This is an optimization exercise on Yosys and OpenROAD, whose aim is small area and a short achievable clock period, not a production implementation. Only simulation tests tie the RTL to the original design; equivalence was not proved. The series may have gaps, and a smaller design here may also do less where the tests do not look. Power figures rest on the tool's default switching activity, not on a simulated workload.

### flow/run.sh
#!/bin/bash
# synth_recipe.tcl (not shown) runs the flow's synth.tcl, then flattens the netlist and writes it again
# the make line also repeats each setting of config.mk as NAME=value (left out here)
make -C /OpenROAD-flow-scripts/flow DESIGN_CONFIG=/design/flow/config.mk WORK_HOME=/design/flow/orfs CLKGATE_MAP_FILE= SYNTH_SCRIPT=/design/flow/synth_recipe.tcl finish
### flow/config.mk
export PLATFORM = sky130hd
export DESIGN_NAME = ARM
export DESIGN_NICKNAME = ARM
export VERILOG_FILES = /design/flow/design.v
export SDC_FILE = /design/flow/constraint.sdc
export NUM_CORES = 4
export LEC_CHECK = 0
export CAP_MARGIN = 20
export CORE_MARGIN = 2
export CORE_UTILIZATION = 40
export SLEW_MARGIN = 20
### flow/constraint.sdc
create_clock -name core_clock -period 6.0 [get_ports {clk}]
set_input_delay 1.2000 -clock core_clock [delete_from_list [all_inputs] [get_ports {clk}]]
set_output_delay 1.2000 -clock core_clock [all_outputs]
set_load 0.01 [all_outputs]
### flow/design.v
`timescale 1ns / 1ps
module mux64bit2(
	input [63:0]input0, input1,
	input control,
	output [63:0]out
    );
	 assign out = control ? input1 : input0;
endmodule
`timescale 1ns / 1ps
module fetch(
	input clock,
	input reset,
	input [63:0] branch_target,
	input pc_source,
	input hit,
	output [63:0] address,
	output [63:0] next_pc
    );
	 wire [63:0] next_address;
	 wire [63:0] nextPc;
	 reg  [63:0] pc_q;
	 assign address = pc_q;
	 assign next_pc = nextPc;
	 assign nextPc = address + 4;
	 mux64bit2 mux (
    .input0(nextPc), 
    .input1(branch_target), 
    .control(pc_source), 
    .out(next_address)
    );
	 always @(posedge clock) begin
		if (reset)
			pc_q <= 64'd0;
		else if (hit)
			pc_q <= next_address;
	 end
endmodule
`timescale 1ns / 1ps
module IFID(
  input clk,
  input rst,
  input[63:0] pc,
  input[31:0] inst,
  input hit,
  output reg[63:0] pcOut,
  output reg[31:0] instOut,
  output reg hitOut
    );
   always @ (posedge clk) begin
    if (rst) begin
      pcOut <= 64'd0;
      instOut <= 32'd0;
      hitOut <= 1'b0;
    end
    else if (hit) begin
      pcOut <= pc;
      instOut <= inst;
      hitOut <= hit;
    end
   end
endmodule
`timescale 1ns / 1ps
module Register_file(
	input clk,
	input rst,
	input write_signal,
	input [4:0] read_register_num_one,
	input [4:0] read_register_num_two,
	input [4:0] write_reg,
	input [63:0] write_data,
	output [63:0] read_data_num_one,
	output [63:0] read_data_num_two
    );
	reg [63:0] regs [0:30];
	integer i;
	always @(posedge clk) begin
		if (rst) begin
			for (i = 0; i < 31; i = i + 1)
				regs[i] <= 64'd0;
		end
		else if (write_signal && write_reg != 5'd31)
			regs[write_reg] <= write_data;
	end
	reg [63:0] rd1, rd2;
	always @(*) begin
		if (read_register_num_one == 5'd31)
			rd1 = 64'd0;
		else if (write_signal && write_reg == read_register_num_one)
			rd1 = write_data;
		else
			rd1 = regs[read_register_num_one];
	end
	always @(*) begin
		if (read_register_num_two == 5'd31)
			rd2 = 64'd0;
		else if (write_signal && write_reg == read_register_num_two)
			rd2 = write_data;
		else
			rd2 = regs[read_register_num_two];
	end
	assign read_data_num_one = rd1;
	assign read_data_num_two = rd2;
endmodule
`timescale 1ns / 1ps
module sign_extend(
	input [31:0] val,
	output [63:0] sign_extended_val
    );
	assign sign_extended_val = (val[31:24] == 8'b10110100) ?
		{{45{val[23]}}, val[23:5]} :
		{{55{val[20]}}, val[20:12]};
endmodule
`timescale 1ns / 1ps
module decode(
	input clk,
	input rst,
	input [31:0] instruction,
	input reg_write,
	input [4:0] write_reg,
	input [63:0] write_data,
	output reg[10:0] op_code,
	output [63:0] read_data_num_one,
	output [63:0] read_data_num_two,
	output [63:0] sign_extended_imm,
	output reg[4:0] dest_reg
    );
	reg [4:0] read_register_two;
	always @(*) begin 
		if(instruction[28] == 1)
			read_register_two = instruction[4:0];
		else 
			read_register_two = instruction[20:16];
	end
	Register_file reg_file(
    .clk(clk), 
    .rst(rst),
    .write_signal(reg_write), 
    .read_register_num_one(instruction[9:5]), 
    .read_register_num_two(read_register_two), 
    .write_reg(write_reg), 
    .write_data(write_data), 
    .read_data_num_one(read_data_num_one), 
    .read_data_num_two(read_data_num_two)
    );
	 sign_extend SE (
    .val(instruction), 
    .sign_extended_val(sign_extended_imm)
    );
	 always@(*)begin
	  op_code = instruction[31:21];
	  dest_reg = instruction[4:0];
	end
endmodule
`timescale 1ns / 1ps
module ControlUnit(
  input[10:0] opCode,
  output reg ALUSrc,
  output reg MemToReg,
  output reg RegWrite,
  output reg MemRead,
  output reg MemWrite,
  output reg Branch, 
  output reg[1:0] ALUOp
    );
   always @ (*) begin
    casez (opCode)
      11'b11111000010: begin
        ALUSrc = 1;
        MemToReg = 1;
        RegWrite = 1;
        MemRead = 1;
        MemWrite = 0;
        Branch = 0;
        ALUOp = 2'b00;
      end
      11'b11111000000: begin
        ALUSrc = 1;
        MemToReg = 1;
        RegWrite = 0;
        MemRead = 0;
        MemWrite = 1;
        Branch = 0;
        ALUOp = 2'b00;
      end
      11'b10110100???: begin
        ALUSrc = 0;
        MemToReg = 0;
        RegWrite = 0;
        MemRead = 0;
        MemWrite = 0;
        Branch = 1;
        ALUOp = 2'b01;
      end
      default: begin
        ALUSrc = 0;
        MemToReg = 0;
        RegWrite = 1;
        MemRead = 0;
        MemWrite = 0;
        Branch = 0;
        ALUOp = 2'b10;
      end
    endcase
  end
endmodule
`timescale 1ns / 1ps
module IDEX(
input clk,
input rst,
input hit,
input [63:0] ReadData1,
input [63:0] ReadData2,
input [63:0] SignExtendImmediate,
input ALUSrc,
input MemtoReg,
input RegWrite,
input MemRead,
input MemWrite,
input Branch,
input [1:0] ALUOp,
input [4:0] WriteReg,
input [10:0] Opcode,
input [63:0] PC,
output hitOut,
output reg [63:0] ReadData1Out,
output reg [63:0] ReadData2Out,
output reg [63:0] SignExtendImmediateOut,
output reg ALUSrcOut,
output reg MemtoRegOut,
output reg RegWriteOut,
output reg MemReadOut,
output reg MemWriteOut,
output reg BranchOut,
output reg [1:0] ALUOpOut,
output reg [4:0] WriteRegOut,
output reg [10:0] OpcodeOut,
output reg [63:0] PCOut
    );
assign hitOut = hit;
always @ (posedge clk) begin
	if (rst) begin
		ReadData1Out <= 64'd0;
		ReadData2Out <= 64'd0;
		SignExtendImmediateOut <= 64'd0;
		ALUSrcOut <= 1'b0;
		MemtoRegOut <= 1'b0;
		RegWriteOut <= 1'b0;
		MemReadOut <= 1'b0;
		MemWriteOut <= 1'b0;
		BranchOut <= 1'b0;
		ALUOpOut <= 2'b00;
		WriteRegOut <= 5'd0;
		OpcodeOut <= 11'd0;
		PCOut <= 64'd0;
	end
	else if(hit == 1)begin
		ReadData1Out <= ReadData1;
		ReadData2Out <= ReadData2;
		SignExtendImmediateOut <= SignExtendImmediate;
		ALUSrcOut <= ALUSrc;
		MemtoRegOut <= MemtoReg;
		RegWriteOut <= RegWrite;
		MemReadOut <= MemRead;
		MemWriteOut <= MemWrite;
		BranchOut <= Branch;
		ALUOpOut <= ALUOp;
		WriteRegOut <= WriteReg;
		OpcodeOut <= Opcode;
		PCOut <= PC;
	end	
end
endmodule
`timescale 1ns / 1ps
module ALUControl(
  input[10:0] opCode,
  input[1:0] ALUOp,
  output reg[3:0] ALUCnt
    );
   always @ (*) begin
    case (ALUOp)
      2'b00:
        ALUCnt = 4'b0010;
      2'b01:
        ALUCnt = 4'b0111;
      2'b10:
        case (opCode)
          11'b10001011000:
            ALUCnt = 4'b0010;
          11'b11001011000:
            ALUCnt = 4'b0110;
          11'b10001010000:
            ALUCnt = 4'b0000;
          11'b10101010000:
            ALUCnt = 4'b0001;
          default:
            ALUCnt = 4'b0000;
        endcase
      default:
        ALUCnt = 4'd0;
    endcase
   end
endmodule
`timescale 1ns / 1ps
module ALU(
input [63:0] input_1,
input [63:0] input_2, 
input [3:0] ALUCnt,
output zero,
output [63:0] ALU_result
    );
assign ALU_result = ALUCnt == 4'b0010 ? (input_1 + input_2):
						  ALUCnt == 4'b0110 ? (input_1 - input_2):
						  ALUCnt == 4'b0000 ? (input_1 & input_2):
						  ALUCnt == 4'b0001 ? (input_1 | input_2):
						  ALUCnt == 4'b0111 ?  input_2 : 64'd0;
assign zero = ALU_result == 0 ? 1'b1 : 1'b0;
endmodule
`timescale 1ns / 1ps
module execute(
input [63:0] ALUReadData1,
input [63:0] ALUReadData2,
input [63:0] PC,
input [63:0] Immediate,
input [10:0] Opcode,
input ALUSrc,
input [1:0]ALUOp,
output zero,
output [63:0] ALUResult,
output [63:0] AddResult
    );
wire [63:0] alu_input2;
wire [3:0] ALUCnt;
assign alu_input2 = ALUSrc == 1 ? Immediate:ALUReadData2;
assign AddResult = PC + (Immediate << 2);
ALUControl instance_name (
    .opCode(Opcode), 
    .ALUOp(ALUOp), 
    .ALUCnt(ALUCnt)
    );
ALU instance_name1 (
    .input_1(ALUReadData1), 
    .input_2(alu_input2), 
    .ALUCnt(ALUCnt), 
    .zero(zero), 
    .ALU_result(ALUResult)
    );
endmodule
`timescale 1ns / 1ps
module EXMEM(clk, rst, hit, branchTarget, zeroFlag, ALUResult, readData2, writeReg, MemRead,
							  MemWrite, Branch, RegWrite, MemToReg , branchTargetOut, zeroFlagOut, ALUResultOut, 
							  readData2Out, writeRegOut, MemReadOut, MemWriteOut, BranchOut, RegWriteOut,
							  MemToRegOut, hitOut);
	input clk;
	input rst;
	input hit;
	input zeroFlag;
	input MemRead;
	input MemWrite;
	input Branch;
	input RegWrite;
	input MemToReg;
	input [63:0] branchTarget;
	input [63:0] ALUResult;
	input [63:0] readData2;
	input [4:0]  writeReg;
	output reg zeroFlagOut;
	output reg MemReadOut;
	output reg MemWriteOut;
	output reg BranchOut;
	output reg RegWriteOut;
	output reg MemToRegOut;
	output reg [63:0] branchTargetOut;
	output reg [63:0] ALUResultOut;
	output reg [63:0] readData2Out;
	output reg [4:0] writeRegOut;
	output hitOut;
	assign hitOut = hit;
	always @(posedge clk) 
		begin 
		if (rst) begin
				  writeRegOut    <= 5'd0;
				  branchTargetOut<= 64'd0;
				  ALUResultOut   <= 64'd0;
				  readData2Out   <= 64'd0;
				  zeroFlagOut    <= 1'b0;
				  MemReadOut     <= 1'b0;
				  MemWriteOut    <= 1'b0;
				  BranchOut      <= 1'b0;
				  RegWriteOut    <= 1'b0;
				  MemToRegOut    <= 1'b0;
		end
		else if(hit == 1)begin
				  writeRegOut    <= writeReg;
				  branchTargetOut<= branchTarget;
				  ALUResultOut   <= ALUResult;
				  readData2Out <= readData2;
				  zeroFlagOut    <= zeroFlag;
				  MemReadOut     <= MemRead;
				  MemWriteOut    <= MemWrite;
				  BranchOut      <= Branch;
				  RegWriteOut    <= RegWrite;
				  MemToRegOut    <= MemToReg;
		end
		end
endmodule
`timescale 1ns / 1ps
module MEMWB(
input clk,
input rst,
input hit,
input [63:0]readData,
input [63:0]ALUResult,
input [4:0]writeReg,
input RegWrite,
input MemtoReg,
output hitOut,
output reg [63:0]readDataOut,
output reg [63:0]ALUResultOut,
output reg [4:0]writeRegOut,
output reg RegWriteOut,
output reg MemtoRegOut
    );
assign hitOut = hit;
always @ (posedge clk) begin
	if (rst) begin
		readDataOut <= 64'd0;
		ALUResultOut <= 64'd0;
		writeRegOut <= 5'd0;
		RegWriteOut <= 1'b0;
		MemtoRegOut <= 1'b0;
	end
	else if(hit == 1)begin
		readDataOut <= readData;
		ALUResultOut <= ALUResult;
		writeRegOut <= writeReg;
		RegWriteOut <= RegWrite;
		MemtoRegOut <= MemtoReg;
	end
end
endmodule
`timescale 1ns / 1ps
module WriteBack(
input MemtoReg,
input [63:0] readData,
input [63:0] ALUResult,
output [63:0] writeData
    );
assign writeData = MemtoReg ? readData : ALUResult;
endmodule
`timescale 1ns / 1ps
module ARM(
    input             clk,
    input             rst,
    output [63:0]     imem_addr,
    input  [31:0]     imem_data,
    input             imem_ready,
    output [63:0]     dmem_addr,
    output [63:0]     dmem_wdata,
    output            dmem_we,
    output            dmem_re,
    input  [63:0]     dmem_rdata,
    output            wb_we,
    output [4:0]      wb_reg,
    output [63:0]     wb_data
);
wire [63:0] Pc; 
wire [31:0] Instruction; 
wire [63:0] branchTargetOut; 
wire [4:0] writeRegOut2; 
wire hit;
wire pcSource;
assign hit = imem_ready;
assign Instruction = imem_data;
fetch instance_name (
    .clock(clk), 
    .reset(rst),
    .branch_target(branchTargetOut),  
    .pc_source(pcSource), 
    .hit(hit),
    .address(imem_addr),
    .next_pc(Pc)  
    );
wire [31:0] Instruction_out; 
wire [63:0] Pc_out; 
wire hit_out;
IFID instance_name1 (
    .clk(clk), 
    .rst(rst),
    .pc(Pc),  
    .inst(Instruction),  
    .hit(hit), 
    .instOut(Instruction_out),  
    .pcOut(Pc_out),  
    .hitOut(hit_out) 
    );
wire [63:0] WriteData; 
wire [10:0] OpCode; 
wire [63:0] ReadData1; 
wire [63:0] ReadData2; 
wire [63:0] SignExtendedImmediate; 
wire [4:0] DestReg; 
wire RegWriteOut2;
decode decode (
    .clk(clk), 
    .rst(rst),
    .instruction(Instruction_out),  
    .reg_write(RegWriteOut2),
    .write_reg(writeRegOut2),  
    .write_data(WriteData),  
    .op_code(OpCode),  
    .read_data_num_one(ReadData1),  
    .read_data_num_two(ReadData2),  
    .sign_extended_imm(SignExtendedImmediate),  
    .dest_reg(DestReg) 
    );
wire [1:0] aluOpcode; 
wire aluSource, memToReg, RegWrite, memRead, memWrite, branch;
ControlUnit controlUnit (
    .opCode(OpCode),  
    .ALUSrc(aluSource), 
    .MemToReg(memToReg), 
    .RegWrite(RegWrite), 
    .MemRead(memRead), 
    .MemWrite(memWrite), 
    .Branch(branch), 
    .ALUOp(aluOpcode) 
    );
wire [63:0] ReadData1Out; 
wire [63:0] ReadData2Out; 
wire [63:0] SignExtendImmediateOut; 
wire [1:0] ALUOpOut; 
wire [4:0] WriteRegOut; 
wire [10:0] OpcodeOut; 
wire [63:0] PCOut1; 
wire hitOut1, ALUSrcOut, MemtoRegOut, RegWriteOut, MemReadOut, MemWriteOut, BranchOut;
IDEX idex (
    .clk(clk), 
    .rst(rst),
    .hit(hit),  
    .ReadData1(ReadData1),  
    .ReadData2(ReadData2),  
    .SignExtendImmediate(SignExtendedImmediate),  
    .ALUSrc(aluSource), 
    .MemtoReg(memToReg), 
    .RegWrite(RegWrite), 
    .MemRead(memRead), 
    .MemWrite(memWrite), 
    .Branch(branch), 
    .ALUOp(aluOpcode),  
    .WriteReg(DestReg),  
    .Opcode(OpCode),  
    .PC(Pc_out), 
    .hitOut(hitOut1),  
    .ReadData1Out(ReadData1Out),  
    .ReadData2Out(ReadData2Out),  
    .SignExtendImmediateOut(SignExtendImmediateOut),  
    .ALUSrcOut(ALUSrcOut), 
    .MemtoRegOut(MemtoRegOut), 
    .RegWriteOut(RegWriteOut), 
    .MemReadOut(MemReadOut), 
    .MemWriteOut(MemWriteOut), 
    .BranchOut(BranchOut), 
    .ALUOpOut(ALUOpOut),  
    .WriteRegOut(WriteRegOut),  
    .OpcodeOut(OpcodeOut),  
    .PCOut(PCOut1) 
    );
wire [63:0] ALUResult; 
wire [63:0] AddResult; 
wire zero;
execute executee (
    .ALUReadData1(ReadData1Out),  
    .ALUReadData2(ReadData2Out),  
    .PC(PCOut1),  
    .Immediate(SignExtendImmediateOut),  
    .Opcode(OpcodeOut),  
    .ALUSrc(ALUSrcOut), 
    .ALUOp(ALUOpOut),  
    .zero(zero), 
    .ALUResult(ALUResult),  
    .AddResult(AddResult) 
    );
wire [63:0] ALUResultOut; 
wire [63:0] ReadData2Out1; 
wire [4:0] writeRegOut1; 
wire zeroFlagOut1, MemReadOut1, MemWriteOut1, BranchOut1, RegWriteOut1, MemToRegOut1, hitOut2;
EXMEM eXMeM (
    .clk(clk), 
    .rst(rst),
    .hit(hit),  
    .branchTarget(AddResult),  
    .zeroFlag(zero), 
    .ALUResult(ALUResult),  
    .readData2(ReadData2Out),  
    .writeReg(WriteRegOut),  
    .MemRead(MemReadOut), 
    .MemWrite(MemWriteOut), 
    .Branch(BranchOut), 
    .RegWrite(RegWriteOut), 
    .MemToReg(MemtoRegOut), 
    .branchTargetOut(branchTargetOut),  
    .zeroFlagOut(zeroFlagOut1), 
    .ALUResultOut(ALUResultOut),  
    .readData2Out(ReadData2Out1),  
    .writeRegOut(writeRegOut1),  
    .MemReadOut(MemReadOut1), 
    .MemWriteOut(MemWriteOut1), 
    .BranchOut(BranchOut1), 
    .RegWriteOut(RegWriteOut1), 
    .MemToRegOut(MemToRegOut1), 
    .hitOut(hitOut2) 
    );
assign pcSource = BranchOut1 & zeroFlagOut1;
assign dmem_addr  = ALUResultOut;
assign dmem_wdata = ReadData2Out1;
assign dmem_we    = MemWriteOut1;
assign dmem_re    = MemReadOut1;
wire [63:0]readDataOut; 
wire [63:0]ALUResultOut1; 
wire hitOut3, MemtoRegOut2;
MEMWB mEmWB (
    .clk(clk), 
    .rst(rst),
    .hit(hit),  
    .readData(dmem_rdata),  
    .ALUResult(ALUResultOut),  
    .writeReg(writeRegOut1),  
    .RegWrite(RegWriteOut1),
    .MemtoReg(MemToRegOut1), 
    .hitOut(hitOut3),  
    .readDataOut(readDataOut),  
    .ALUResultOut(ALUResultOut1),  
    .writeRegOut(writeRegOut2),  
    .RegWriteOut(RegWriteOut2), 
    .MemtoRegOut(MemtoRegOut2)
    );
WriteBack writeback (
    .MemtoReg(MemtoRegOut2), 
    .readData(readDataOut),  
    .ALUResult(ALUResultOut1),  
    .writeData(WriteData) 
    );
assign wb_we   = RegWriteOut2;
assign wb_reg  = writeRegOut2;
assign wb_data = WriteData;
endmodule
==> out/qor.yml, run 1 <==
final_common_cell: "nor2_1"
dr.pass1.iters: 6
seq_cells: 2784
clk_share_pct: 5.74
grt_usage_pct: 32.6
yosysUniqueCellTypes: 100
numPortBuffers: 362
synthCells: 15200
netlist_area_mm2: 0.151
n_all_buffers: 873
dpl_cell_area_mm2: 0.163
dp_hpwl_um: 402000
synth_area_leaders: "edfxtp_1 41%, dfxtp_1 9.7%, mux4_2 9.4%, nor2_1 7.7%, nand2_1 5.8%"
seq-cell-share_pct: 44.2
overflow: 0
hold_viol: 0
vias_per_cell: 6.32
drtIter0Drc: 19200
drv_slew: 0
min_delay_path_depth: 2
largest_class: "sequential cells"
min_to: "eXMeM.branchTargetOut[57]"
initial_core_util_pct: 40.2
cts_buffer_depth: 4
clk_pin_slew_worst_paths_ps: 60
die-area_mm2: 0.383
worst_pin_slew_ps: 1210
cts.sinks: 2784
seq_power_mw: 22.0
internal_power_mw: 35.1
post_cts_buffers: 0
crit_required_ps: 6890
cts_hold_buf: 0
n_all_inverters: 289
buf_share_pct: 5.15
cp_data_arrival_time_ps: 6800
outcome: "no timing/DRC/antenna violations"
powerDensity_mw_per_mm2: 289
final_cell_mix: "3,101 x nor2_1, 2,282 x nand2_1, 2,048 x edfxtp_1, 728 x dfxtp_1, 632 x mux4_2"
cts_buffers: 306
grt_pass1_vias: 119000
[run 1: cell usage after synthesis, types with 12 or more instances]
cell	count
buf_1	143
nand3_1	611
nor3_1	82
a2111oi_0	13
nor4_1	38
o22ai_1	32
o211ai_1	28
inv_1	286
a2bb2oi_1	20
nor2b_1	51
a221o_1	21
a21oi_1	625
o22a_1	15
mux2_2	16
o21bai_1	39
and2_1	29
o21a_1	25
mux4_2	632
a22o_1	20
a21o_1	97
nand2b_1	37
a211oi_1	223
a221oi_1	15
a31oi_1	162
nor3b_1	12
a311oi_1	394
edfxtp_1	2048
ha_1	253
a21boi_0	14
dfxtp_1	736
nand4_1	50
mux2i_1	573
clkbuf_1	1245
o221ai_1	33
or2_2	24
buf_2	20
o31ai_1	41
nor2_1	3101
xor2_1	50
o21ai_0	190
or3_1	22
nand2_1	2345
and3_1	307
a22oi_1	167
xnor2_1	102
[run 1: sequential cells by signal, summed over array words and instances (netlist names), 2 cells and up, named ones only]
signal,cells
decode.reg_file.regs,2048
eXMeM.ALUResultOut,64
eXMeM.branchTargetOut,64
eXMeM.readData2Out,64
idex.PCOut,64
idex.ReadData1Out,64
idex.ReadData2Out,64
instance_name.pc_q,64
instance_name1.pcOut,64
mEmWB.ALUResultOut,64
mEmWB.readDataOut,64
instance_name1.instOut,32
idex.SignExtendImmediateOut,19
idex.OpcodeOut,11
eXMeM.writeRegOut,5
idex.WriteRegOut,5
mEmWB.writeRegOut,5
idex.ALUOpOut,2
[run 1: worst register-to-register path, delay by kind of cell (launching register included)]
kind	cells	cell delay (ps)
simple gates	6	1770
mux	1	430
fa+ha+maj	1	360
flops	1	350
compound gates	7	2130
buf+inv	4	810
[run 1: logic make-up (layout without fill, tap and decap cells)]
family          Yosys count  in the layout  synth area share (%)
other cells               1             84               0.00248
flops                  2784           2784                  50.4
xor+xnor                152            152                 0.880
simple gates           6769           6769                  18.6
buf+inv                1700           1723                  4.24
fa+ha+maj               256            256                  2.13
mux                    1221           1221                  13.3
compound gates         2288           2288                  10.4
[run 1: routing by layer]
layer | share of wire, % | wire length (um)
met1 | 37 | 239000
met2 | 43 | 280000
met3 | 13 | 86700
met4 | 6.0 | 38900
met5 | 0.053 | 343
[run 1: what timing repair did]
item	in CTS	in global routing
endpoints found under the hold margin	0	0
endpoints found under the setup margin	0	1
gates resized for setup	0	6
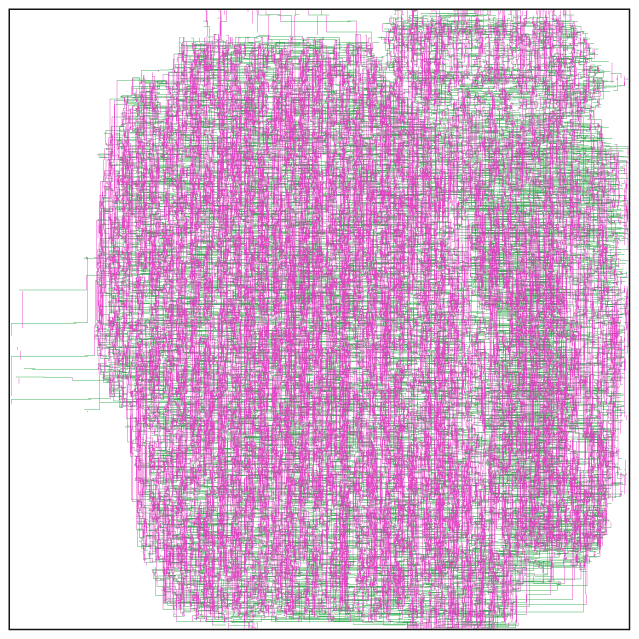
**Above:** run 1 (wiring by layer).
Drawn at 1 px/um. Only two layers are drawn.
Key: magenta = metal 2 [wire length 280 mm]; green = metal 1 [wire length 239 mm]

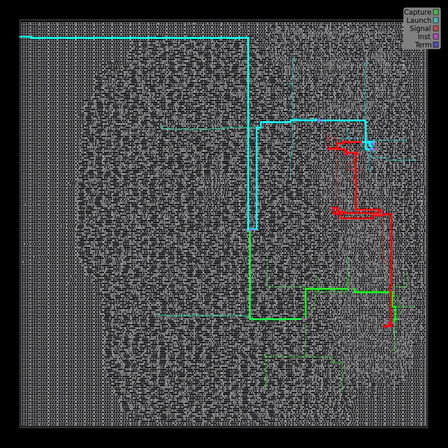
**Above:** run 1 (critical path on the layout).
final setup margin: 91.6 ps
Final Util: 46.0%
final non-filler cell total: 20.3k
Tmin final: 5910 ps
total negative slack: 0 ps

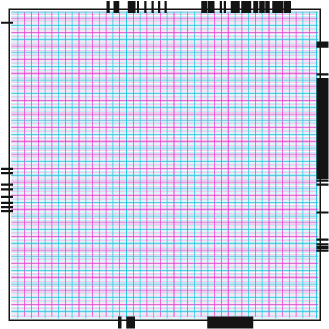
**Above:** run 1 (floorplan with the power grid).
Drawn at 0.5 px/um. Pins as bars on the die edge.
Key: magenta = VDD; cyan = VSS
45 straps on met4. 226 met1 rails follow the rows. 45 straps on met5.

--- run 2 (changed files replaced; the others as in run 1) ---
==> flow/design.v <==
`timescale 1ns / 1ps
module ARM(
    input             clk,
    input             rst,
    output [63:0]     imem_addr,
    input  [31:0]     imem_data,
    input             imem_ready,
    output [63:0]     dmem_addr,
    output [63:0]     dmem_wdata,
    output            dmem_we,
    output            dmem_re,
    input  [63:0]     dmem_rdata,
    output            wb_we,
    output [4:0]      wb_reg,
    output [63:0]     wb_data
);
wire hit = imem_ready;
reg  [63:2] pc;
wire [63:2] pc_inc = pc + 62'd1;
assign imem_addr = {pc, 2'b00};
wire [10:0] f_op  = imem_data[31:21];
wire        f_ld  = f_op == 11'b11111000010;
wire        f_st  = f_op == 11'b11111000000;
wire        f_cbz = f_op[10:3] == 8'b10110100;
wire        f_add = f_op == 11'b10001011000;
wire        f_sub = f_op == 11'b11001011000;
wire        f_orr = f_op == 11'b10101010000;
wire [4:0]  f_r2  = imem_data[28] ? imem_data[4:0] : imem_data[20:16];
reg  [63:2] d_pc4;
reg  [13:0] d_hi;                        
reg  [4:0]  d_rn, d_r2, d_rd;
reg         d_ld, d_st, d_cbz, d_add, d_sub, d_orr;   
always @(posedge clk) begin
    if (rst) begin
        d_rn <= 5'd0; d_r2 <= 5'd0; d_rd <= 5'd0;
        d_ld <= 1'b0; d_st <= 1'b0; d_cbz <= 1'b0;
        d_add <= 1'b0; d_sub <= 1'b0; d_orr <= 1'b0;
    end else if (hit) begin
        d_rn <= imem_data[9:5]; d_r2 <= f_r2; d_rd <= imem_data[4:0];
        d_ld <= f_ld; d_st <= f_st; d_cbz <= f_cbz;
        d_add <= f_add; d_sub <= f_sub; d_orr <= f_orr;
    end
end
always @(posedge clk) begin
    if (hit) begin
        d_pc4 <= pc_inc;
        d_hi  <= imem_data[23:10];
    end
end
reg         w_we;
reg  [4:0]  w_rd;
reg  [63:0] w_data;
reg  [30:0] valid;
wire [30:0] wsel;
wire [63:0] rfq [0:30];
genvar gi;
generate
    for (gi = 0; gi < 31; gi = gi + 1) begin : R
        reg [63:0] q;
        assign wsel[gi] = w_we && (w_rd == gi);
        always @(posedge clk)
            if (wsel[gi]) q <= w_data;
        assign rfq[gi] = q;
    end
endgenerate
always @(posedge clk) begin
    if (rst) valid <= 31'd0;
    else     valid <= valid | wsel;
end
wire [30:0] keep = valid & ~wsel;
wire        byp_a = w_we && (w_rd == d_rn) && (d_rn != 5'd31) && !d_cbz;
wire        byp_b = w_we && (w_rd == d_r2) && (d_r2 != 5'd31);
reg [63:0] rd_a, rd_b;
integer i;
always @(*) begin
    rd_a = ({64{d_cbz}} & {d_pc4, 2'b00}) | ({64{byp_a}} & w_data);
    rd_b = {64{byp_b}} & w_data;
    for (i = 0; i < 31; i = i + 1) begin
        rd_a = rd_a | ({64{keep[i] && !d_cbz && d_rn == i}} & rfq[i]);
        rd_b = rd_b | ({64{keep[i] && d_r2 == i}} & rfq[i]);
    end
end
reg  [63:0] e_a, e_b;
reg  [18:0] e_imm;                       
reg  [4:0]  e_rd;
reg         e_re, e_we, e_rw, e_cbz;
reg         e_mem, e_sub, e_and, e_orr;
always @(posedge clk) begin
    if (rst) begin
        e_re <= 1'b0; e_we <= 1'b0; e_rw <= 1'b0; e_cbz <= 1'b0;
    end else if (hit) begin
        e_re  <= d_ld;
        e_we  <= d_st;
        e_rw  <= !(d_st || d_cbz);
        e_cbz <= d_cbz;
    end
end
always @(posedge clk) begin
    if (hit) begin
        e_a   <= rd_a;
        e_b   <= rd_b;
        e_imm <= {d_hi, d_rn};
        e_rd  <= d_rd;
        e_mem <= d_ld || d_st;
        e_sub <= d_sub;
        e_orr <= d_orr;
        e_and <= !(d_ld || d_st || d_cbz || d_add || d_sub || d_orr);
    end
end
wire [63:0] x_off = e_cbz ? {{43{e_imm[18]}}, e_imm, 2'b00}
                          : {{55{e_imm[15]}}, e_imm[15:7]};
wire [63:0] x_y   = (e_mem || e_cbz) ? x_off : (e_b ^ {64{e_sub}});
wire [64:0] x_sum = {e_a, e_sub} + {x_y, e_sub};
wire [63:0] x_res = e_and ? (e_a & e_b) :
                    e_orr ? (e_a | e_b) : x_sum[64:1];
wire        x_taken = e_cbz && (e_b == 64'd0);
reg  [63:0] m_res, m_wd;
reg  [4:0]  m_rd;
reg         m_re, m_we, m_rw, m_taken;
always @(posedge clk) begin
    if (rst) begin
        m_re <= 1'b0; m_we <= 1'b0; m_rw <= 1'b0; m_taken <= 1'b0;
    end else if (hit) begin
        m_re <= e_re; m_we <= e_we; m_rw <= e_rw; m_taken <= x_taken;
    end
end
always @(posedge clk) begin
    if (hit) begin
        m_res <= x_res;
        m_wd  <= e_b;
        m_rd  <= e_rd;
    end
end
assign dmem_addr  = m_res;
assign dmem_wdata = m_wd;
assign dmem_we    = m_we;
assign dmem_re    = m_re;
always @(posedge clk) begin
    if (rst)      pc <= 62'd0;
    else if (hit) pc <= m_taken ? m_res[63:2] : pc_inc;
end
always @(posedge clk) begin
    if (rst)      w_we <= 1'b0;
    else if (hit) w_we <= m_rw;
end
always @(posedge clk) begin
    if (hit) begin
        w_rd   <= m_rd;
        w_data <= m_re ? dmem_rdata : m_res;
    end
end
assign wb_we   = w_we;
assign wb_reg  = w_rd;
assign wb_data = w_data;
endmodule
==> out/qor.yml, run 2 <==
cts_root_buffer: "clkbuf_16"
start_kind: "flip-flop"
finalSetupViolations: 0
rrSetupSlack_ps: 730
r2r-start: "e_mem"
final_common_cell: "edfxtp_1"
vias: 92700
p_leak_nw: 40.9
yosysMostFrequentCell: "edfxtp_1"
cts_buffers: 269
grt_start_max_net_pins: 137
synth-edff-count: 2418
grt_pass1_vias: 84400
skew_ps: 59.2
netlist_area_mm2: 0.109
yosysUniqueCellTypes: 78
syn_area_per_cell_um2: 14.1
clk_pin_slew_worst_paths_ps: 70
power_mw: 38.4
synthToLayoutAreaGrowth_pct: 17.7
r2r_cells: 14
powerDensity_mw_per_mm2: 299
cp_data_arrival_time_ps: 5890
numPortBuffers: 360
overflow: 0
min_to: "w_rd[4]"
worstPathCellList: "or2_2 -> buf_4 -> o21ai_0 -> ha_1 -> nand2_1 -> nor3_1 -> nand3_1 -> nor3_1 -> o211ai_1 -> a31oi_1 -> o21ai_1 -> nor4_1 -> nand3_1 -> and3_1"
ios: 363
holdCritPathClass: "flip-flop to flip-flop"
top_register: "R.q"
dp_slack_ps: 826
post_cts_buffers: 0
yosysSeqAreaShare_pct: 68.9
drive_gt1_share_pct: 11.3
hold_viol: 0
timing.rr.end: "m_res[61]"
yosysWarnings: 1
worst_pin_slew_ps: 1310
slew_headroom_pct: 13.0
synth_top_area_share_pct: 66.7
worst_slack_ps: 729
worstHoldStart: "m_rd[4]"
ys.flop_type: "edfxtp_1"
cp-end-kind: "flip-flop"
antenna_found_initial: 63
cts_buffer_depth: 4
dr.pass1.iters: 15
fin_setup_tns_ps: 0
crit_fanout: 25
cts_resized: 0
die_h_um: 526
core_area_mm2: 0.271
fin_util_pct: 47.4
die_w_um: 526
yosysTopAreaCell: "edfxtp_1"
rsz0062_at_grt: "no"
cts.sinks: 2541
htreeDepth: 5
dpl_cell_area_mm2: 0.119
final_cell_mix: "2,418 x edfxtp_1, 1,292 x a22oi_1, 481 x nand4_1, 358 x clkdlybuf4s50_1, 339 x nand2_1"
finalWeightedCongestion: 0.967
synth_area_leaders: "edfxtp_1 67%, a22oi_1 8.9%, nand4_1 2.8%, a221oi_1 2.6%, a22o_1 2.6%"
design_area_mm2: 0.128
vias_per_cell: 7.76
cts_tree: "built"
outcome: "no timing/DRC/antenna violations"
setup.worst_path.class: "flip-flop to flip-flop"
ant_nets: 0
max_freq_ghz: 0.190
cpMaxStageDelayCell: "edfxtp_1"
initial_core_util_pct: 40.2
irDropWorstVdd_mv: 0.212
drtIter0Drc: 21600
drv_slew: 0
nets: 8279
cap_violations: 0
cp_slowest_stage_delay_ps: 840
rows: 191
min_period_over_period_pct: 87.8
drt-total-wl_um: 584000
grt_pass1_wl_um: 764000
synthCells: 7702
dp_hpwl_um: 326000
async_flop_share_pct: 0
remaining_drc_errors: 0
synth_seq_cells: 2541
largest_register_ffs: 1984
wire_per_inst_um: 48.9
min_delay_path_depth: 0
clk_latency_ps: 910
yosys-top-cells-count: "2,418 x edfxtp_1, 1,292 x a22oi_1, 481 x nand4_1, 439 x clkbuf_1, 339 x nand2_1"
crit_required_ps: 6620
grt_usage_pct: 40.7
cts_hold_buf: 0
die-area_mm2: 0.277
==> run 2: changes by cell type after synthesis, sizes merged, moves of 559 or more <==
cell    delta
a22oi   +1125
clkbuf   -806
dfxtp    -613
mux4     -632
nand2   -2006
nand3    -559
nor2    -2858
==> run 2: power breakdown <==
| part | internal [mW] | total, mW | switching (mW) |
|---|---|---|---|
| logic | 0.482 | 1.49 | 1.01 |
| clock network | 9.67 | 17.1 | 7.41 |
| registers | 19.6 | 19.8 | 0.260 |
| total | 29.7 | 38.4 | 8.68 |
==> run 2: worst max-delay path by stage <==
stage                  from   endpoint  slack (ps)  depth (start not counted)
finish                e_mem  m_res[61]         730                         14
CTS                   e_mem  m_res[60]         790                         14
floorplan           w_rd[3]  R[1].q[0]        1650                          4
global route          e_mem  m_res[61]         480                         16
global placement      e_mem  m_res[60]         840                         14
detailed placement    e_mem  m_res[61]         830                         16
==> run 2: cells by family (layout without fill, tap and decap cells) <==
group / Yosys count / count (layout) / share of synthesized area (%)
buffers and inverters: 651 / 1266 / 2.32
adders and majority gates: 65 / 65 / 0.754
AOI/OAI and AO/OA: 2649 / 2649 / 18.2
muxes: 116 / 116 / 1.15
DFF: 2541 / 2541 / 68.9
other: 1 / 64 / 0.00344
xor gates and xnor gates: 189 / 189 / 1.52
and+or+nand+nor: 1490 / 1490 / 7.15
==> run 2: per-stage QoR <==
stage,std cells,hold slack (ps)
after CTS,11900,410
after global placement,11400,402
after detailed placement,11400,407
after global routing,11900,421
after floorplan,7703,400
final,12000,410
==> run 2: critical path, delay by kind of cell, from the launching register on <==
| kind | cells | cell delay [ps] |
|---|---|---|
| AOI/OAI and AO/OA | 4 | 870 |
| and+or+nand+nor | 8 | 2420 |
| buffers and inverters | 1 | 410 |
| adders and majority gates | 1 | 450 |
| DFF | 1 | 840 |
==> run 2: final cells by class <==
cell class | instances | area (um2)
Tap cell | 3570 | 4470
Clock inverter | 137 | 1450
Multi-Input combinational cell | 4511 | 32000
Fill cell | 23300 | 143000
Timing Repair Buffer | 708 | 7560
Sequential cell | 2541 | 75100
Clock buffer | 337 | 7220
Antenna cell | 62 | 155
Inverter | 84 | 317
==> run 2: metal layers <==
layer	track usage, %	wire, um	vias up
met4	25.7	50100	42
met3	21.6	113000	3216
met1	49.3	191000	45000
met2	56.0	230000	11400
met5	1.73	538	-
li1	-	-	33100
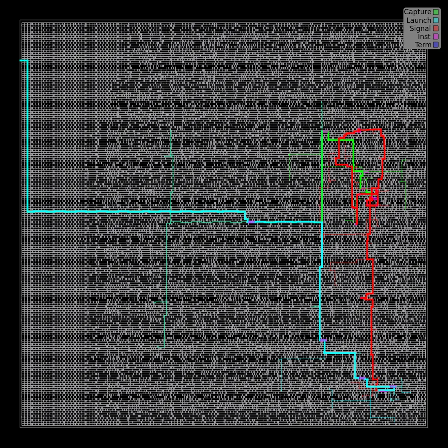
**Above:** run 2 (critical path on the layout).
Tmin final: 5270 ps
final non-filler cell total: 12.0k

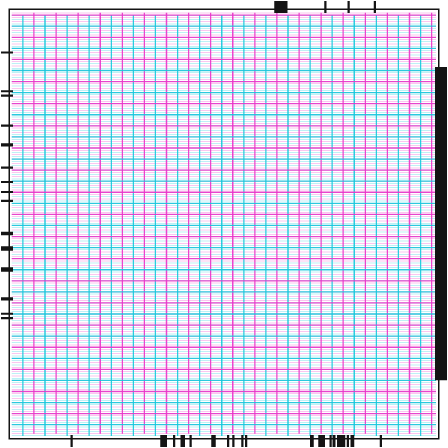
**Above:** run 2 (floorplan with the power grid).
Pins as bars on the die edge.
Key: magenta = VDD; cyan = VSS
192 met1 rails follow the rows. The core has 191 rows. 38 straps on met5. 38 straps on met4. 363 signal pins sit on the boundary.

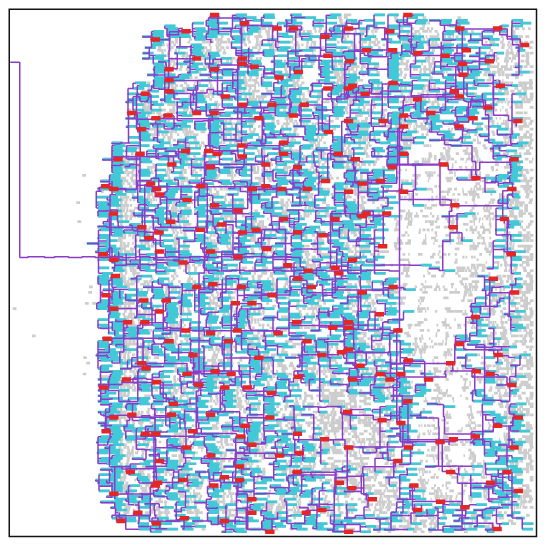
**Above:** run 2 (clock network drawn from the DEF).
Drawn at 1 px/um.
Key: cyan = flip-flops [count 2,541]; purple = clock wires [length 31.6 mm]; red = clock drivers [count 269]
Position of the flops: spread over the die.

==> run 3, diff against run 2 <==
--- a/flow/design.v
+++ b/flow/design.v
@@ -17,2 +17,8 @@
 wire hit = imem_ready;
+reg  [63:0] m_res, m_wd;
+reg  [4:0]  m_rd;
+reg         m_re, m_we, m_rw, m_taken;
+reg         w_we;
+reg  [4:0]  w_rd;
+reg  [63:0] w_data;
 reg  [63:2] pc;
@@ -32,2 +38,3 @@
 reg         d_ld, d_st, d_cbz, d_add, d_sub, d_orr;   
+reg         d_byp_a, d_byp_b;
 always @(posedge clk) begin
@@ -35,2 +42,3 @@
         d_rn <= 5'd0; d_r2 <= 5'd0; d_rd <= 5'd0;
+        d_byp_a <= 1'b0; d_byp_b <= 1'b0;
         d_ld <= 1'b0; d_st <= 1'b0; d_cbz <= 1'b0;
@@ -39,2 +47,4 @@
         d_rn <= imem_data[9:5]; d_r2 <= f_r2; d_rd <= imem_data[4:0];
+        d_byp_a <= m_rw && (m_rd == imem_data[9:5]) && (imem_data[9:5] != 5'd31) && !f_cbz;
+        d_byp_b <= m_rw && (m_rd == f_r2) && (f_r2 != 5'd31);
         d_ld <= f_ld; d_st <= f_st; d_cbz <= f_cbz;
@@ -49,5 +59,2 @@
 end
-reg         w_we;
-reg  [4:0]  w_rd;
-reg  [63:0] w_data;
 reg  [30:0] valid;
@@ -70,4 +77,4 @@
 wire [30:0] keep = valid & ~wsel;
-wire        byp_a = w_we && (w_rd == d_rn) && (d_rn != 5'd31) && !d_cbz;
-wire        byp_b = w_we && (w_rd == d_r2) && (d_r2 != 5'd31);
+wire        byp_a = d_byp_a;
+wire        byp_b = d_byp_b;
 reg [63:0] rd_a, rd_b;
@@ -100,3 +107,3 @@
         e_a   <= rd_a;
-        e_b   <= rd_b;
+        e_b   <= rd_b ^ {64{d_sub}};    
         e_imm <= {d_hi, d_rn};
@@ -111,3 +118,3 @@
                           : {{55{e_imm[15]}}, e_imm[15:7]};
-wire [63:0] x_y   = (e_mem || e_cbz) ? x_off : (e_b ^ {64{e_sub}});
+wire [63:0] x_y   = (e_mem || e_cbz) ? x_off : e_b;
 wire [64:0] x_sum = {e_a, e_sub} + {x_y, e_sub};
@@ -116,5 +123,2 @@
 wire        x_taken = e_cbz && (e_b == 64'd0);
-reg  [63:0] m_res, m_wd;
-reg  [4:0]  m_rd;
-reg         m_re, m_we, m_rw, m_taken;
 always @(posedge clk) begin
--- a/flow/config.mk
+++ b/flow/config.mk
@@ -10,2 +10,5 @@
 export CORE_UTILIZATION = 40
+export CTS_CLUSTER_DIAMETER = 90
+export CTS_CLUSTER_SIZE = 25
+export SETUP_SLACK_MARGIN = 2.5
 export SLEW_MARGIN = 20
==> out/qor.yml, run 3 <==
drv_slew: 0
grt_start_max_net_pins: 145
rsz0062_at_grt: "yes"
internal_power_mw: 23.8
r2r-start: "e_mem"
synth_top_area_share_pct: 66.6
cpMaxStageDelayCell: "or4_1"
synth_area_leaders: "edfxtp_1 67%, a22oi_1 8.6%, a221oi_1 3.1%, a22o_1 3.1%, dfxtp_1 2.3%"
synthCells: 7608
yosysWarnings: 1
multi_input_area_mm2: 0.0341
die-area_mm2: 0.277
clk_latency_ps: 890
setup.worst_path.class: "flip-flop to flip-flop"
finalSetupViolations: 0
cp_slowest_stage_delay_ps: 510
worst_slack_ps: 1810
cts.sinks: 2543
holdCritPathClass: "flip-flop to flip-flop"
skew_ps: 52.9
syn_area_per_cell_um2: 14.3
dp_slack_ps: 1060
drt-total-wl_um: 577000
clk_pin_slew_worst_paths_ps: 100
seqPwrFrac_pct: 64.3
final_common_cell: "edfxtp_1"
start_kind: "flip-flop"
final_cell_mix: "2,418 x edfxtp_1, 1,245 x a22oi_1, 381 x a22o_1, 374 x a221oi_1, 363 x nand4_1"
power.share.clock_pct: 30.5
numPortBuffers: 360
dpl_cell_area_mm2: 0.119
rows: 191
num-fill-cells: 23400
outcome: "no timing/DRC/antenna violations"
dr.pass1.iters: 11
overflow: 0
cts_hold_buf: 0
design_area_mm2: 0.127
largest_register_ffs: 1984
grt_pass1_wl_um: 750000
drtIter0Drc: 21200
synth-edff-count: 2418
slew_headroom_pct: 10.7
rrSetupSlack_ps: 1810
wire_per_inst_um: 49.1
run 3: cells by family after synthesis:
logic type                 after synthesis  share of synthesized area (%)
buffers and inverters                  650                           2.27
xor gates and xnor gates               192                           1.54
adders and majority gates               65                          0.753
AOI/OAI and AO/OA                     2724                           18.9
and+or+nand+nor                       1313                           6.38
DFF                                   2543                           68.9
muxes                                  120                           1.19
other                                    1                        0.00344
run 3: timing repair:
action | 4_1_cts | 5_1_grt
gates cloned | 4 | 6
endpoints found under the hold margin | 0 | 0
pin swaps | 107 | 121
setup endpoints to repair | 236 | 165
buffers inserted | 134 | 94
resized for setup | 391 | 235
run 3: how the worst min path moves through the flow:
stage / depth (start not counted) / slack [ps] / to
CTS: 0 / 430 / e_imm[14]
detailed placement: 0 / 400 / e_imm[11]
floorplan: 0 / 400 / e_imm[10]
global placement: 0 / 400 / m_rd[3]
finish: 0 / 430 / m_rd[4]
global route: 0 / 430 / m_rd[4]
run 3: cell type report:
type | instances | area share (%)
inverters | 98 | 0.292
repair buffers | 922 | 7.64
clock buffers | 153 | 2.41
well taps | 3570 | 3.51
flip-flops and latches | 2543 | 59.1
diodes | 45 | 0.0885
clock inverters | 14 | 0.130
multi-input cells | 4419 | 26.8
run 3: metrics by stage:
stage          power, mW  instances
2_1_floorplan       20.6       7609
3_3_place_gp        21.4      11300
3_5_place_dp        21.4      11300
4_1_cts             30.5      11600
5_1_grt             31.3      11700
6_report            30.8      11800
run 3: per-layer routing:
layer | share of wire [%] | GRT usage (%) | vias to the layer above | routed length, um
met2 | 39 | 54.3 | 11300 | 224000
met1 | 32 | 47.9 | 45000 | 187000
met3 | 20 | 21.8 | 3267 | 113000
met5 | 0.089 | 0.641 | - | 514
li1 | - | - | 32900 | -
met4 | 9.1 | 25.6 | 31 | 52400
run 3: power groups by stage:
stage | registers (mW) | logic, mW | clock network, mW
after detailed placement | 20.2 | 1.24 | 0
after CTS | 19.8 | 1.48 | 9.25
after global routing | 19.8 | 1.66 | 9.85
final | 19.8 | 1.61 | 9.39
after global placement | 20.2 | 1.24 | 0
after floorplan | 20.2 | 0.463 | 0
run 3: critical path: cells and delay by family (launching register included):
kind            cells  cell delay (ps)
flops               1              420
mux                 1              380
xor+xnor            1              110
buf+inv             1              150
compound gates      5              980
simple gates        6             1630
fa+ha+maj           1              280
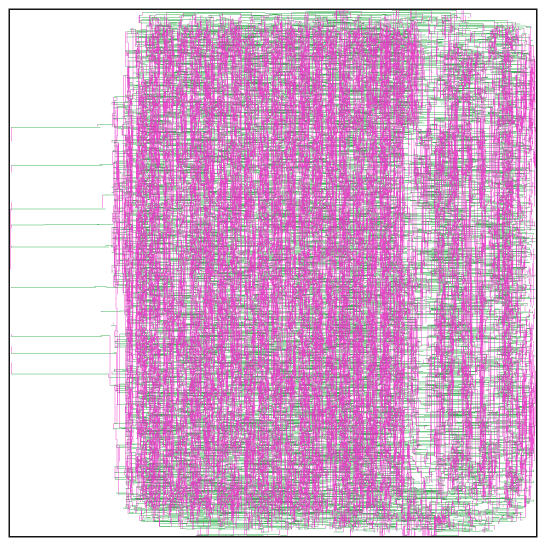
**Above:** run 3 (wiring by layer).
Drawn at 1 px/um. Only two layers are drawn.
Key: green = metal 1 [wire length 187 mm]; magenta = metal 2 [wire length 224 mm]

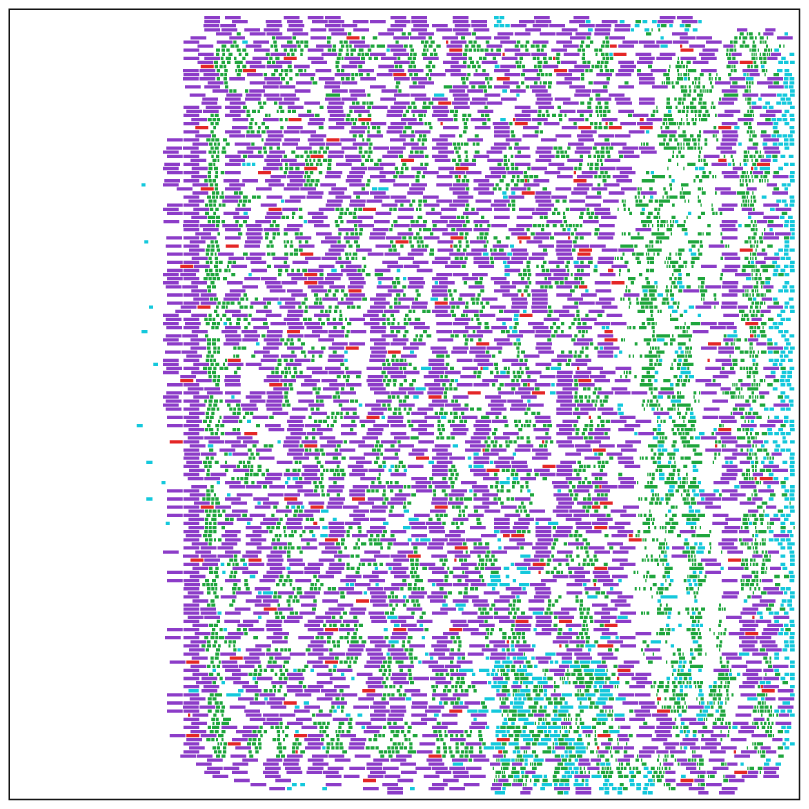
**Above:** run 3 (placed cells, one colour a class).
Drawn at 1.5 px/um.
Key: purple = flops [cells 2,543]; green = combinational and other logic [cells 4,517]; red = clock drivers and dummy loads [cells 167]; cyan = other buffers and delay cells [cells 922]

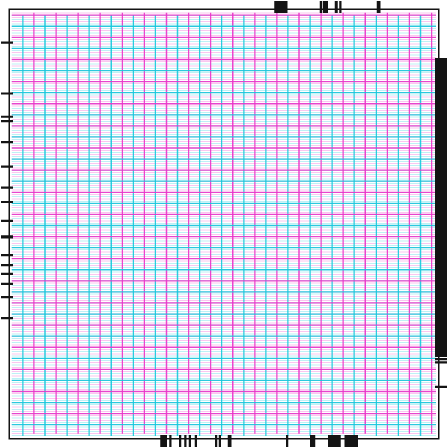
**Above:** run 3 (floorplan with the power grid).
Pins as bars on the die edge.
Key: cyan = VSS; magenta = VDD
192 met1 rails follow the rows. 363 signal pins sit on the boundary.

==> run 4, diff against run 3 <==
==> flow/flow/run.sh (new file) <==
#!/bin/bash
# The standard layout, except that the port buffers are plain buffers
# (sky130_fd_sc_hd__buf_2) rather than the delay-cell buffers buffer_ports
# picks on its own. make's full output goes to standard.log; ORFS keeps each
# step's log under orfs/logs.
set -euo pipefail
bash standard.sh 'BUFFER_PORTS_ARGS=-buffer_cell sky130_fd_sc_hd__buf_2' finish > standard.log 2>&1
==> flow/standard.sh (new file) <==
#!/bin/bash
# synth_recipe.tcl (not shown) runs the flow's synth.tcl, then flattens the netlist and writes it again
# the make line also repeats each setting of config.mk as NAME=value (left out here)
make -C /OpenROAD-flow-scripts/flow DESIGN_CONFIG=/design/flow/config.mk WORK_HOME=/design/flow/orfs CLKGATE_MAP_FILE= SYNTH_SCRIPT=/design/flow/synth_recipe.tcl "${@:-finish}"
--- a/flow/config.mk
+++ b/flow/config.mk
@@ -10,4 +10,4 @@
 export CORE_UTILIZATION = 40
-export CTS_CLUSTER_DIAMETER = 90
-export CTS_CLUSTER_SIZE = 25
+export CTS_CLUSTER_DIAMETER = 80
+export CTS_CLUSTER_SIZE = 20
 export SETUP_SLACK_MARGIN = 2.5
removed: flow/run.sh
==> out/qor.yml, run 4 <==
die-area_mm2: 0.277
drive_gt1_share_pct: 17.9
grt_pass1_vias: 84000
cp-end-kind: "flip-flop"
powerDensity_mw_per_mm2: 257
async_flop_share_pct: 0
hold_viol: 0
numPortBuffers: 360
cts_root_buffer: "clkbuf_16"
min_period_over_period_pct: 70.1
wl_met2_um: 220000
rsz0062_at_grt: "yes"
htreeDepth: 4
crit_required_ps: 6610
drt-total-wl_um: 575000
antenna_found_initial: 43
dr.max_layer_used: "met5"
cts.sinks: 2543
synth_seq_cells: 2543
final_cells: 11700
finalWeightedCongestion: 0.961
wl_met3_um: 115000
p_leak_nw: 40.5
yosysWarnings: 1
min_delay_path_depth: 0
setup.worst_path.class: "flip-flop to flip-flop"
synthCells: 7608
whs_ps: 426
initial_core_util_pct: 40.2
cp_slowest_stage_delay_ps: 530
finalCriticalPeriod_ps: 4210
cap_violations: 0
grt_usage_pct: 39.5
holdCritPathClass: "flip-flop to flip-flop"
final_common_cell: "edfxtp_1"
dp_cells: 11300
outcome: "no timing/DRC/antenna violations"
yosysUniqueCellTypes: 73
vias: 92500
core_area_mm2: 0.271
worst_pin_slew_ps: 1350
irDropWorstVdd_mv: 0.338
largest_register_ffs: 1984
m1WireLength_um: 185000
crit_fanout: 6
fin_setup_tns_ps: 0
start_kind: "flip-flop"
vias_per_cell: 7.90
final_cell_mix: "2,418 x edfxtp_1, 1,245 x a22oi_1, 381 x a22o_1, 371 x a221oi_1, 363 x nand4_1"
grt_start_max_net_pins: 135
yosysTopAreaCell: "edfxtp_1"
netlist_area_mm2: 0.109
cp_data_arrival_time_ps: 4820
yosysMostFrequentCell: "edfxtp_1"
synth-edff-count: 2418
drv_slew: 0
synthToLayoutAreaGrowth_pct: 14.7
slew_headroom_pct: 9.78
drtIter0Drc: 21800
ys.flop_type: "edfxtp_1"
cts_tree: "built"
dpl_cell_area_mm2: 0.117
cts_buffers: 151
yosysSeqAreaShare_pct: 68.9
clk_latency_ps: 880
syn_area_per_cell_um2: 14.3
synth_area_leaders: "edfxtp_1 67%, a22oi_1 8.6%, a221oi_1 3.1%, a22o_1 3.1%, dfxtp_1 2.3%"
remaining_drc_errors: 0
dp_hpwl_um: 297000
r2r_cells: 14
ios: 363
clk_pin_slew_worst_paths_ps: 90
die_h_um: 526
nets: 8200
grt_pass1_wl_um: 745000
worstPathCellList: "and2_4 -> mux2_8 -> a21o_1 -> ha_4 -> and4_4 -> nand2_4 -> or4_4 -> or3_4 -> a211o_1 -> a211o_1 -> a21oi_2 -> xor2_2 -> nor4b_2 -> a211oi_2"
dr.pass1.iters: 11
max_freq_ghz: 0.238
## run 4: final timing paths
check,start,endpoint,slack [ps]
hold / removal,d_hi[8],e_imm[13],430
setup / recovery,e_imm[15],m_res[63],1790
hold reg to reg,d_hi[8],e_imm[13],430
setup reg to reg,e_imm[15],m_res[63],1790
## run 4: metrics by stage
stage | setup slack [ps] | power, mW | util (%)
after floorplan | 1670 | 20.6 | -
after global placement | 1280 | 21.3 | 43.3
after detailed placement | 1280 | 21.4 | 43.4
after CTS | 1840 | 31.9 | 45.5
after global routing | 1690 | 32.7 | 46.1
final | 1790 | 32.1 | 46.1
## run 4: cells by family (layout without fill, tap and decap cells)
logic type	Yosys count	in the layout	share of synthesized area, %
xor gates and xnor gates	192	192	1.54
buffers and inverters	650	1119	2.27
and+or+nand+nor	1313	1313	6.38
other	1	49	0.00344
adders and majority gates	65	65	0.753
AOI/OAI and AO/OA	2724	2724	18.9
DFF	2543	2543	68.9
muxes	120	125	1.19
## run 4: cell type report
cell class / count / area [um2]
clock inverters: 21 / 231
flip-flops and latches: 2543 / 75200
fillers: 23600 / 146000
well taps: 3570 / 4470
clock buffers: 179 / 4070
inverters: 98 / 372
repair buffers: 821 / 6880
diodes: 47 / 118
multi-input cells: 4421 / 33600
## run 4: critical path, delay by kind of cell, from the launching register on
family / cells / cell delay (ps)
simple gates: 6 / 1750
compound gates: 5 / 1030
mux: 1 / 380
xor+xnor: 1 / 110
fa+ha+maj: 1 / 310
flops: 1 / 400
## run 4: metal layers
| layer | vias up | track usage [%] |
|---|---|---|
| met3 | 3357 | 21.7 |
| met4 | 47 | 25.9 |
| met1 | 45100 | 47.9 |
| li1 | 32800 | - |
| met2 | 11200 | 53.4 |
| met5 | - | 1.77 |
## run 4: report_power, final
part,leakage [nW],internal [mW],switching (mW),total [mW]
registers,23.3,19.6,0.236,19.8
clock network,2.11,4.86,6.10,11.0
logic,15.0,0.415,0.975,1.39
## run 4: timing repair
action                                  4_1_cts  5_1_grt
cloned                                        7        7
endpoints found under the setup margin      194      162
hold endpoints to repair                      0        0
hold buffers                                  0        0
setup buffers                                53       79
resized for setup                           217      196
pin swaps                                    20       50
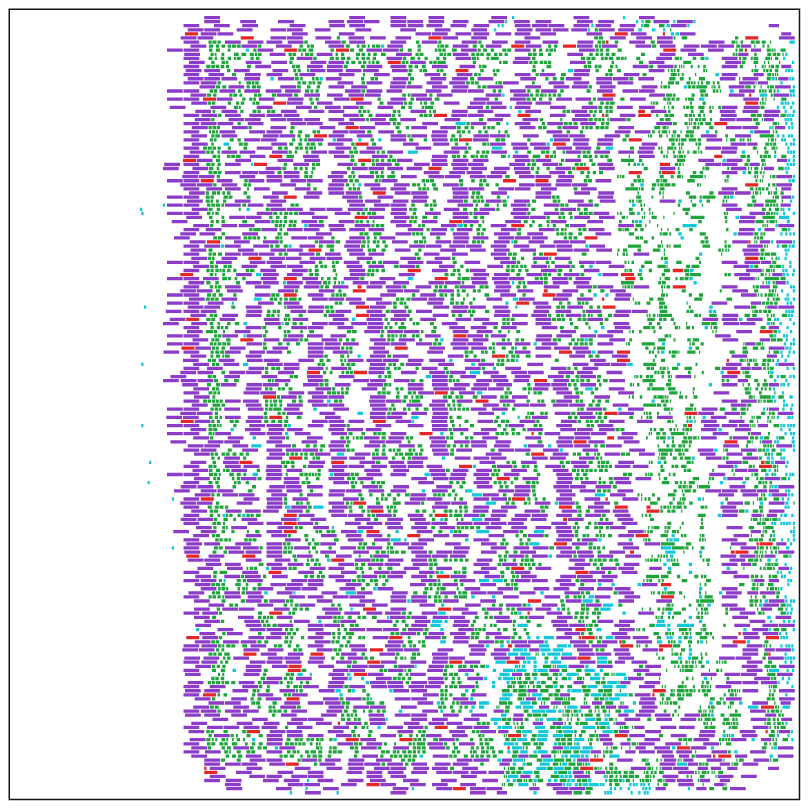
**Above:** run 4 (placed cells, one colour a class).
Drawn at 1.5 px/um.
Key: cyan = other buffers and delay cells [cells 821]; purple = flops [cells 2,543]; red = clock drivers and dummy loads [cells 200]; green = combinational and other logic [cells 4,519]
Final Util: 46.1%
sequential share of cell area: 60.2%
Design Area, Final: 0.125 mm2
# rows: 191

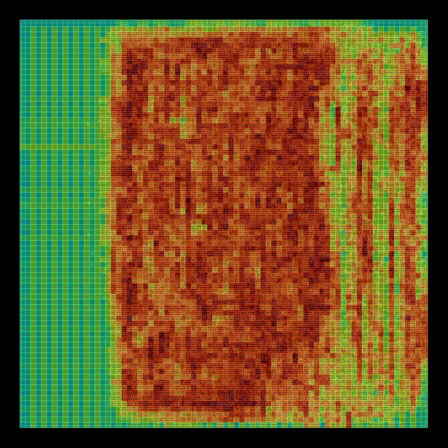
**Above:** run 4 (track usage over the die).
most crowded layer after global routing: met2
WL per Instance: 49.1 um
met1 GRT Util: 47.9%
GR Layer Usage met2: 53.4%

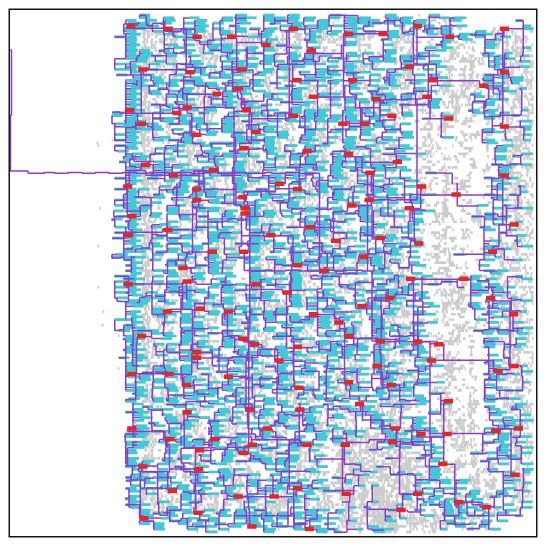
**Above:** run 4 (clock network drawn from the DEF).
Drawn at 1 px/um.
Key: cyan = flip-flops [count 2,543]; purple = clock wires [length 28.3 mm]; red = clock drivers [count 151]
Position of the flops: spread over the die. There are 152 routed clock nets.
clock share of power: 34.1%
Worst Skew: 47.4 ps
Clk. pwr: 11.0 mW

--- run 5 (changed files replaced; the others as in run 4) ---
removed: flow/flow/run.sh
removed: flow/standard.sh
==> flow/design.v <==
`timescale 1ns / 1ps
module ARM(
    input             clk,
    input             rst,
    output [63:0]     imem_addr,
    input  [31:0]     imem_data,
    input             imem_ready,
    output [63:0]     dmem_addr,
    output [63:0]     dmem_wdata,
    output            dmem_we,
    output            dmem_re,
    input  [63:0]     dmem_rdata,
    output            wb_we,
    output [4:0]      wb_reg,
    output [63:0]     wb_data
);
wire hit = imem_ready;
reg  [63:0] m_res, m_wd;
reg  [4:0]  m_rd;
reg         m_re, m_we, m_rw, m_taken;
reg         w_we;
reg  [4:0]  w_rd;
reg  [63:0] w_data;
reg  [63:2] pc;
wire [63:2] pc_inc = pc + 62'd1;
assign imem_addr = {pc, 2'b00};
wire [10:0] f_op  = imem_data[31:21];
wire        f_ld  = f_op == 11'b11111000010;
wire        f_st  = f_op == 11'b11111000000;
wire        f_cbz = f_op[10:3] == 8'b10110100;
wire        f_add = f_op == 11'b10001011000;
wire        f_sub = f_op == 11'b11001011000;
wire        f_orr = f_op == 11'b10101010000;
wire [4:0]  f_r2  = imem_data[28] ? imem_data[4:0] : imem_data[20:16];
reg  [30:0] valid;
wire [30:0] wsel;
wire [63:0] rfq [0:30];
genvar gi;
generate
    for (gi = 0; gi < 31; gi = gi + 1) begin : R
        reg [63:0] q;
        assign wsel[gi] = w_we && (w_rd == gi);
        always @(posedge clk)
            if (wsel[gi]) q <= w_data;
        assign rfq[gi] = q;
    end
endgenerate
always @(posedge clk) begin
    if (rst) valid <= 31'd0;
    else     valid <= valid | wsel;
end
wire [30:0] f_keep;
wire [30:0] f_sa, f_sb;
genvar fi;
generate
    for (fi = 0; fi < 31; fi = fi + 1) begin : S
        assign f_keep[fi] = (valid[fi] || wsel[fi]) && !(m_rw && m_rd == fi);
        assign f_sa[fi]   = f_keep[fi] && !f_cbz && imem_data[9:5] == fi;
        assign f_sb[fi]   = f_keep[fi] && f_r2 == fi;
    end
endgenerate
reg  [63:2] d_pc4;
reg  [13:0] d_hi;                        
reg  [4:0]  d_rn, d_rd;
reg  [30:0] d_sa, d_sb;
reg         d_ld, d_st, d_cbz, d_add, d_sub, d_orr;   
reg         d_byp_a, d_byp_b;
always @(posedge clk) begin
    if (rst) begin
        d_rn <= 5'd0; d_rd <= 5'd0;
        d_sa <= 31'd0; d_sb <= 31'd0;
        d_byp_a <= 1'b0; d_byp_b <= 1'b0;
        d_ld <= 1'b0; d_st <= 1'b0; d_cbz <= 1'b0;
        d_add <= 1'b0; d_sub <= 1'b0; d_orr <= 1'b0;
    end else if (hit) begin
        d_rn <= imem_data[9:5]; d_rd <= imem_data[4:0];
        d_sa <= f_sa;
        d_sb <= f_sb;
        d_byp_a <= m_rw && (m_rd == imem_data[9:5]) && (imem_data[9:5] != 5'd31) && !f_cbz;
        d_byp_b <= m_rw && (m_rd == f_r2) && (f_r2 != 5'd31);
        d_ld <= f_ld; d_st <= f_st; d_cbz <= f_cbz;
        d_add <= f_add; d_sub <= f_sub; d_orr <= f_orr;
    end
end
always @(posedge clk) begin
    if (hit) begin
        d_pc4 <= pc_inc;
        d_hi  <= imem_data[23:10];
    end
end
wire        byp_a = d_byp_a;
wire        byp_b = d_byp_b;
reg [63:0] rd_a, rd_b;
integer i;
always @(*) begin
    rd_a = ({64{d_cbz}} & {d_pc4, 2'b00}) | ({64{byp_a}} & w_data);
    rd_b = {64{byp_b}} & w_data;
    for (i = 0; i < 31; i = i + 1) begin
        rd_a = rd_a | ({64{d_sa[i]}} & rfq[i]);
        rd_b = rd_b | ({64{d_sb[i]}} & rfq[i]);
    end
end
wire        d_off_use = d_ld || d_st || d_cbz;
wire [63:0] d_off     = d_cbz ? {{43{d_hi[13]}}, d_hi, d_rn, 2'b00}
                              : {{55{d_hi[10]}}, d_hi[10:2]};
reg  [63:0] e_a, e_b, e_y;
reg  [4:0]  e_rd;
reg         e_re, e_we, e_rw, e_cbz;
reg         e_sub, e_and, e_orr;
always @(posedge clk) begin
    if (rst) begin
        e_re <= 1'b0; e_we <= 1'b0; e_rw <= 1'b0; e_cbz <= 1'b0;
    end else if (hit) begin
        e_re  <= d_ld;
        e_we  <= d_st;
        e_rw  <= !(d_st || d_cbz);
        e_cbz <= d_cbz;
    end
end
always @(posedge clk) begin
    if (hit) begin
        e_a   <= rd_a ^ {64{d_sub}};    
        e_b   <= rd_b;
        e_y   <= d_off_use ? d_off : rd_b;
        e_rd  <= d_rd;
        e_sub <= d_sub;
        e_orr <= d_orr;
        e_and <= !(d_ld || d_st || d_cbz || d_add || d_sub || d_orr);
    end
end
wire [63:0] x_sum = e_a + e_y;
wire [63:0] x_res = e_and ? (e_a & e_b) :
                    e_orr ? (e_a | e_b) : (x_sum ^ {64{e_sub}});
wire        x_taken = e_cbz && (e_b == 64'd0);
always @(posedge clk) begin
    if (rst) begin
        m_re <= 1'b0; m_we <= 1'b0; m_rw <= 1'b0; m_taken <= 1'b0;
    end else if (hit) begin
        m_re <= e_re; m_we <= e_we; m_rw <= e_rw; m_taken <= x_taken;
    end
end
always @(posedge clk) begin
    if (hit) begin
        m_res <= x_res;
        m_wd  <= e_b;
        m_rd  <= e_rd;
    end
end
assign dmem_addr  = m_res;
assign dmem_wdata = m_wd;
assign dmem_we    = m_we;
assign dmem_re    = m_re;
always @(posedge clk) begin
    if (rst)      pc <= 62'd0;
    else if (hit) pc <= m_taken ? m_res[63:2] : pc_inc;
end
always @(posedge clk) begin
    if (rst)      w_we <= 1'b0;
    else if (hit) w_we <= m_rw;
end
always @(posedge clk) begin
    if (hit) begin
        w_rd   <= m_rd;
        w_data <= m_re ? dmem_rdata : m_res;
    end
end
assign wb_we   = w_we;
assign wb_reg  = w_rd;
assign wb_data = w_data;
endmodule
==> flow/run.sh <==
#!/bin/bash
# synth_recipe.tcl (not shown) runs the flow's synth.tcl, then flattens the netlist and writes it again
# the make line also repeats each setting of config.mk as NAME=value (left out here)
make -C /OpenROAD-flow-scripts/flow DESIGN_CONFIG=/design/flow/config.mk WORK_HOME=/design/flow/orfs CLKGATE_MAP_FILE= SYNTH_SCRIPT=/design/flow/synth_recipe.tcl finish
==> out/qor.yml, run 5 <==
cts.sinks: 2644
cts_hold_buf: 0
rrSetupSlack_ps: 2430
top_register: "R.q"
synth_area_leaders: "edfxtp_1 66%, a22oi_1 7.5%, a221oi_1 3.9%, a22o_1 3.5%, dfxtp_1 3.2%"
synth_top_family_by_area: "compound AO/OA/AOI/OAI gates"
cts_buffers: 163
finalCriticalPeriod_ps: 3570
skew_ps: 69.6
crit_required_ps: 6540
synth-edff-count: 2462
overflow: 0
dp_cells: 11600
cts_tree: "built"
ant_nets: 0
synth-xor-area-share_pct: 1.98
clk_pin_slew_worst_paths_ps: 90
nets: 8214
r2r_cells: 6
fin_setup_tns_ps: 0
crit_fanout: 35
outcome: "no timing/DRC/antenna violations"
synth.mux.area_fraction_pct: 1.12
clk_latency_ps: 900
yosysMostFrequentCell: "edfxtp_1"
grt_usage_pct: 39.0
synth_top_area_share_pct: 65.7
power_mw: 33.3
setup.worst_path.class: "flip-flop to flip-flop"
min_to: "m_rd[1]"
p_leak_nw: 40.6
netlist_area_mm2: 0.113
r2r-start: "d_sa[5]"
slew_headroom_pct: 4.65
final_cells: 11900
initial_core_util_pct: 40.3
drive_gt1_share_pct: 9.69
dp_hpwl_um: 320000
yosys.area_share.simple_pct: 6.33
final_cell_mix: "2,462 x edfxtp_1, 1,118 x a22oi_1, 499 x a221oi_1, 452 x a22o_1, 322 x clkdlybuf4s50_1"
drtIter0Drc: 21200
==> run 5: routing by layer <==
| metal | GRT usage [%] | vias up | part of all wire [%] |
|---|---|---|---|
| met3 | 21.3 | 3204 | 20 |
| met2 | 54.0 | 10700 | 39 |
| met4 | 23.9 | 49 | 8.5 |
| li1 | - | 33200 | - |
| met5 | 2.58 | - | 0.18 |
| met1 | 46.9 | 45200 | 32 |
==> run 5: worst max path at each step <==
stage            start        end  slack, ps  cells after the start
2_1_floorplan  w_rd[1]   d_sa[16]       1650                      7
3_3_place_gp   e_a[38]  m_res[63]       1540                     11
3_5_place_dp   e_a[38]  m_res[63]       1460                     11
4_1_cts         e_y[1]  m_res[63]       2200                     12
5_1_grt         e_a[2]  m_res[63]       2370                     12
6_report       d_sa[5]    e_a[34]       2430                      6
==> run 5: power breakdown <==
| group | internal, mW | switching [mW] |
|---|---|---|
| Combinational | 0.439 | 0.897 |
| Sequential | 20.2 | 0.214 |
| Clock | 5.14 | 6.34 |
| Total | 25.8 | 7.45 |
==> run 5: repair_timing <==
action / CTS / global route
gates resized for setup: 105 / 79
buffers inserted: 23 / 3
pin swaps: 10 / 16
gates cloned: 0 / 0
setup endpoints to repair: 88 / 38
==> run 5: kinds of logic (layout without fill, tap and decap cells) <==
family	count (synthesis)	count (layout)
and+or+nand+nor	1400	1400
xor gates and xnor gates	255	255
AOI/OAI and AO/OA	2711	2711
DFF	2644	2644
other	1	39
adders and majority gates	65	65
muxes	116	116
buffers and inverters	650	910
==> run 5: cell type report <==
class                   count  area, um2
diodes                     37       92.6
clock buffers             201       4340
clock inverters            17        158
fillers                 24500     152000
inverters                  34        130
multi-input cells        4549      33600
flip-flops and latches   2644      77800
well taps                3724       4660
repair buffers            658       6840
==> run 5: worst max-delay path: stages, from the launching register on <==
cell      delay, ps
dfxtp_4         590
buf_4           460
a22o_1          260
a221oi_1        290
nand4_1         170
nor3_1         1050
xnor2_1         200
==> run 5: per-stage QoR <==
step	utilization, %	worst slack, ps	instance area (um2)
global placement	43.6	1540	122000
finish	45.6	2430	128000
floorplan	-	1650	113000
CTS	45.4	2200	127000
detailed placement	43.6	1460	122000
global route	45.6	2370	128000
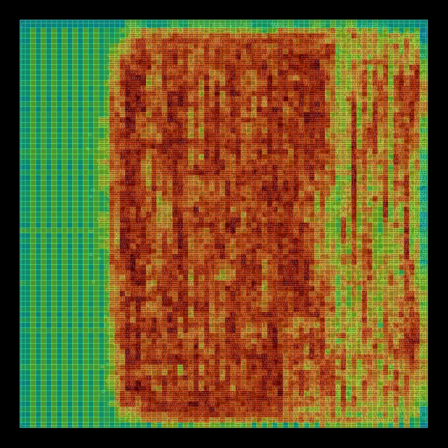
**Above:** run 5 (track usage over the die).
met3 GRT Util: 21.3%
Final Util: 45.6%
GR Layer Usage met2: 54.0%
WL per Instance: 48.8 um

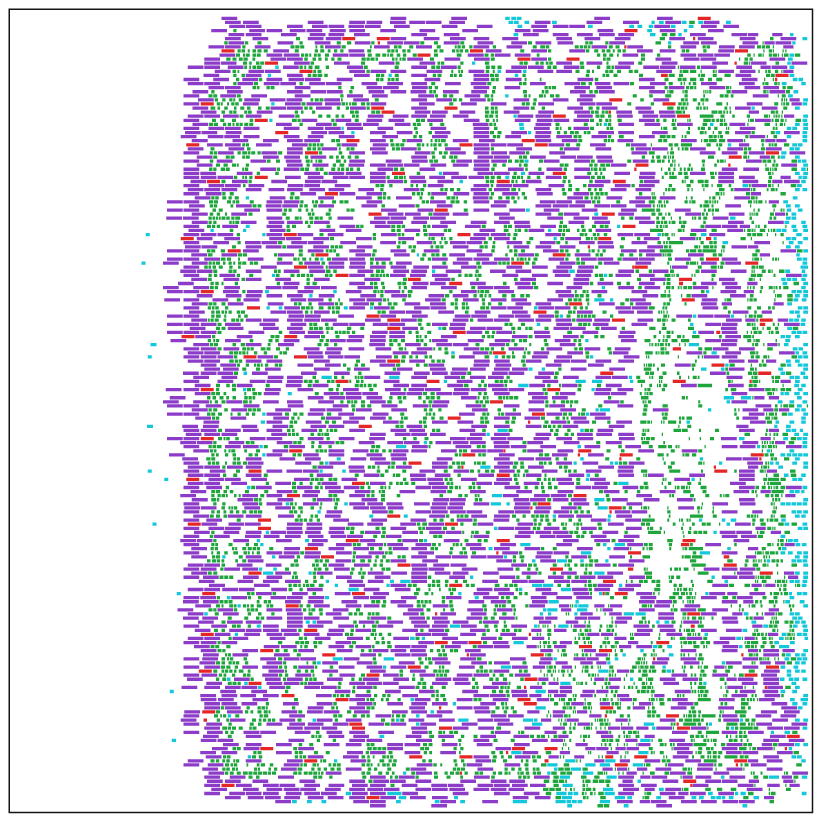
**Above:** run 5 (placed cells, one colour a class).
Drawn at 1.5 px/um.
Key: green = combinational and other logic [cells 4,583]; cyan = other buffers and delay cells [cells 658]; red = clock drivers and dummy loads [cells 218]; purple = flops [cells 2,644]
# rows: 194
sequential share of cell area: 61.0%

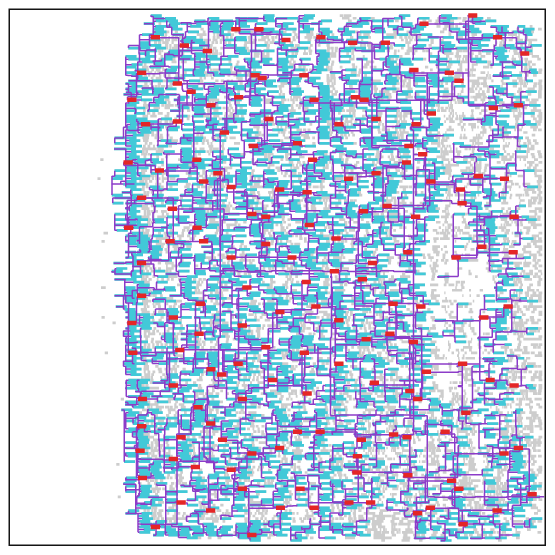
**Above:** run 5 (clock network drawn from the DEF).
Drawn at 1 px/um.
Key: red = clock drivers [count 163]; cyan = flip-flops [count 2,644]; purple = clock wires [length 29.7 mm]
Position of the flops: spread over the die. There are 164 routed clock nets.

==> run 6, diff against run 5 <==
--- a/flow/design.v
+++ b/flow/design.v
@@ -105,3 +105,5 @@
                               : {{55{d_hi[10]}}, d_hi[10:2]};
-reg  [63:0] e_a, e_b, e_y;
+wire [63:0] d_opa = rd_a ^ {64{d_sub}};
+wire [63:0] d_opy = d_off_use ? d_off : rd_b;
+reg  [63:0] e_t, e_g, e_b;                  
 reg  [4:0]  e_rd;
@@ -121,5 +123,5 @@
     if (hit) begin
-        e_a   <= rd_a ^ {64{d_sub}};    
+        e_t   <= d_opa | d_opy;
+        e_g   <= d_opa & d_opy;
         e_b   <= rd_b;
-        e_y   <= d_off_use ? d_off : rd_b;
         e_rd  <= d_rd;
@@ -130,5 +132,24 @@
 end
-wire [63:0] x_sum = e_a + e_y;
-wire [63:0] x_res = e_and ? (e_a & e_b) :
-                    e_orr ? (e_a | e_b) : (x_sum ^ {64{e_sub}});
+genvar xl;
+generate
+    for (xl = 0; xl < 6; xl = xl + 1) begin : KS
+        wire [63:0] gi, pi, go, po;
+        if (xl == 0) begin : F
+            assign gi = e_g;
+            assign pi = e_t;
+        end else begin : N
+            assign gi = KS[xl-1].go;
+            assign pi = KS[xl-1].po;
+        end
+        assign go = gi | (pi & {gi[63-(1<<xl):0], {(1<<xl){1'b0}}});
+        assign po = pi & {pi[63-(1<<xl):0], {(1<<xl){1'b1}}};
+    end
+endgenerate
+wire [63:0] x_c   = {KS[5].go[62:0], 1'b0};
+wire        x_logic = e_and || e_orr;
+wire [63:0] x_lv    = e_and ? e_g : e_t;
+wire [63:0] x_ps    = (e_t & ~e_g) ^ {64{e_sub}};
+wire [63:0] x_r0    = x_logic ? x_lv : x_ps;
+wire [63:0] x_r1    = x_logic ? x_lv : ~x_ps;
+wire [63:0] x_res   = (x_c & x_r1) | (~x_c & x_r0);
 wire        x_taken = e_cbz && (e_b == 64'd0);
--- a/flow/config.mk
+++ b/flow/config.mk
@@ -9,6 +9,6 @@
 export CORE_MARGIN = 2
-export CORE_UTILIZATION = 40
+export CORE_UTILIZATION = 55
 export CTS_CLUSTER_DIAMETER = 80
 export CTS_CLUSTER_SIZE = 20
-export SETUP_SLACK_MARGIN = 2.5
+export SETUP_SLACK_MARGIN = 3.2
 export SLEW_MARGIN = 20
==> out/qor.yml, run 6 <==
r2r-start: "e_g[15]"
hold_viol: 0
timing.rr.end: "m_res[56]"
cts_root_buffer: "clkbuf_16"
p_leak_nw: 46.0
holdCritPathClass: "flip-flop to flip-flop"
initial_core_util_pct: 55.2
setup.worst_path.class: "flip-flop to flip-flop"
cp-end-kind: "flip-flop"
die_w_um: 456
synth_area_leaders: "edfxtp_1 66%, a22oi_1 7.4%, a221oi_1 3.5%, a22o_1 3.5%, dfxtp_1 3.2%"
fin_setup_tns_ps: 0
core_area_mm2: 0.204
synthCells: 7995
final_common_cell: "edfxtp_1"
drv_slew: 0
cts.sinks: 2644
vias: 102000
cp_data_arrival_time_ps: 3830
synthToLayoutAreaGrowth_pct: 21.2
dp_hpwl_um: 308000
cts_tree: "built"
ys.flop_type: "edfxtp_1"
crit_start: "e_g[15]"
crit_required_ps: 6620
rows: 166
cts_resized: 1291
nets: 8939
cp_top_family: "compound AO/OA/AOI/OAI gates"
top_register: "R.q"
yosysUniqueCellTypes: 97
min_to: "m_rd[2]"
async_flop_share_pct: 0
min_period_over_period_pct: 53.6
powerDensity_mw_per_mm2: 248
global_route.usage.met1_pct: 67.0
finalSetupViolations: 0
synth_seq_cells: 2644
cp_common_cell: "o21ai_1"
grt_pass1_vias: 88100
cap_violations: 0
cpMaxStageDelayCell: "edfxtp_1"
vias_per_cell: 8.73
final_cells: 11700
cts_hold_buf: 0
syn_area_per_cell_um2: 14.1
yosysTopAreaCell: "edfxtp_1"
finalWeightedCongestion: 0.985
min_delay_path_depth: 0
antenna_found_initial: 61
overflow: 0
yosysWarnings: 1
ant_nets: 0
drt-total-wl_um: 628000
yosysMostFrequentCell: "edfxtp_1"
remaining_drc_errors: 0
final_cell_mix: "2,462 x edfxtp_1, 1,105 x a22oi_1, 591 x buf_4, 447 x a22o_1, 438 x a221oi_1"
largest_register_ffs: 1984
max_freq_ghz: 0.311
cts_buffer_depth: 3
drive_gt1_share_pct: 20.4
cp_slowest_stage_delay_ps: 460
rsz0062_at_grt: "yes"
grt_start_max_net_pins: 168
drtIter0Drc: 24600
synth-edff-count: 2462
die-area_mm2: 0.208
cts_buffers: 156
crit_buf_inv: 1
worstHoldStart: "e_rd[2]"
grt_pass1_wl_um: 791000
r2r_cells: 13
irDropWorstVdd_mv: 0.342
synth_top_area_share_pct: 65.7
start_kind: "flip-flop"
netlist_area_mm2: 0.113
dp_cells: 10700
post_cts_buffers: 380
dr.pass1.iters: 14
numPortBuffers: 360
yosys-top-cells-count: "2,462 x edfxtp_1, 1,105 x a22oi_1, 448 x a221oi_1, 447 x a22o_1, 447 x clkbuf_1"
yosysSeqAreaShare_pct: 68.9
die_h_um: 456
rrSetupSlack_ps: 2780
ios: 363
clk_pin_slew_worst_paths_ps: 80
wire_per_inst_um: 53.6
slew_headroom_pct: 18.6
htreeDepth: 4
crit_fanout: 4
worst_pin_slew_ps: 1220
outcome: "no timing/DRC/antenna violations"
worstPathCellList: "o21ai_1 -> o21ai_1 -> o2111a_1 -> a21oi_2 -> o221a_4 -> a2111oi_4 -> buf_6 -> o31ai_4 -> o311a_4 -> o21ai_2 -> xnor2_1 -> mux2i_1 -> a221o_1"
finalCriticalPeriod_ps: 3220
top_usage_layer: "met2"
==> run 6: changes by cell type in the layout (fill, tap and decap cells not counted), moves of 94 or more <==
cell / previous run / this run
diode_2: 37 / 131
xnor2_1: 192 / 91
clkdlybuf4s50_1: 322 / 96
buf_6: 19 / 116
buf_12: 73 / 171
buf_4: 203 / 591
==> run 6: kinds of logic (layout without fill, tap and decap cells) <==
family | Yosys count | count (layout) | share of synthesized area (%)
fa+ha+maj | 1 | 1 | 0.0111
xor+xnor | 190 | 190 | 1.48
simple gates | 1580 | 1580 | 7.15
compound gates | 2782 | 2782 | 19.0
flops | 2644 | 2644 | 68.9
buf+inv | 689 | 1599 | 2.35
other cells | 1 | 133 | 0.00333
mux | 108 | 108 | 1.04
==> run 6: power breakdown <==
group	total, mW	leakage [nW]	internal (mW)	switching (mW)
Sequential	20.5	24.3	20.2	0.227
Combinational	1.73	19.5	0.716	1.02
Clock	11.6	2.23	5.18	6.42
==> run 6: area by class of cell <==
| type | instances | area (um2) |
|---|---|---|
| diodes | 131 | 328 |
| clock buffers | 196 | 4270 |
| clock inverters | 29 | 302 |
| fillers | 14500 | 67600 |
| inverters | 60 | 230 |
| multi-input cells | 4663 | 34300 |
| flip-flops and latches | 2644 | 78000 |
| well taps | 2688 | 3360 |
| repair buffers | 1314 | 15600 |
==> run 6: per-stage QoR <==
stage | hold WS (ps) | setup slack (ps) | utilization, % | power (mW) | area (um2)
2_1_floorplan | 400 | 2760 | - | 21.3 | 113000
3_3_place_gp | 402 | 2100 | 59.1 | 22.0 | 121000
3_5_place_dp | 411 | 2100 | 59.1 | 22.0 | 121000
4_1_cts | 414 | 2770 | 65.1 | 33.4 | 133000
5_1_grt | 418 | 2690 | 66.7 | 34.2 | 136000
6_report | 427 | 2780 | 66.9 | 33.8 | 136000
==> run 6: worst max path at each step <==
| stage | cells after the start | slack [ps] | to |
|---|---|---|---|
| final | 13 | 2780 | m_res[56] |
| after global routing | 14 | 2690 | m_res[43] |
| after CTS | 1 | 2770 | wb_data[31] |
| after detailed placement | 8 | 2100 | d_sa[19] |
| after global placement | 8 | 2100 | d_sa[19] |
| after floorplan | 7 | 2760 | d_sa[10] |
==> run 6: metal layers <==
layer | up-vias | share of wire [%]
met1 | 49700 | 31
met5 | - | 0.66
met4 | 96 | 11
met3 | 4502 | 22
li1 | 35000 | -
met2 | 13100 | 36
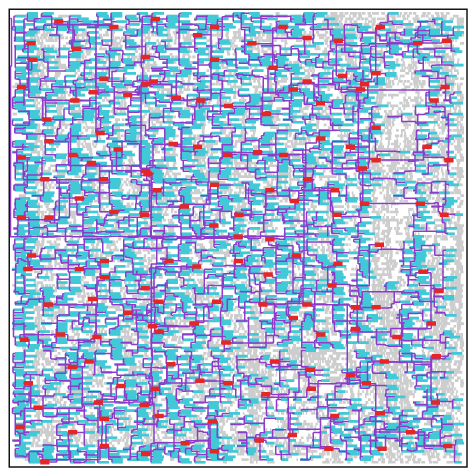
**Above:** run 6 (clock network drawn from the DEF).
Drawn at 1 px/um.
Key: purple = clock wires [length 29.1 mm]; cyan = flip-flops [count 2,644]; red = clock drivers [count 156]
Position of the flops: spread over the die. There are 157 routed clock nets.
worst skew pair latency: 900 ps
Clk. pwr: 11.6 mW
clock share of power: 34.3%
Worst Skew: 46.0 ps

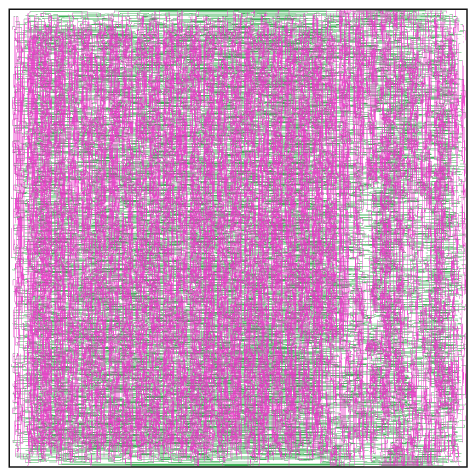
**Above:** run 6 (wiring by layer).
Drawn at 1 px/um. Only two layers are drawn.
Key: green = metal 1 [wire length 195 mm]; magenta = metal 2 [wire length 226 mm]

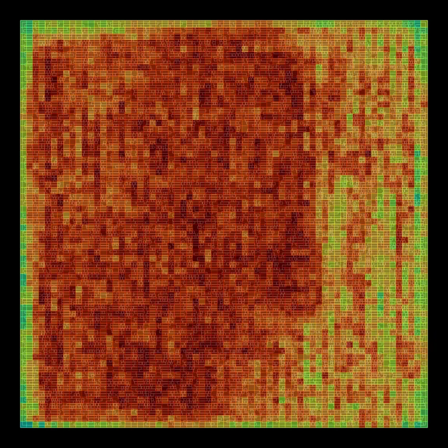
**Above:** run 6 (track usage over the die).
GR Layer Usage met2: 71.9%
Final Util: 66.9%
GR Util All Layers: 56.6%
met3 GRT Util: 40.1%

==> run 7, diff against run 6 <==
==> flow/flow/run.sh (new file) <==
#!/bin/bash
# The standard layout, except that the port buffers are plain buffers
# (sky130_fd_sc_hd__buf_2) rather than the delay-cell buffers buffer_ports
# picks on its own. make's full output goes to standard.log; ORFS keeps each
# step's log under orfs/logs.
set -euo pipefail
bash standard.sh 'BUFFER_PORTS_ARGS=-buffer_cell sky130_fd_sc_hd__buf_2' finish > standard.log 2>&1
==> flow/standard.sh (new file) <==
#!/bin/bash
# synth_recipe.tcl (not shown) runs the flow's synth.tcl, then flattens the netlist and writes it again
# the make line also repeats each setting of config.mk as NAME=value (left out here)
make -C /OpenROAD-flow-scripts/flow DESIGN_CONFIG=/design/flow/config.mk WORK_HOME=/design/flow/orfs CLKGATE_MAP_FILE= SYNTH_SCRIPT=/design/flow/synth_recipe.tcl "${@:-finish}"
removed: flow/run.sh
==> out/qor.yml, run 7 <==
crit_required_ps: 6600
p_leak_nw: 45.8
skew_ps: 48.5
antenna_found_initial: 61
rsz0062_at_grt: "yes"
power_mw: 33.7
grt_pass1_wl_um: 795000
cp_slowest_stage_delay_ps: 470
cap_violations: 0
ant_nets: 1
min_to: "m_rd[3]"
dp_slack_ps: 2260
finalWeightedCongestion: 1.00
drt-total-wl_um: 630000
clk_pin_slew_worst_paths_ps: 90
cts_buffer_depth: 3
outcome: "finished with violations"
rows: 166
ys.flop_type: "edfxtp_1"
cpMaxStageDelayCell: "edfxtp_1"
initial_core_util_pct: 55.2
largest_register_ffs: 1984
synth_area_leaders: "edfxtp_1 66%, a22oi_1 7.4%, a221oi_1 3.5%, a22o_1 3.5%, dfxtp_1 3.2%"
so.violations: "antenna rules"
top_register: "R.q"
cp-end-kind: "flip-flop"
multi_input_area_mm2: 0.0344
powerDensity_mw_per_mm2: 250
yosysTopAreaCell: "edfxtp_1"
min_period_over_period_pct: 54.1
die_h_um: 456
remaining_drc_errors: 0
cts.sinks: 2644
grt_pass1_vias: 88200
yosysSeqAreaShare_pct: 68.9
nets: 8929
grt_start_max_net_pins: 150
setup.worst_path.class: "flip-flop to flip-flop"
ios: 363
overflow: 0
min_delay_path_depth: 0
die-area_mm2: 0.208
cts_resized: 594
num-fill-cells: 14500
r2r-start: "e_g[8]"
-- run 7: cell counts after synthesis --
Identical to the previous run, type by type.
-- run 7: per-stage QoR --
step	hold slack, ps	cell area (um2)	std cells
floorplan	400	113000	7996
global placement	403	119000	10700
detailed placement	407	119000	10700
CTS	415	131000	11300
global route	429	135000	11600
finish	429	135000	11700
-- run 7: layer usage --
| layer | routed length (um) | GRT usage (%) | vias to the layer above | part of all wire (%) |
|---|---|---|---|---|
| met5 | 5290 | 14.3 | - | 0.84 |
| met4 | 69500 | 39.0 | 103 | 11 |
| met3 | 139000 | 41.0 | 4361 | 22 |
| met2 | 224000 | 71.5 | 13300 | 36 |
| met1 | 192000 | 66.8 | 49500 | 30 |
| li1 | - | - | 35000 | - |
-- run 7: worst max path at each step --
| stage | from | end | slack [ps] | cells after the start |
|---|---|---|---|---|
| after global routing | e_g[8] | m_res[55] | 2680 | 14 |
| after detailed placement | pc[2] | pc[60] | 2260 | 11 |
| after global placement | pc[2] | pc[60] | 2230 | 11 |
| after CTS | e_g[37] | m_res[48] | 2820 | 12 |
| final | e_g[8] | m_res[55] | 2750 | 14 |
| after floorplan | w_rd[4] | d_sa[10] | 2760 | 7 |
-- run 7: logic make-up after synthesis --
| group | count (synthesis) | share of synthesized area, % |
|---|---|---|
| and+or+nand+nor | 1580 | 7.15 |
| xor gates and xnor gates | 190 | 1.48 |
| DFF | 2644 | 68.9 |
| AOI/OAI and AO/OA | 2782 | 19.0 |
| muxes | 108 | 1.04 |
| other | 1 | 0.00333 |
| buffers and inverters | 689 | 2.35 |
| adders and majority gates | 1 | 0.0111 |
-- run 7: critical path: cells and delay by family (launching register included) --
family | cells | cell delay, ps
AOI/OAI and AO/OA | 9 | 1650
DFF | 1 | 470
and+or+nand+nor | 2 | 360
buffers and inverters | 2 | 360
xor gates and xnor gates | 1 | 130
-- run 7: report_power, final --
part	switching, mW	internal (mW)	total, mW
Clock	6.38	5.17	11.6
Sequential	0.237	20.3	20.5
Combinational	0.997	0.660	1.66
-- run 7: layout make-up --
cell class,instances,share of cell area (%)
Sequential cell,2644,57.7
Multi-Input combinational cell,4663,25.5
Timing Repair Buffer,1304,10.6
Clock buffer,195,3.13
Tap cell,2688,2.49
Clock inverter,29,0.245
Antenna cell,101,0.187
Inverter,60,0.169
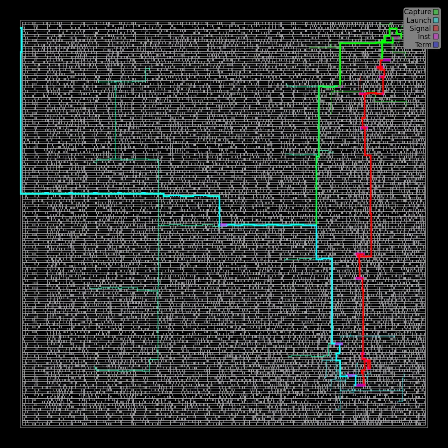
**Above:** run 7 (critical path on the layout).
Tmin final: 3250 ps
final setup margin: 2750 ps
final non-filler cell total: 11.7k

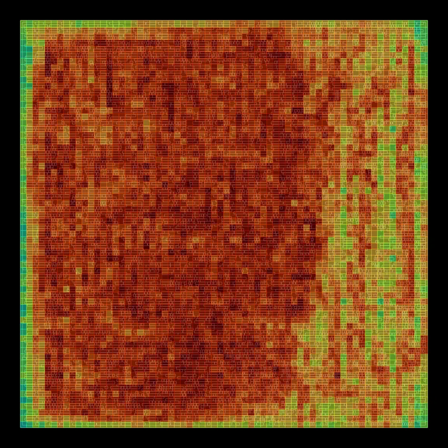
**Above:** run 7 (track usage over the die).
GR Util All Layers: 57.2%
WL per Instance: 53.9 um
met1 GRT Util: 66.8%
met3 GRT Util: 41.0%
Final Util: 66.2%

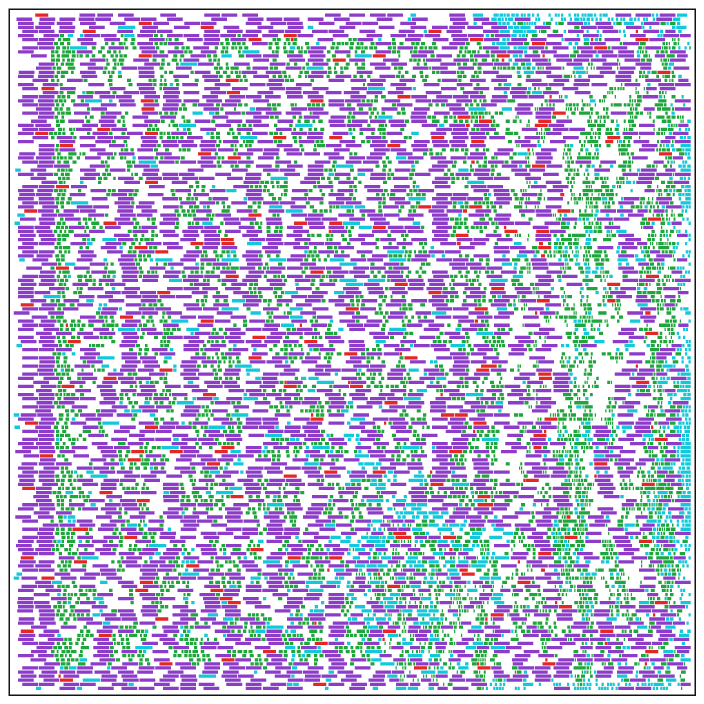
**Above:** run 7 (placed cells, one colour a class).
Drawn at 1.5 px/um.
Key: green = combinational and other logic [cells 4,723]; red = clock drivers and dummy loads [cells 224]; purple = flops [cells 2,644]; cyan = other buffers and delay cells [cells 1,304]

==> run 8, diff against run 7 <==
--- a/flow/config.mk
+++ b/flow/config.mk
@@ -9,6 +9,6 @@
 export CORE_MARGIN = 2
-export CORE_UTILIZATION = 55
+export CORE_UTILIZATION = 40
 export CTS_CLUSTER_DIAMETER = 80
 export CTS_CLUSTER_SIZE = 20
-export SETUP_SLACK_MARGIN = 3.2
+export SETUP_SLACK_MARGIN = 3.1
 export SLEW_MARGIN = 20
==> out/qor.yml, run 8 <==
rsz0062_at_grt: "yes"
finalSetupViolations: 0
cts.sinks: 2644
irDropWorstVdd_mv: 0.230
grt_pass1_wl_um: 765000
cap_violations: 0
setup.worst_path.class: "flip-flop to flip-flop"
dp_hpwl_um: 309000
power_mw: 33.4
final_cell_mix: "2,462 x edfxtp_1, 1,105 x a22oi_1, 447 x a22o_1, 445 x a221oi_1, 423 x buf_4"
htreeDepth: 4
top_register: "R.q"
min_period_over_period_pct: 55.4
dr.pass1.iters: 12
yosysUniqueCellTypes: 97
vias: 98700
vias_per_cell: 7.95
powerDensity_mw_per_mm2: 253
drive_gt1_share_pct: 19.4
synth_top_area_share_pct: 65.7
synth-edff-count: 2462
grt_start_max_net_pins: 170
clk_pin_slew_worst_paths_ps: 90
yosysWarnings: 1
final_cells: 12400
cp-end-kind: "flip-flop"
p_leak_nw: 43.5
yosysTopAreaCell: "edfxtp_1"
netlist_area_mm2: 0.113
yosysMostFrequentCell: "edfxtp_1"
core_area_mm2: 0.280
holdCritPathClass: "flip-flop to flip-flop"
rows: 194
finalWeightedCongestion: 0.985
grt_pass1_vias: 86500
worstPathCellList: "a21oi_1 -> o21ai_2 -> a221oi_2 -> buf_4 -> nand2_8 -> o211a_4 -> o211ai_4 -> buf_6 -> o21ai_2 -> xnor2_1 -> buf_4 -> a221oi_2 -> a41o_1 -> a21oi_1"
crit_fanout: 4
largest_register_ffs: 1984
dp_cells: 11700
finalCriticalPeriod_ps: 3330
syn_area_per_cell_um2: 14.1
final_common_cell: "edfxtp_1"
cts_root_buffer: "clkbuf_16"
drtIter0Drc: 23100
yosys-top-cells-count: "2,462 x edfxtp_1, 1,105 x a22oi_1, 448 x a221oi_1, 447 x a22o_1, 447 x clkbuf_1"
nets: 8668
synth_area_leaders: "edfxtp_1 66%, a22oi_1 7.4%, a221oi_1 3.5%, a22o_1 3.5%, dfxtp_1 3.2%"
cts_tree: "built"
drt-total-wl_um: 604000
dp_slack_ps: 2120
max_freq_ghz: 0.301
remaining_drc_errors: 0
synthToLayoutAreaGrowth_pct: 17.3
antenna_found_initial: 56
ios: 363
fin_setup_tns_ps: 0
die_w_um: 534
worst_pin_slew_ps: 1360
drv_slew: 0
slew_headroom_pct: 9.52
cp_data_arrival_time_ps: 3890
initial_core_util_pct: 40.2
ant_nets: 0
cp_slowest_stage_delay_ps: 450
overflow: 0
num-fill-cells: 24100
hold_viol: 0
numPortBuffers: 360
crit_required_ps: 6560
cpMaxStageDelayCell: "edfxtp_1"
outcome: "no timing/DRC/antenna violations"
cts_buffer_depth: 4
synthCells: 7995
yosysSeqAreaShare_pct: 68.9
worst_slack_ps: 2670
ys.flop_type: "edfxtp_1"
die_h_um: 534
start_kind: "flip-flop"
synth_seq_cells: 2644
cts_buffers: 161
wire_per_inst_um: 48.7
die-area_mm2: 0.286
async_flop_share_pct: 0
run 8: cell counts after synthesis:
Identical to the previous run, type by type.
run 8: stage by stage:
stage | utilization, % | instance area, um2 | hold WS [ps]
final | 47.2 | 132000 | 431
after global routing | 47.1 | 132000 | 434
after CTS | 46.1 | 129000 | 434
after detailed placement | 42.9 | 120000 | 410
after global placement | 42.9 | 120000 | 407
after floorplan | - | 113000 | 400
run 8: worst max-delay path: cells and delay by family, from the launching register on:
family / cells / cell delay, ps
xor gates and xnor gates: 1 / 150
AOI/OAI and AO/OA: 9 / 1800
DFF: 1 / 450
buffers and inverters: 3 / 520
and+or+nand+nor: 1 / 90
run 8: logic make-up after synthesis:
logic type,count (synthesis),share of synthesized area [%]
buffers and inverters,689,2.35
muxes,108,1.04
xor gates and xnor gates,190,1.48
and+or+nand+nor,1580,7.15
AOI/OAI and AO/OA,2782,19.0
DFF,2644,68.9
adders and majority gates,1,0.0111
other,1,0.00333
run 8: worst paths after layout:
check	from	to	slack [ps]	cells after the start
worst max-delay path	e_g[13]	m_res[54]	2670	14
worst min-delay path	e_rd[1]	m_rd[1]	430	0
worst max register to register	e_g[13]	m_res[54]	2670	14
worst min register to register	e_rd[1]	m_rd[1]	430	0
run 8: power breakdown:
part	leakage, nW	internal (mW)	total, mW	switching (mW)
Clock	2.14	5.06	11.4	6.30
Combinational	17.1	0.547	1.50	0.953
Sequential	24.3	20.3	20.5	0.237
Total	43.5	25.9	33.4	7.49
run 8: repair_timing:
action                     CTS  global route
cloned                      39            13
pin swaps                   64            60
hold buffers                 0             0
setup buffers              186           176
setup endpoints to repair  671           266
gates resized for setup    442           187
run 8: area by class of cell:
class / instances / area (um2) / share of cell area (%)
clock buffer: 192 / 4240 / 3.21
antenna: 79 / 198 / 0.150
multi-input combinational: 4663 / 33900 / 25.7
sequential: 2644 / 77900 / 59.0
inverter: 60 / 228 / 0.173
clock inverter: 16 / 148 / 0.112
tap: 3724 / 4660 / 3.53
timing repair buffer: 1038 / 10700 / 8.12
run 8: layer usage:
metal	vias up	share of wire, %	GRT usage (%)
met1	47800	31	46.0
li1	34400	-	-
met4	56	10	25.7
met5	-	0.18	2.32
met3	3954	21	23.6
met2	12500	38	53.6
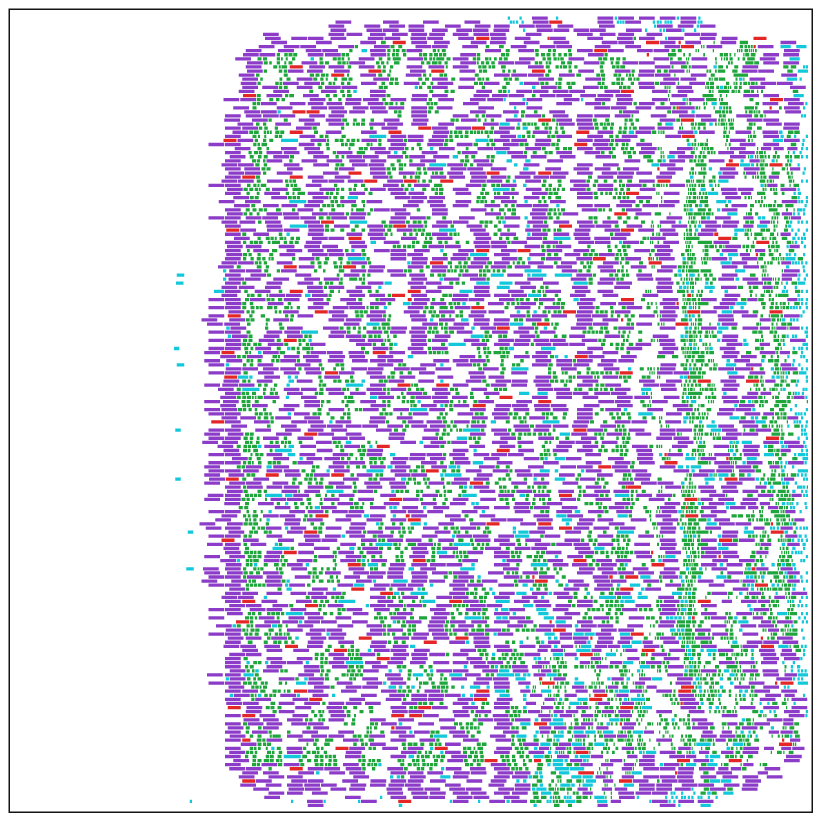
**Above:** run 8 (placed cells, one colour a class).
Drawn at 1.5 px/um.
Key: cyan = other buffers and delay cells [cells 1,038]; green = combinational and other logic [cells 4,723]; red = clock drivers and dummy loads [cells 208]; purple = flops [cells 2,644]

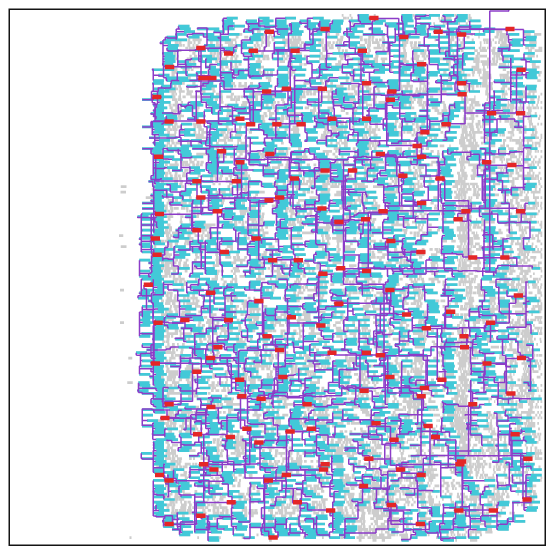
**Above:** run 8 (clock network drawn from the DEF).
Drawn at 1 px/um.
Key: cyan = flip-flops [count 2,644]; red = clock drivers [count 161]; purple = clock wires [length 29.1 mm]
There are 162 routed clock nets.
Clk. pwr: 11.4 mW
clock share of power: 34.1%
Worst Skew: 64.5 ps
worst skew pair latency: 910 ps

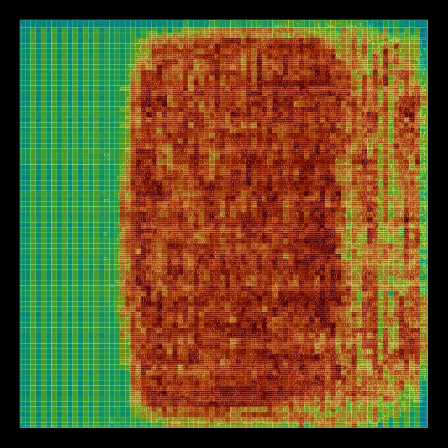
**Above:** run 8 (track usage over the die).
GR Util All Layers: 39.3%
Final Util: 47.2%


==> gallery <==
Track usage over the die.
picture 1
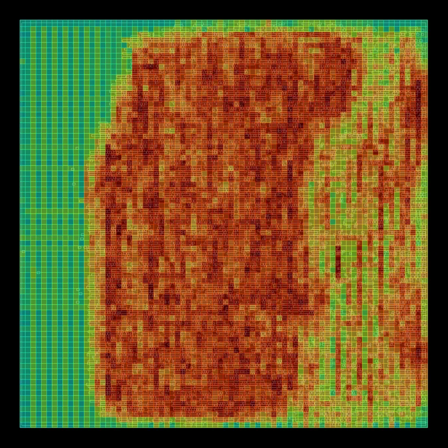
picture 2
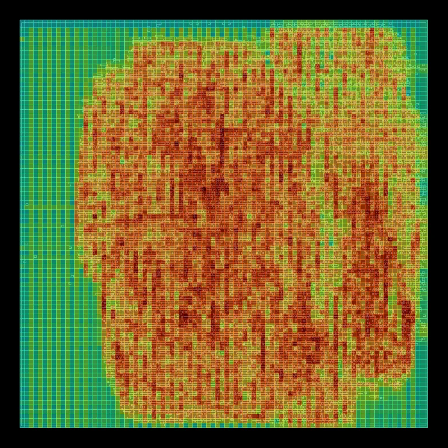
Picture 1 is run 2.
Picture 2 is run 1.
- most wire per cell: picture 1
- highest track usage: picture 1


## Gallery

Wiring by layer.
Drawn at 1 px/um. Only two layers are drawn.
image #1
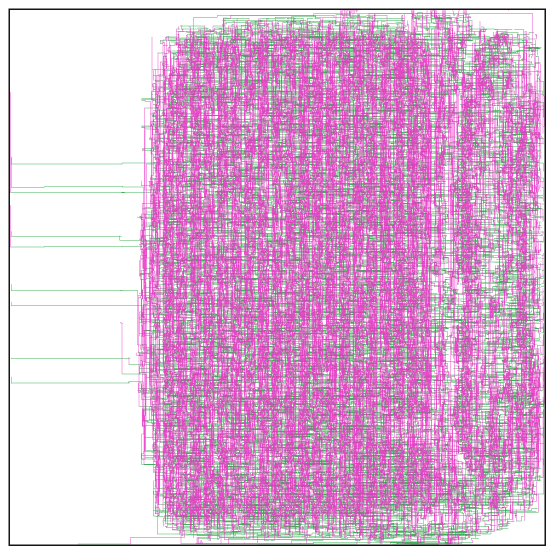
image #2
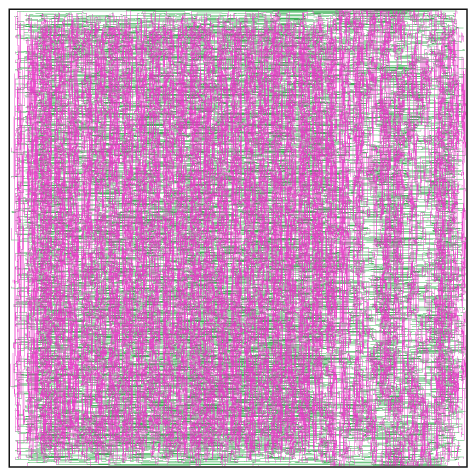
image #3
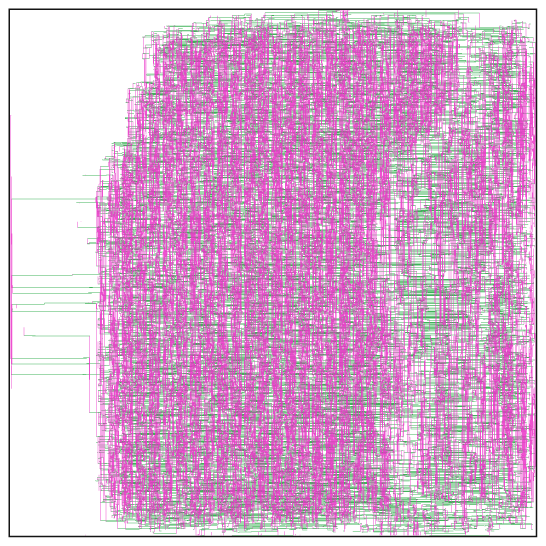
Of these, smallest die: image #2
Image #3 comes from run 2.
Image #2 comes from run 7.
Image #1 comes from run 8.

Key to image #2:
Key: magenta = metal 2 [wire length 224 mm]; green = metal 1 [wire length 192 mm]

port drivers added, routing unchanged:
Ports are ideal in the flow. The routed layouts listed here were re-timed in OpenROAD.
Step 1, drivers: a clkbuf_16 drives clk and a buf_2 each remaining input, both assumed.
Step 2 moves the port delays by t, midway between the first and last clock arrival at a register: inputs arrive t later, outputs are due t later. That takes back most of the time a late clock gives input paths.
Three values: ideal ports, drivers, drivers and shift; two values: the first two.
run	t, ns	setup WS [ns]	worst hold slack (ns)
run 1	1.065	0.092 / 0.092 / 0.092	0.458 / 0.458 / 0.458
run 2	0.978	0.729 / 0.729 / 0.729	0.410 / 0.410 / 0.410
run 3	0.960	1.809 / 1.809 / 1.809	0.426 / 0.426 / 0.426
run 4	0.968	1.791 / 1.791 / 1.791	0.426 / 0.426 / 0.426
run 5	0.971	2.426 / 2.399 / 1.814	0.420 / 0.420 / 0.420
run 6	0.975	2.783 / 2.783 / 2.345	0.427 / 0.427 / 0.427
run 7	0.982	2.751 / 2.751 / 2.452	0.429 / 0.410 / 0.429
run 8	0.982	2.675 / 2.675 / 2.229	0.431 / 0.420 / 0.431
For run 5, which loses most, drivers alone change the setup slack by -0.027 ns; drivers and shift together by -0.612 ns.
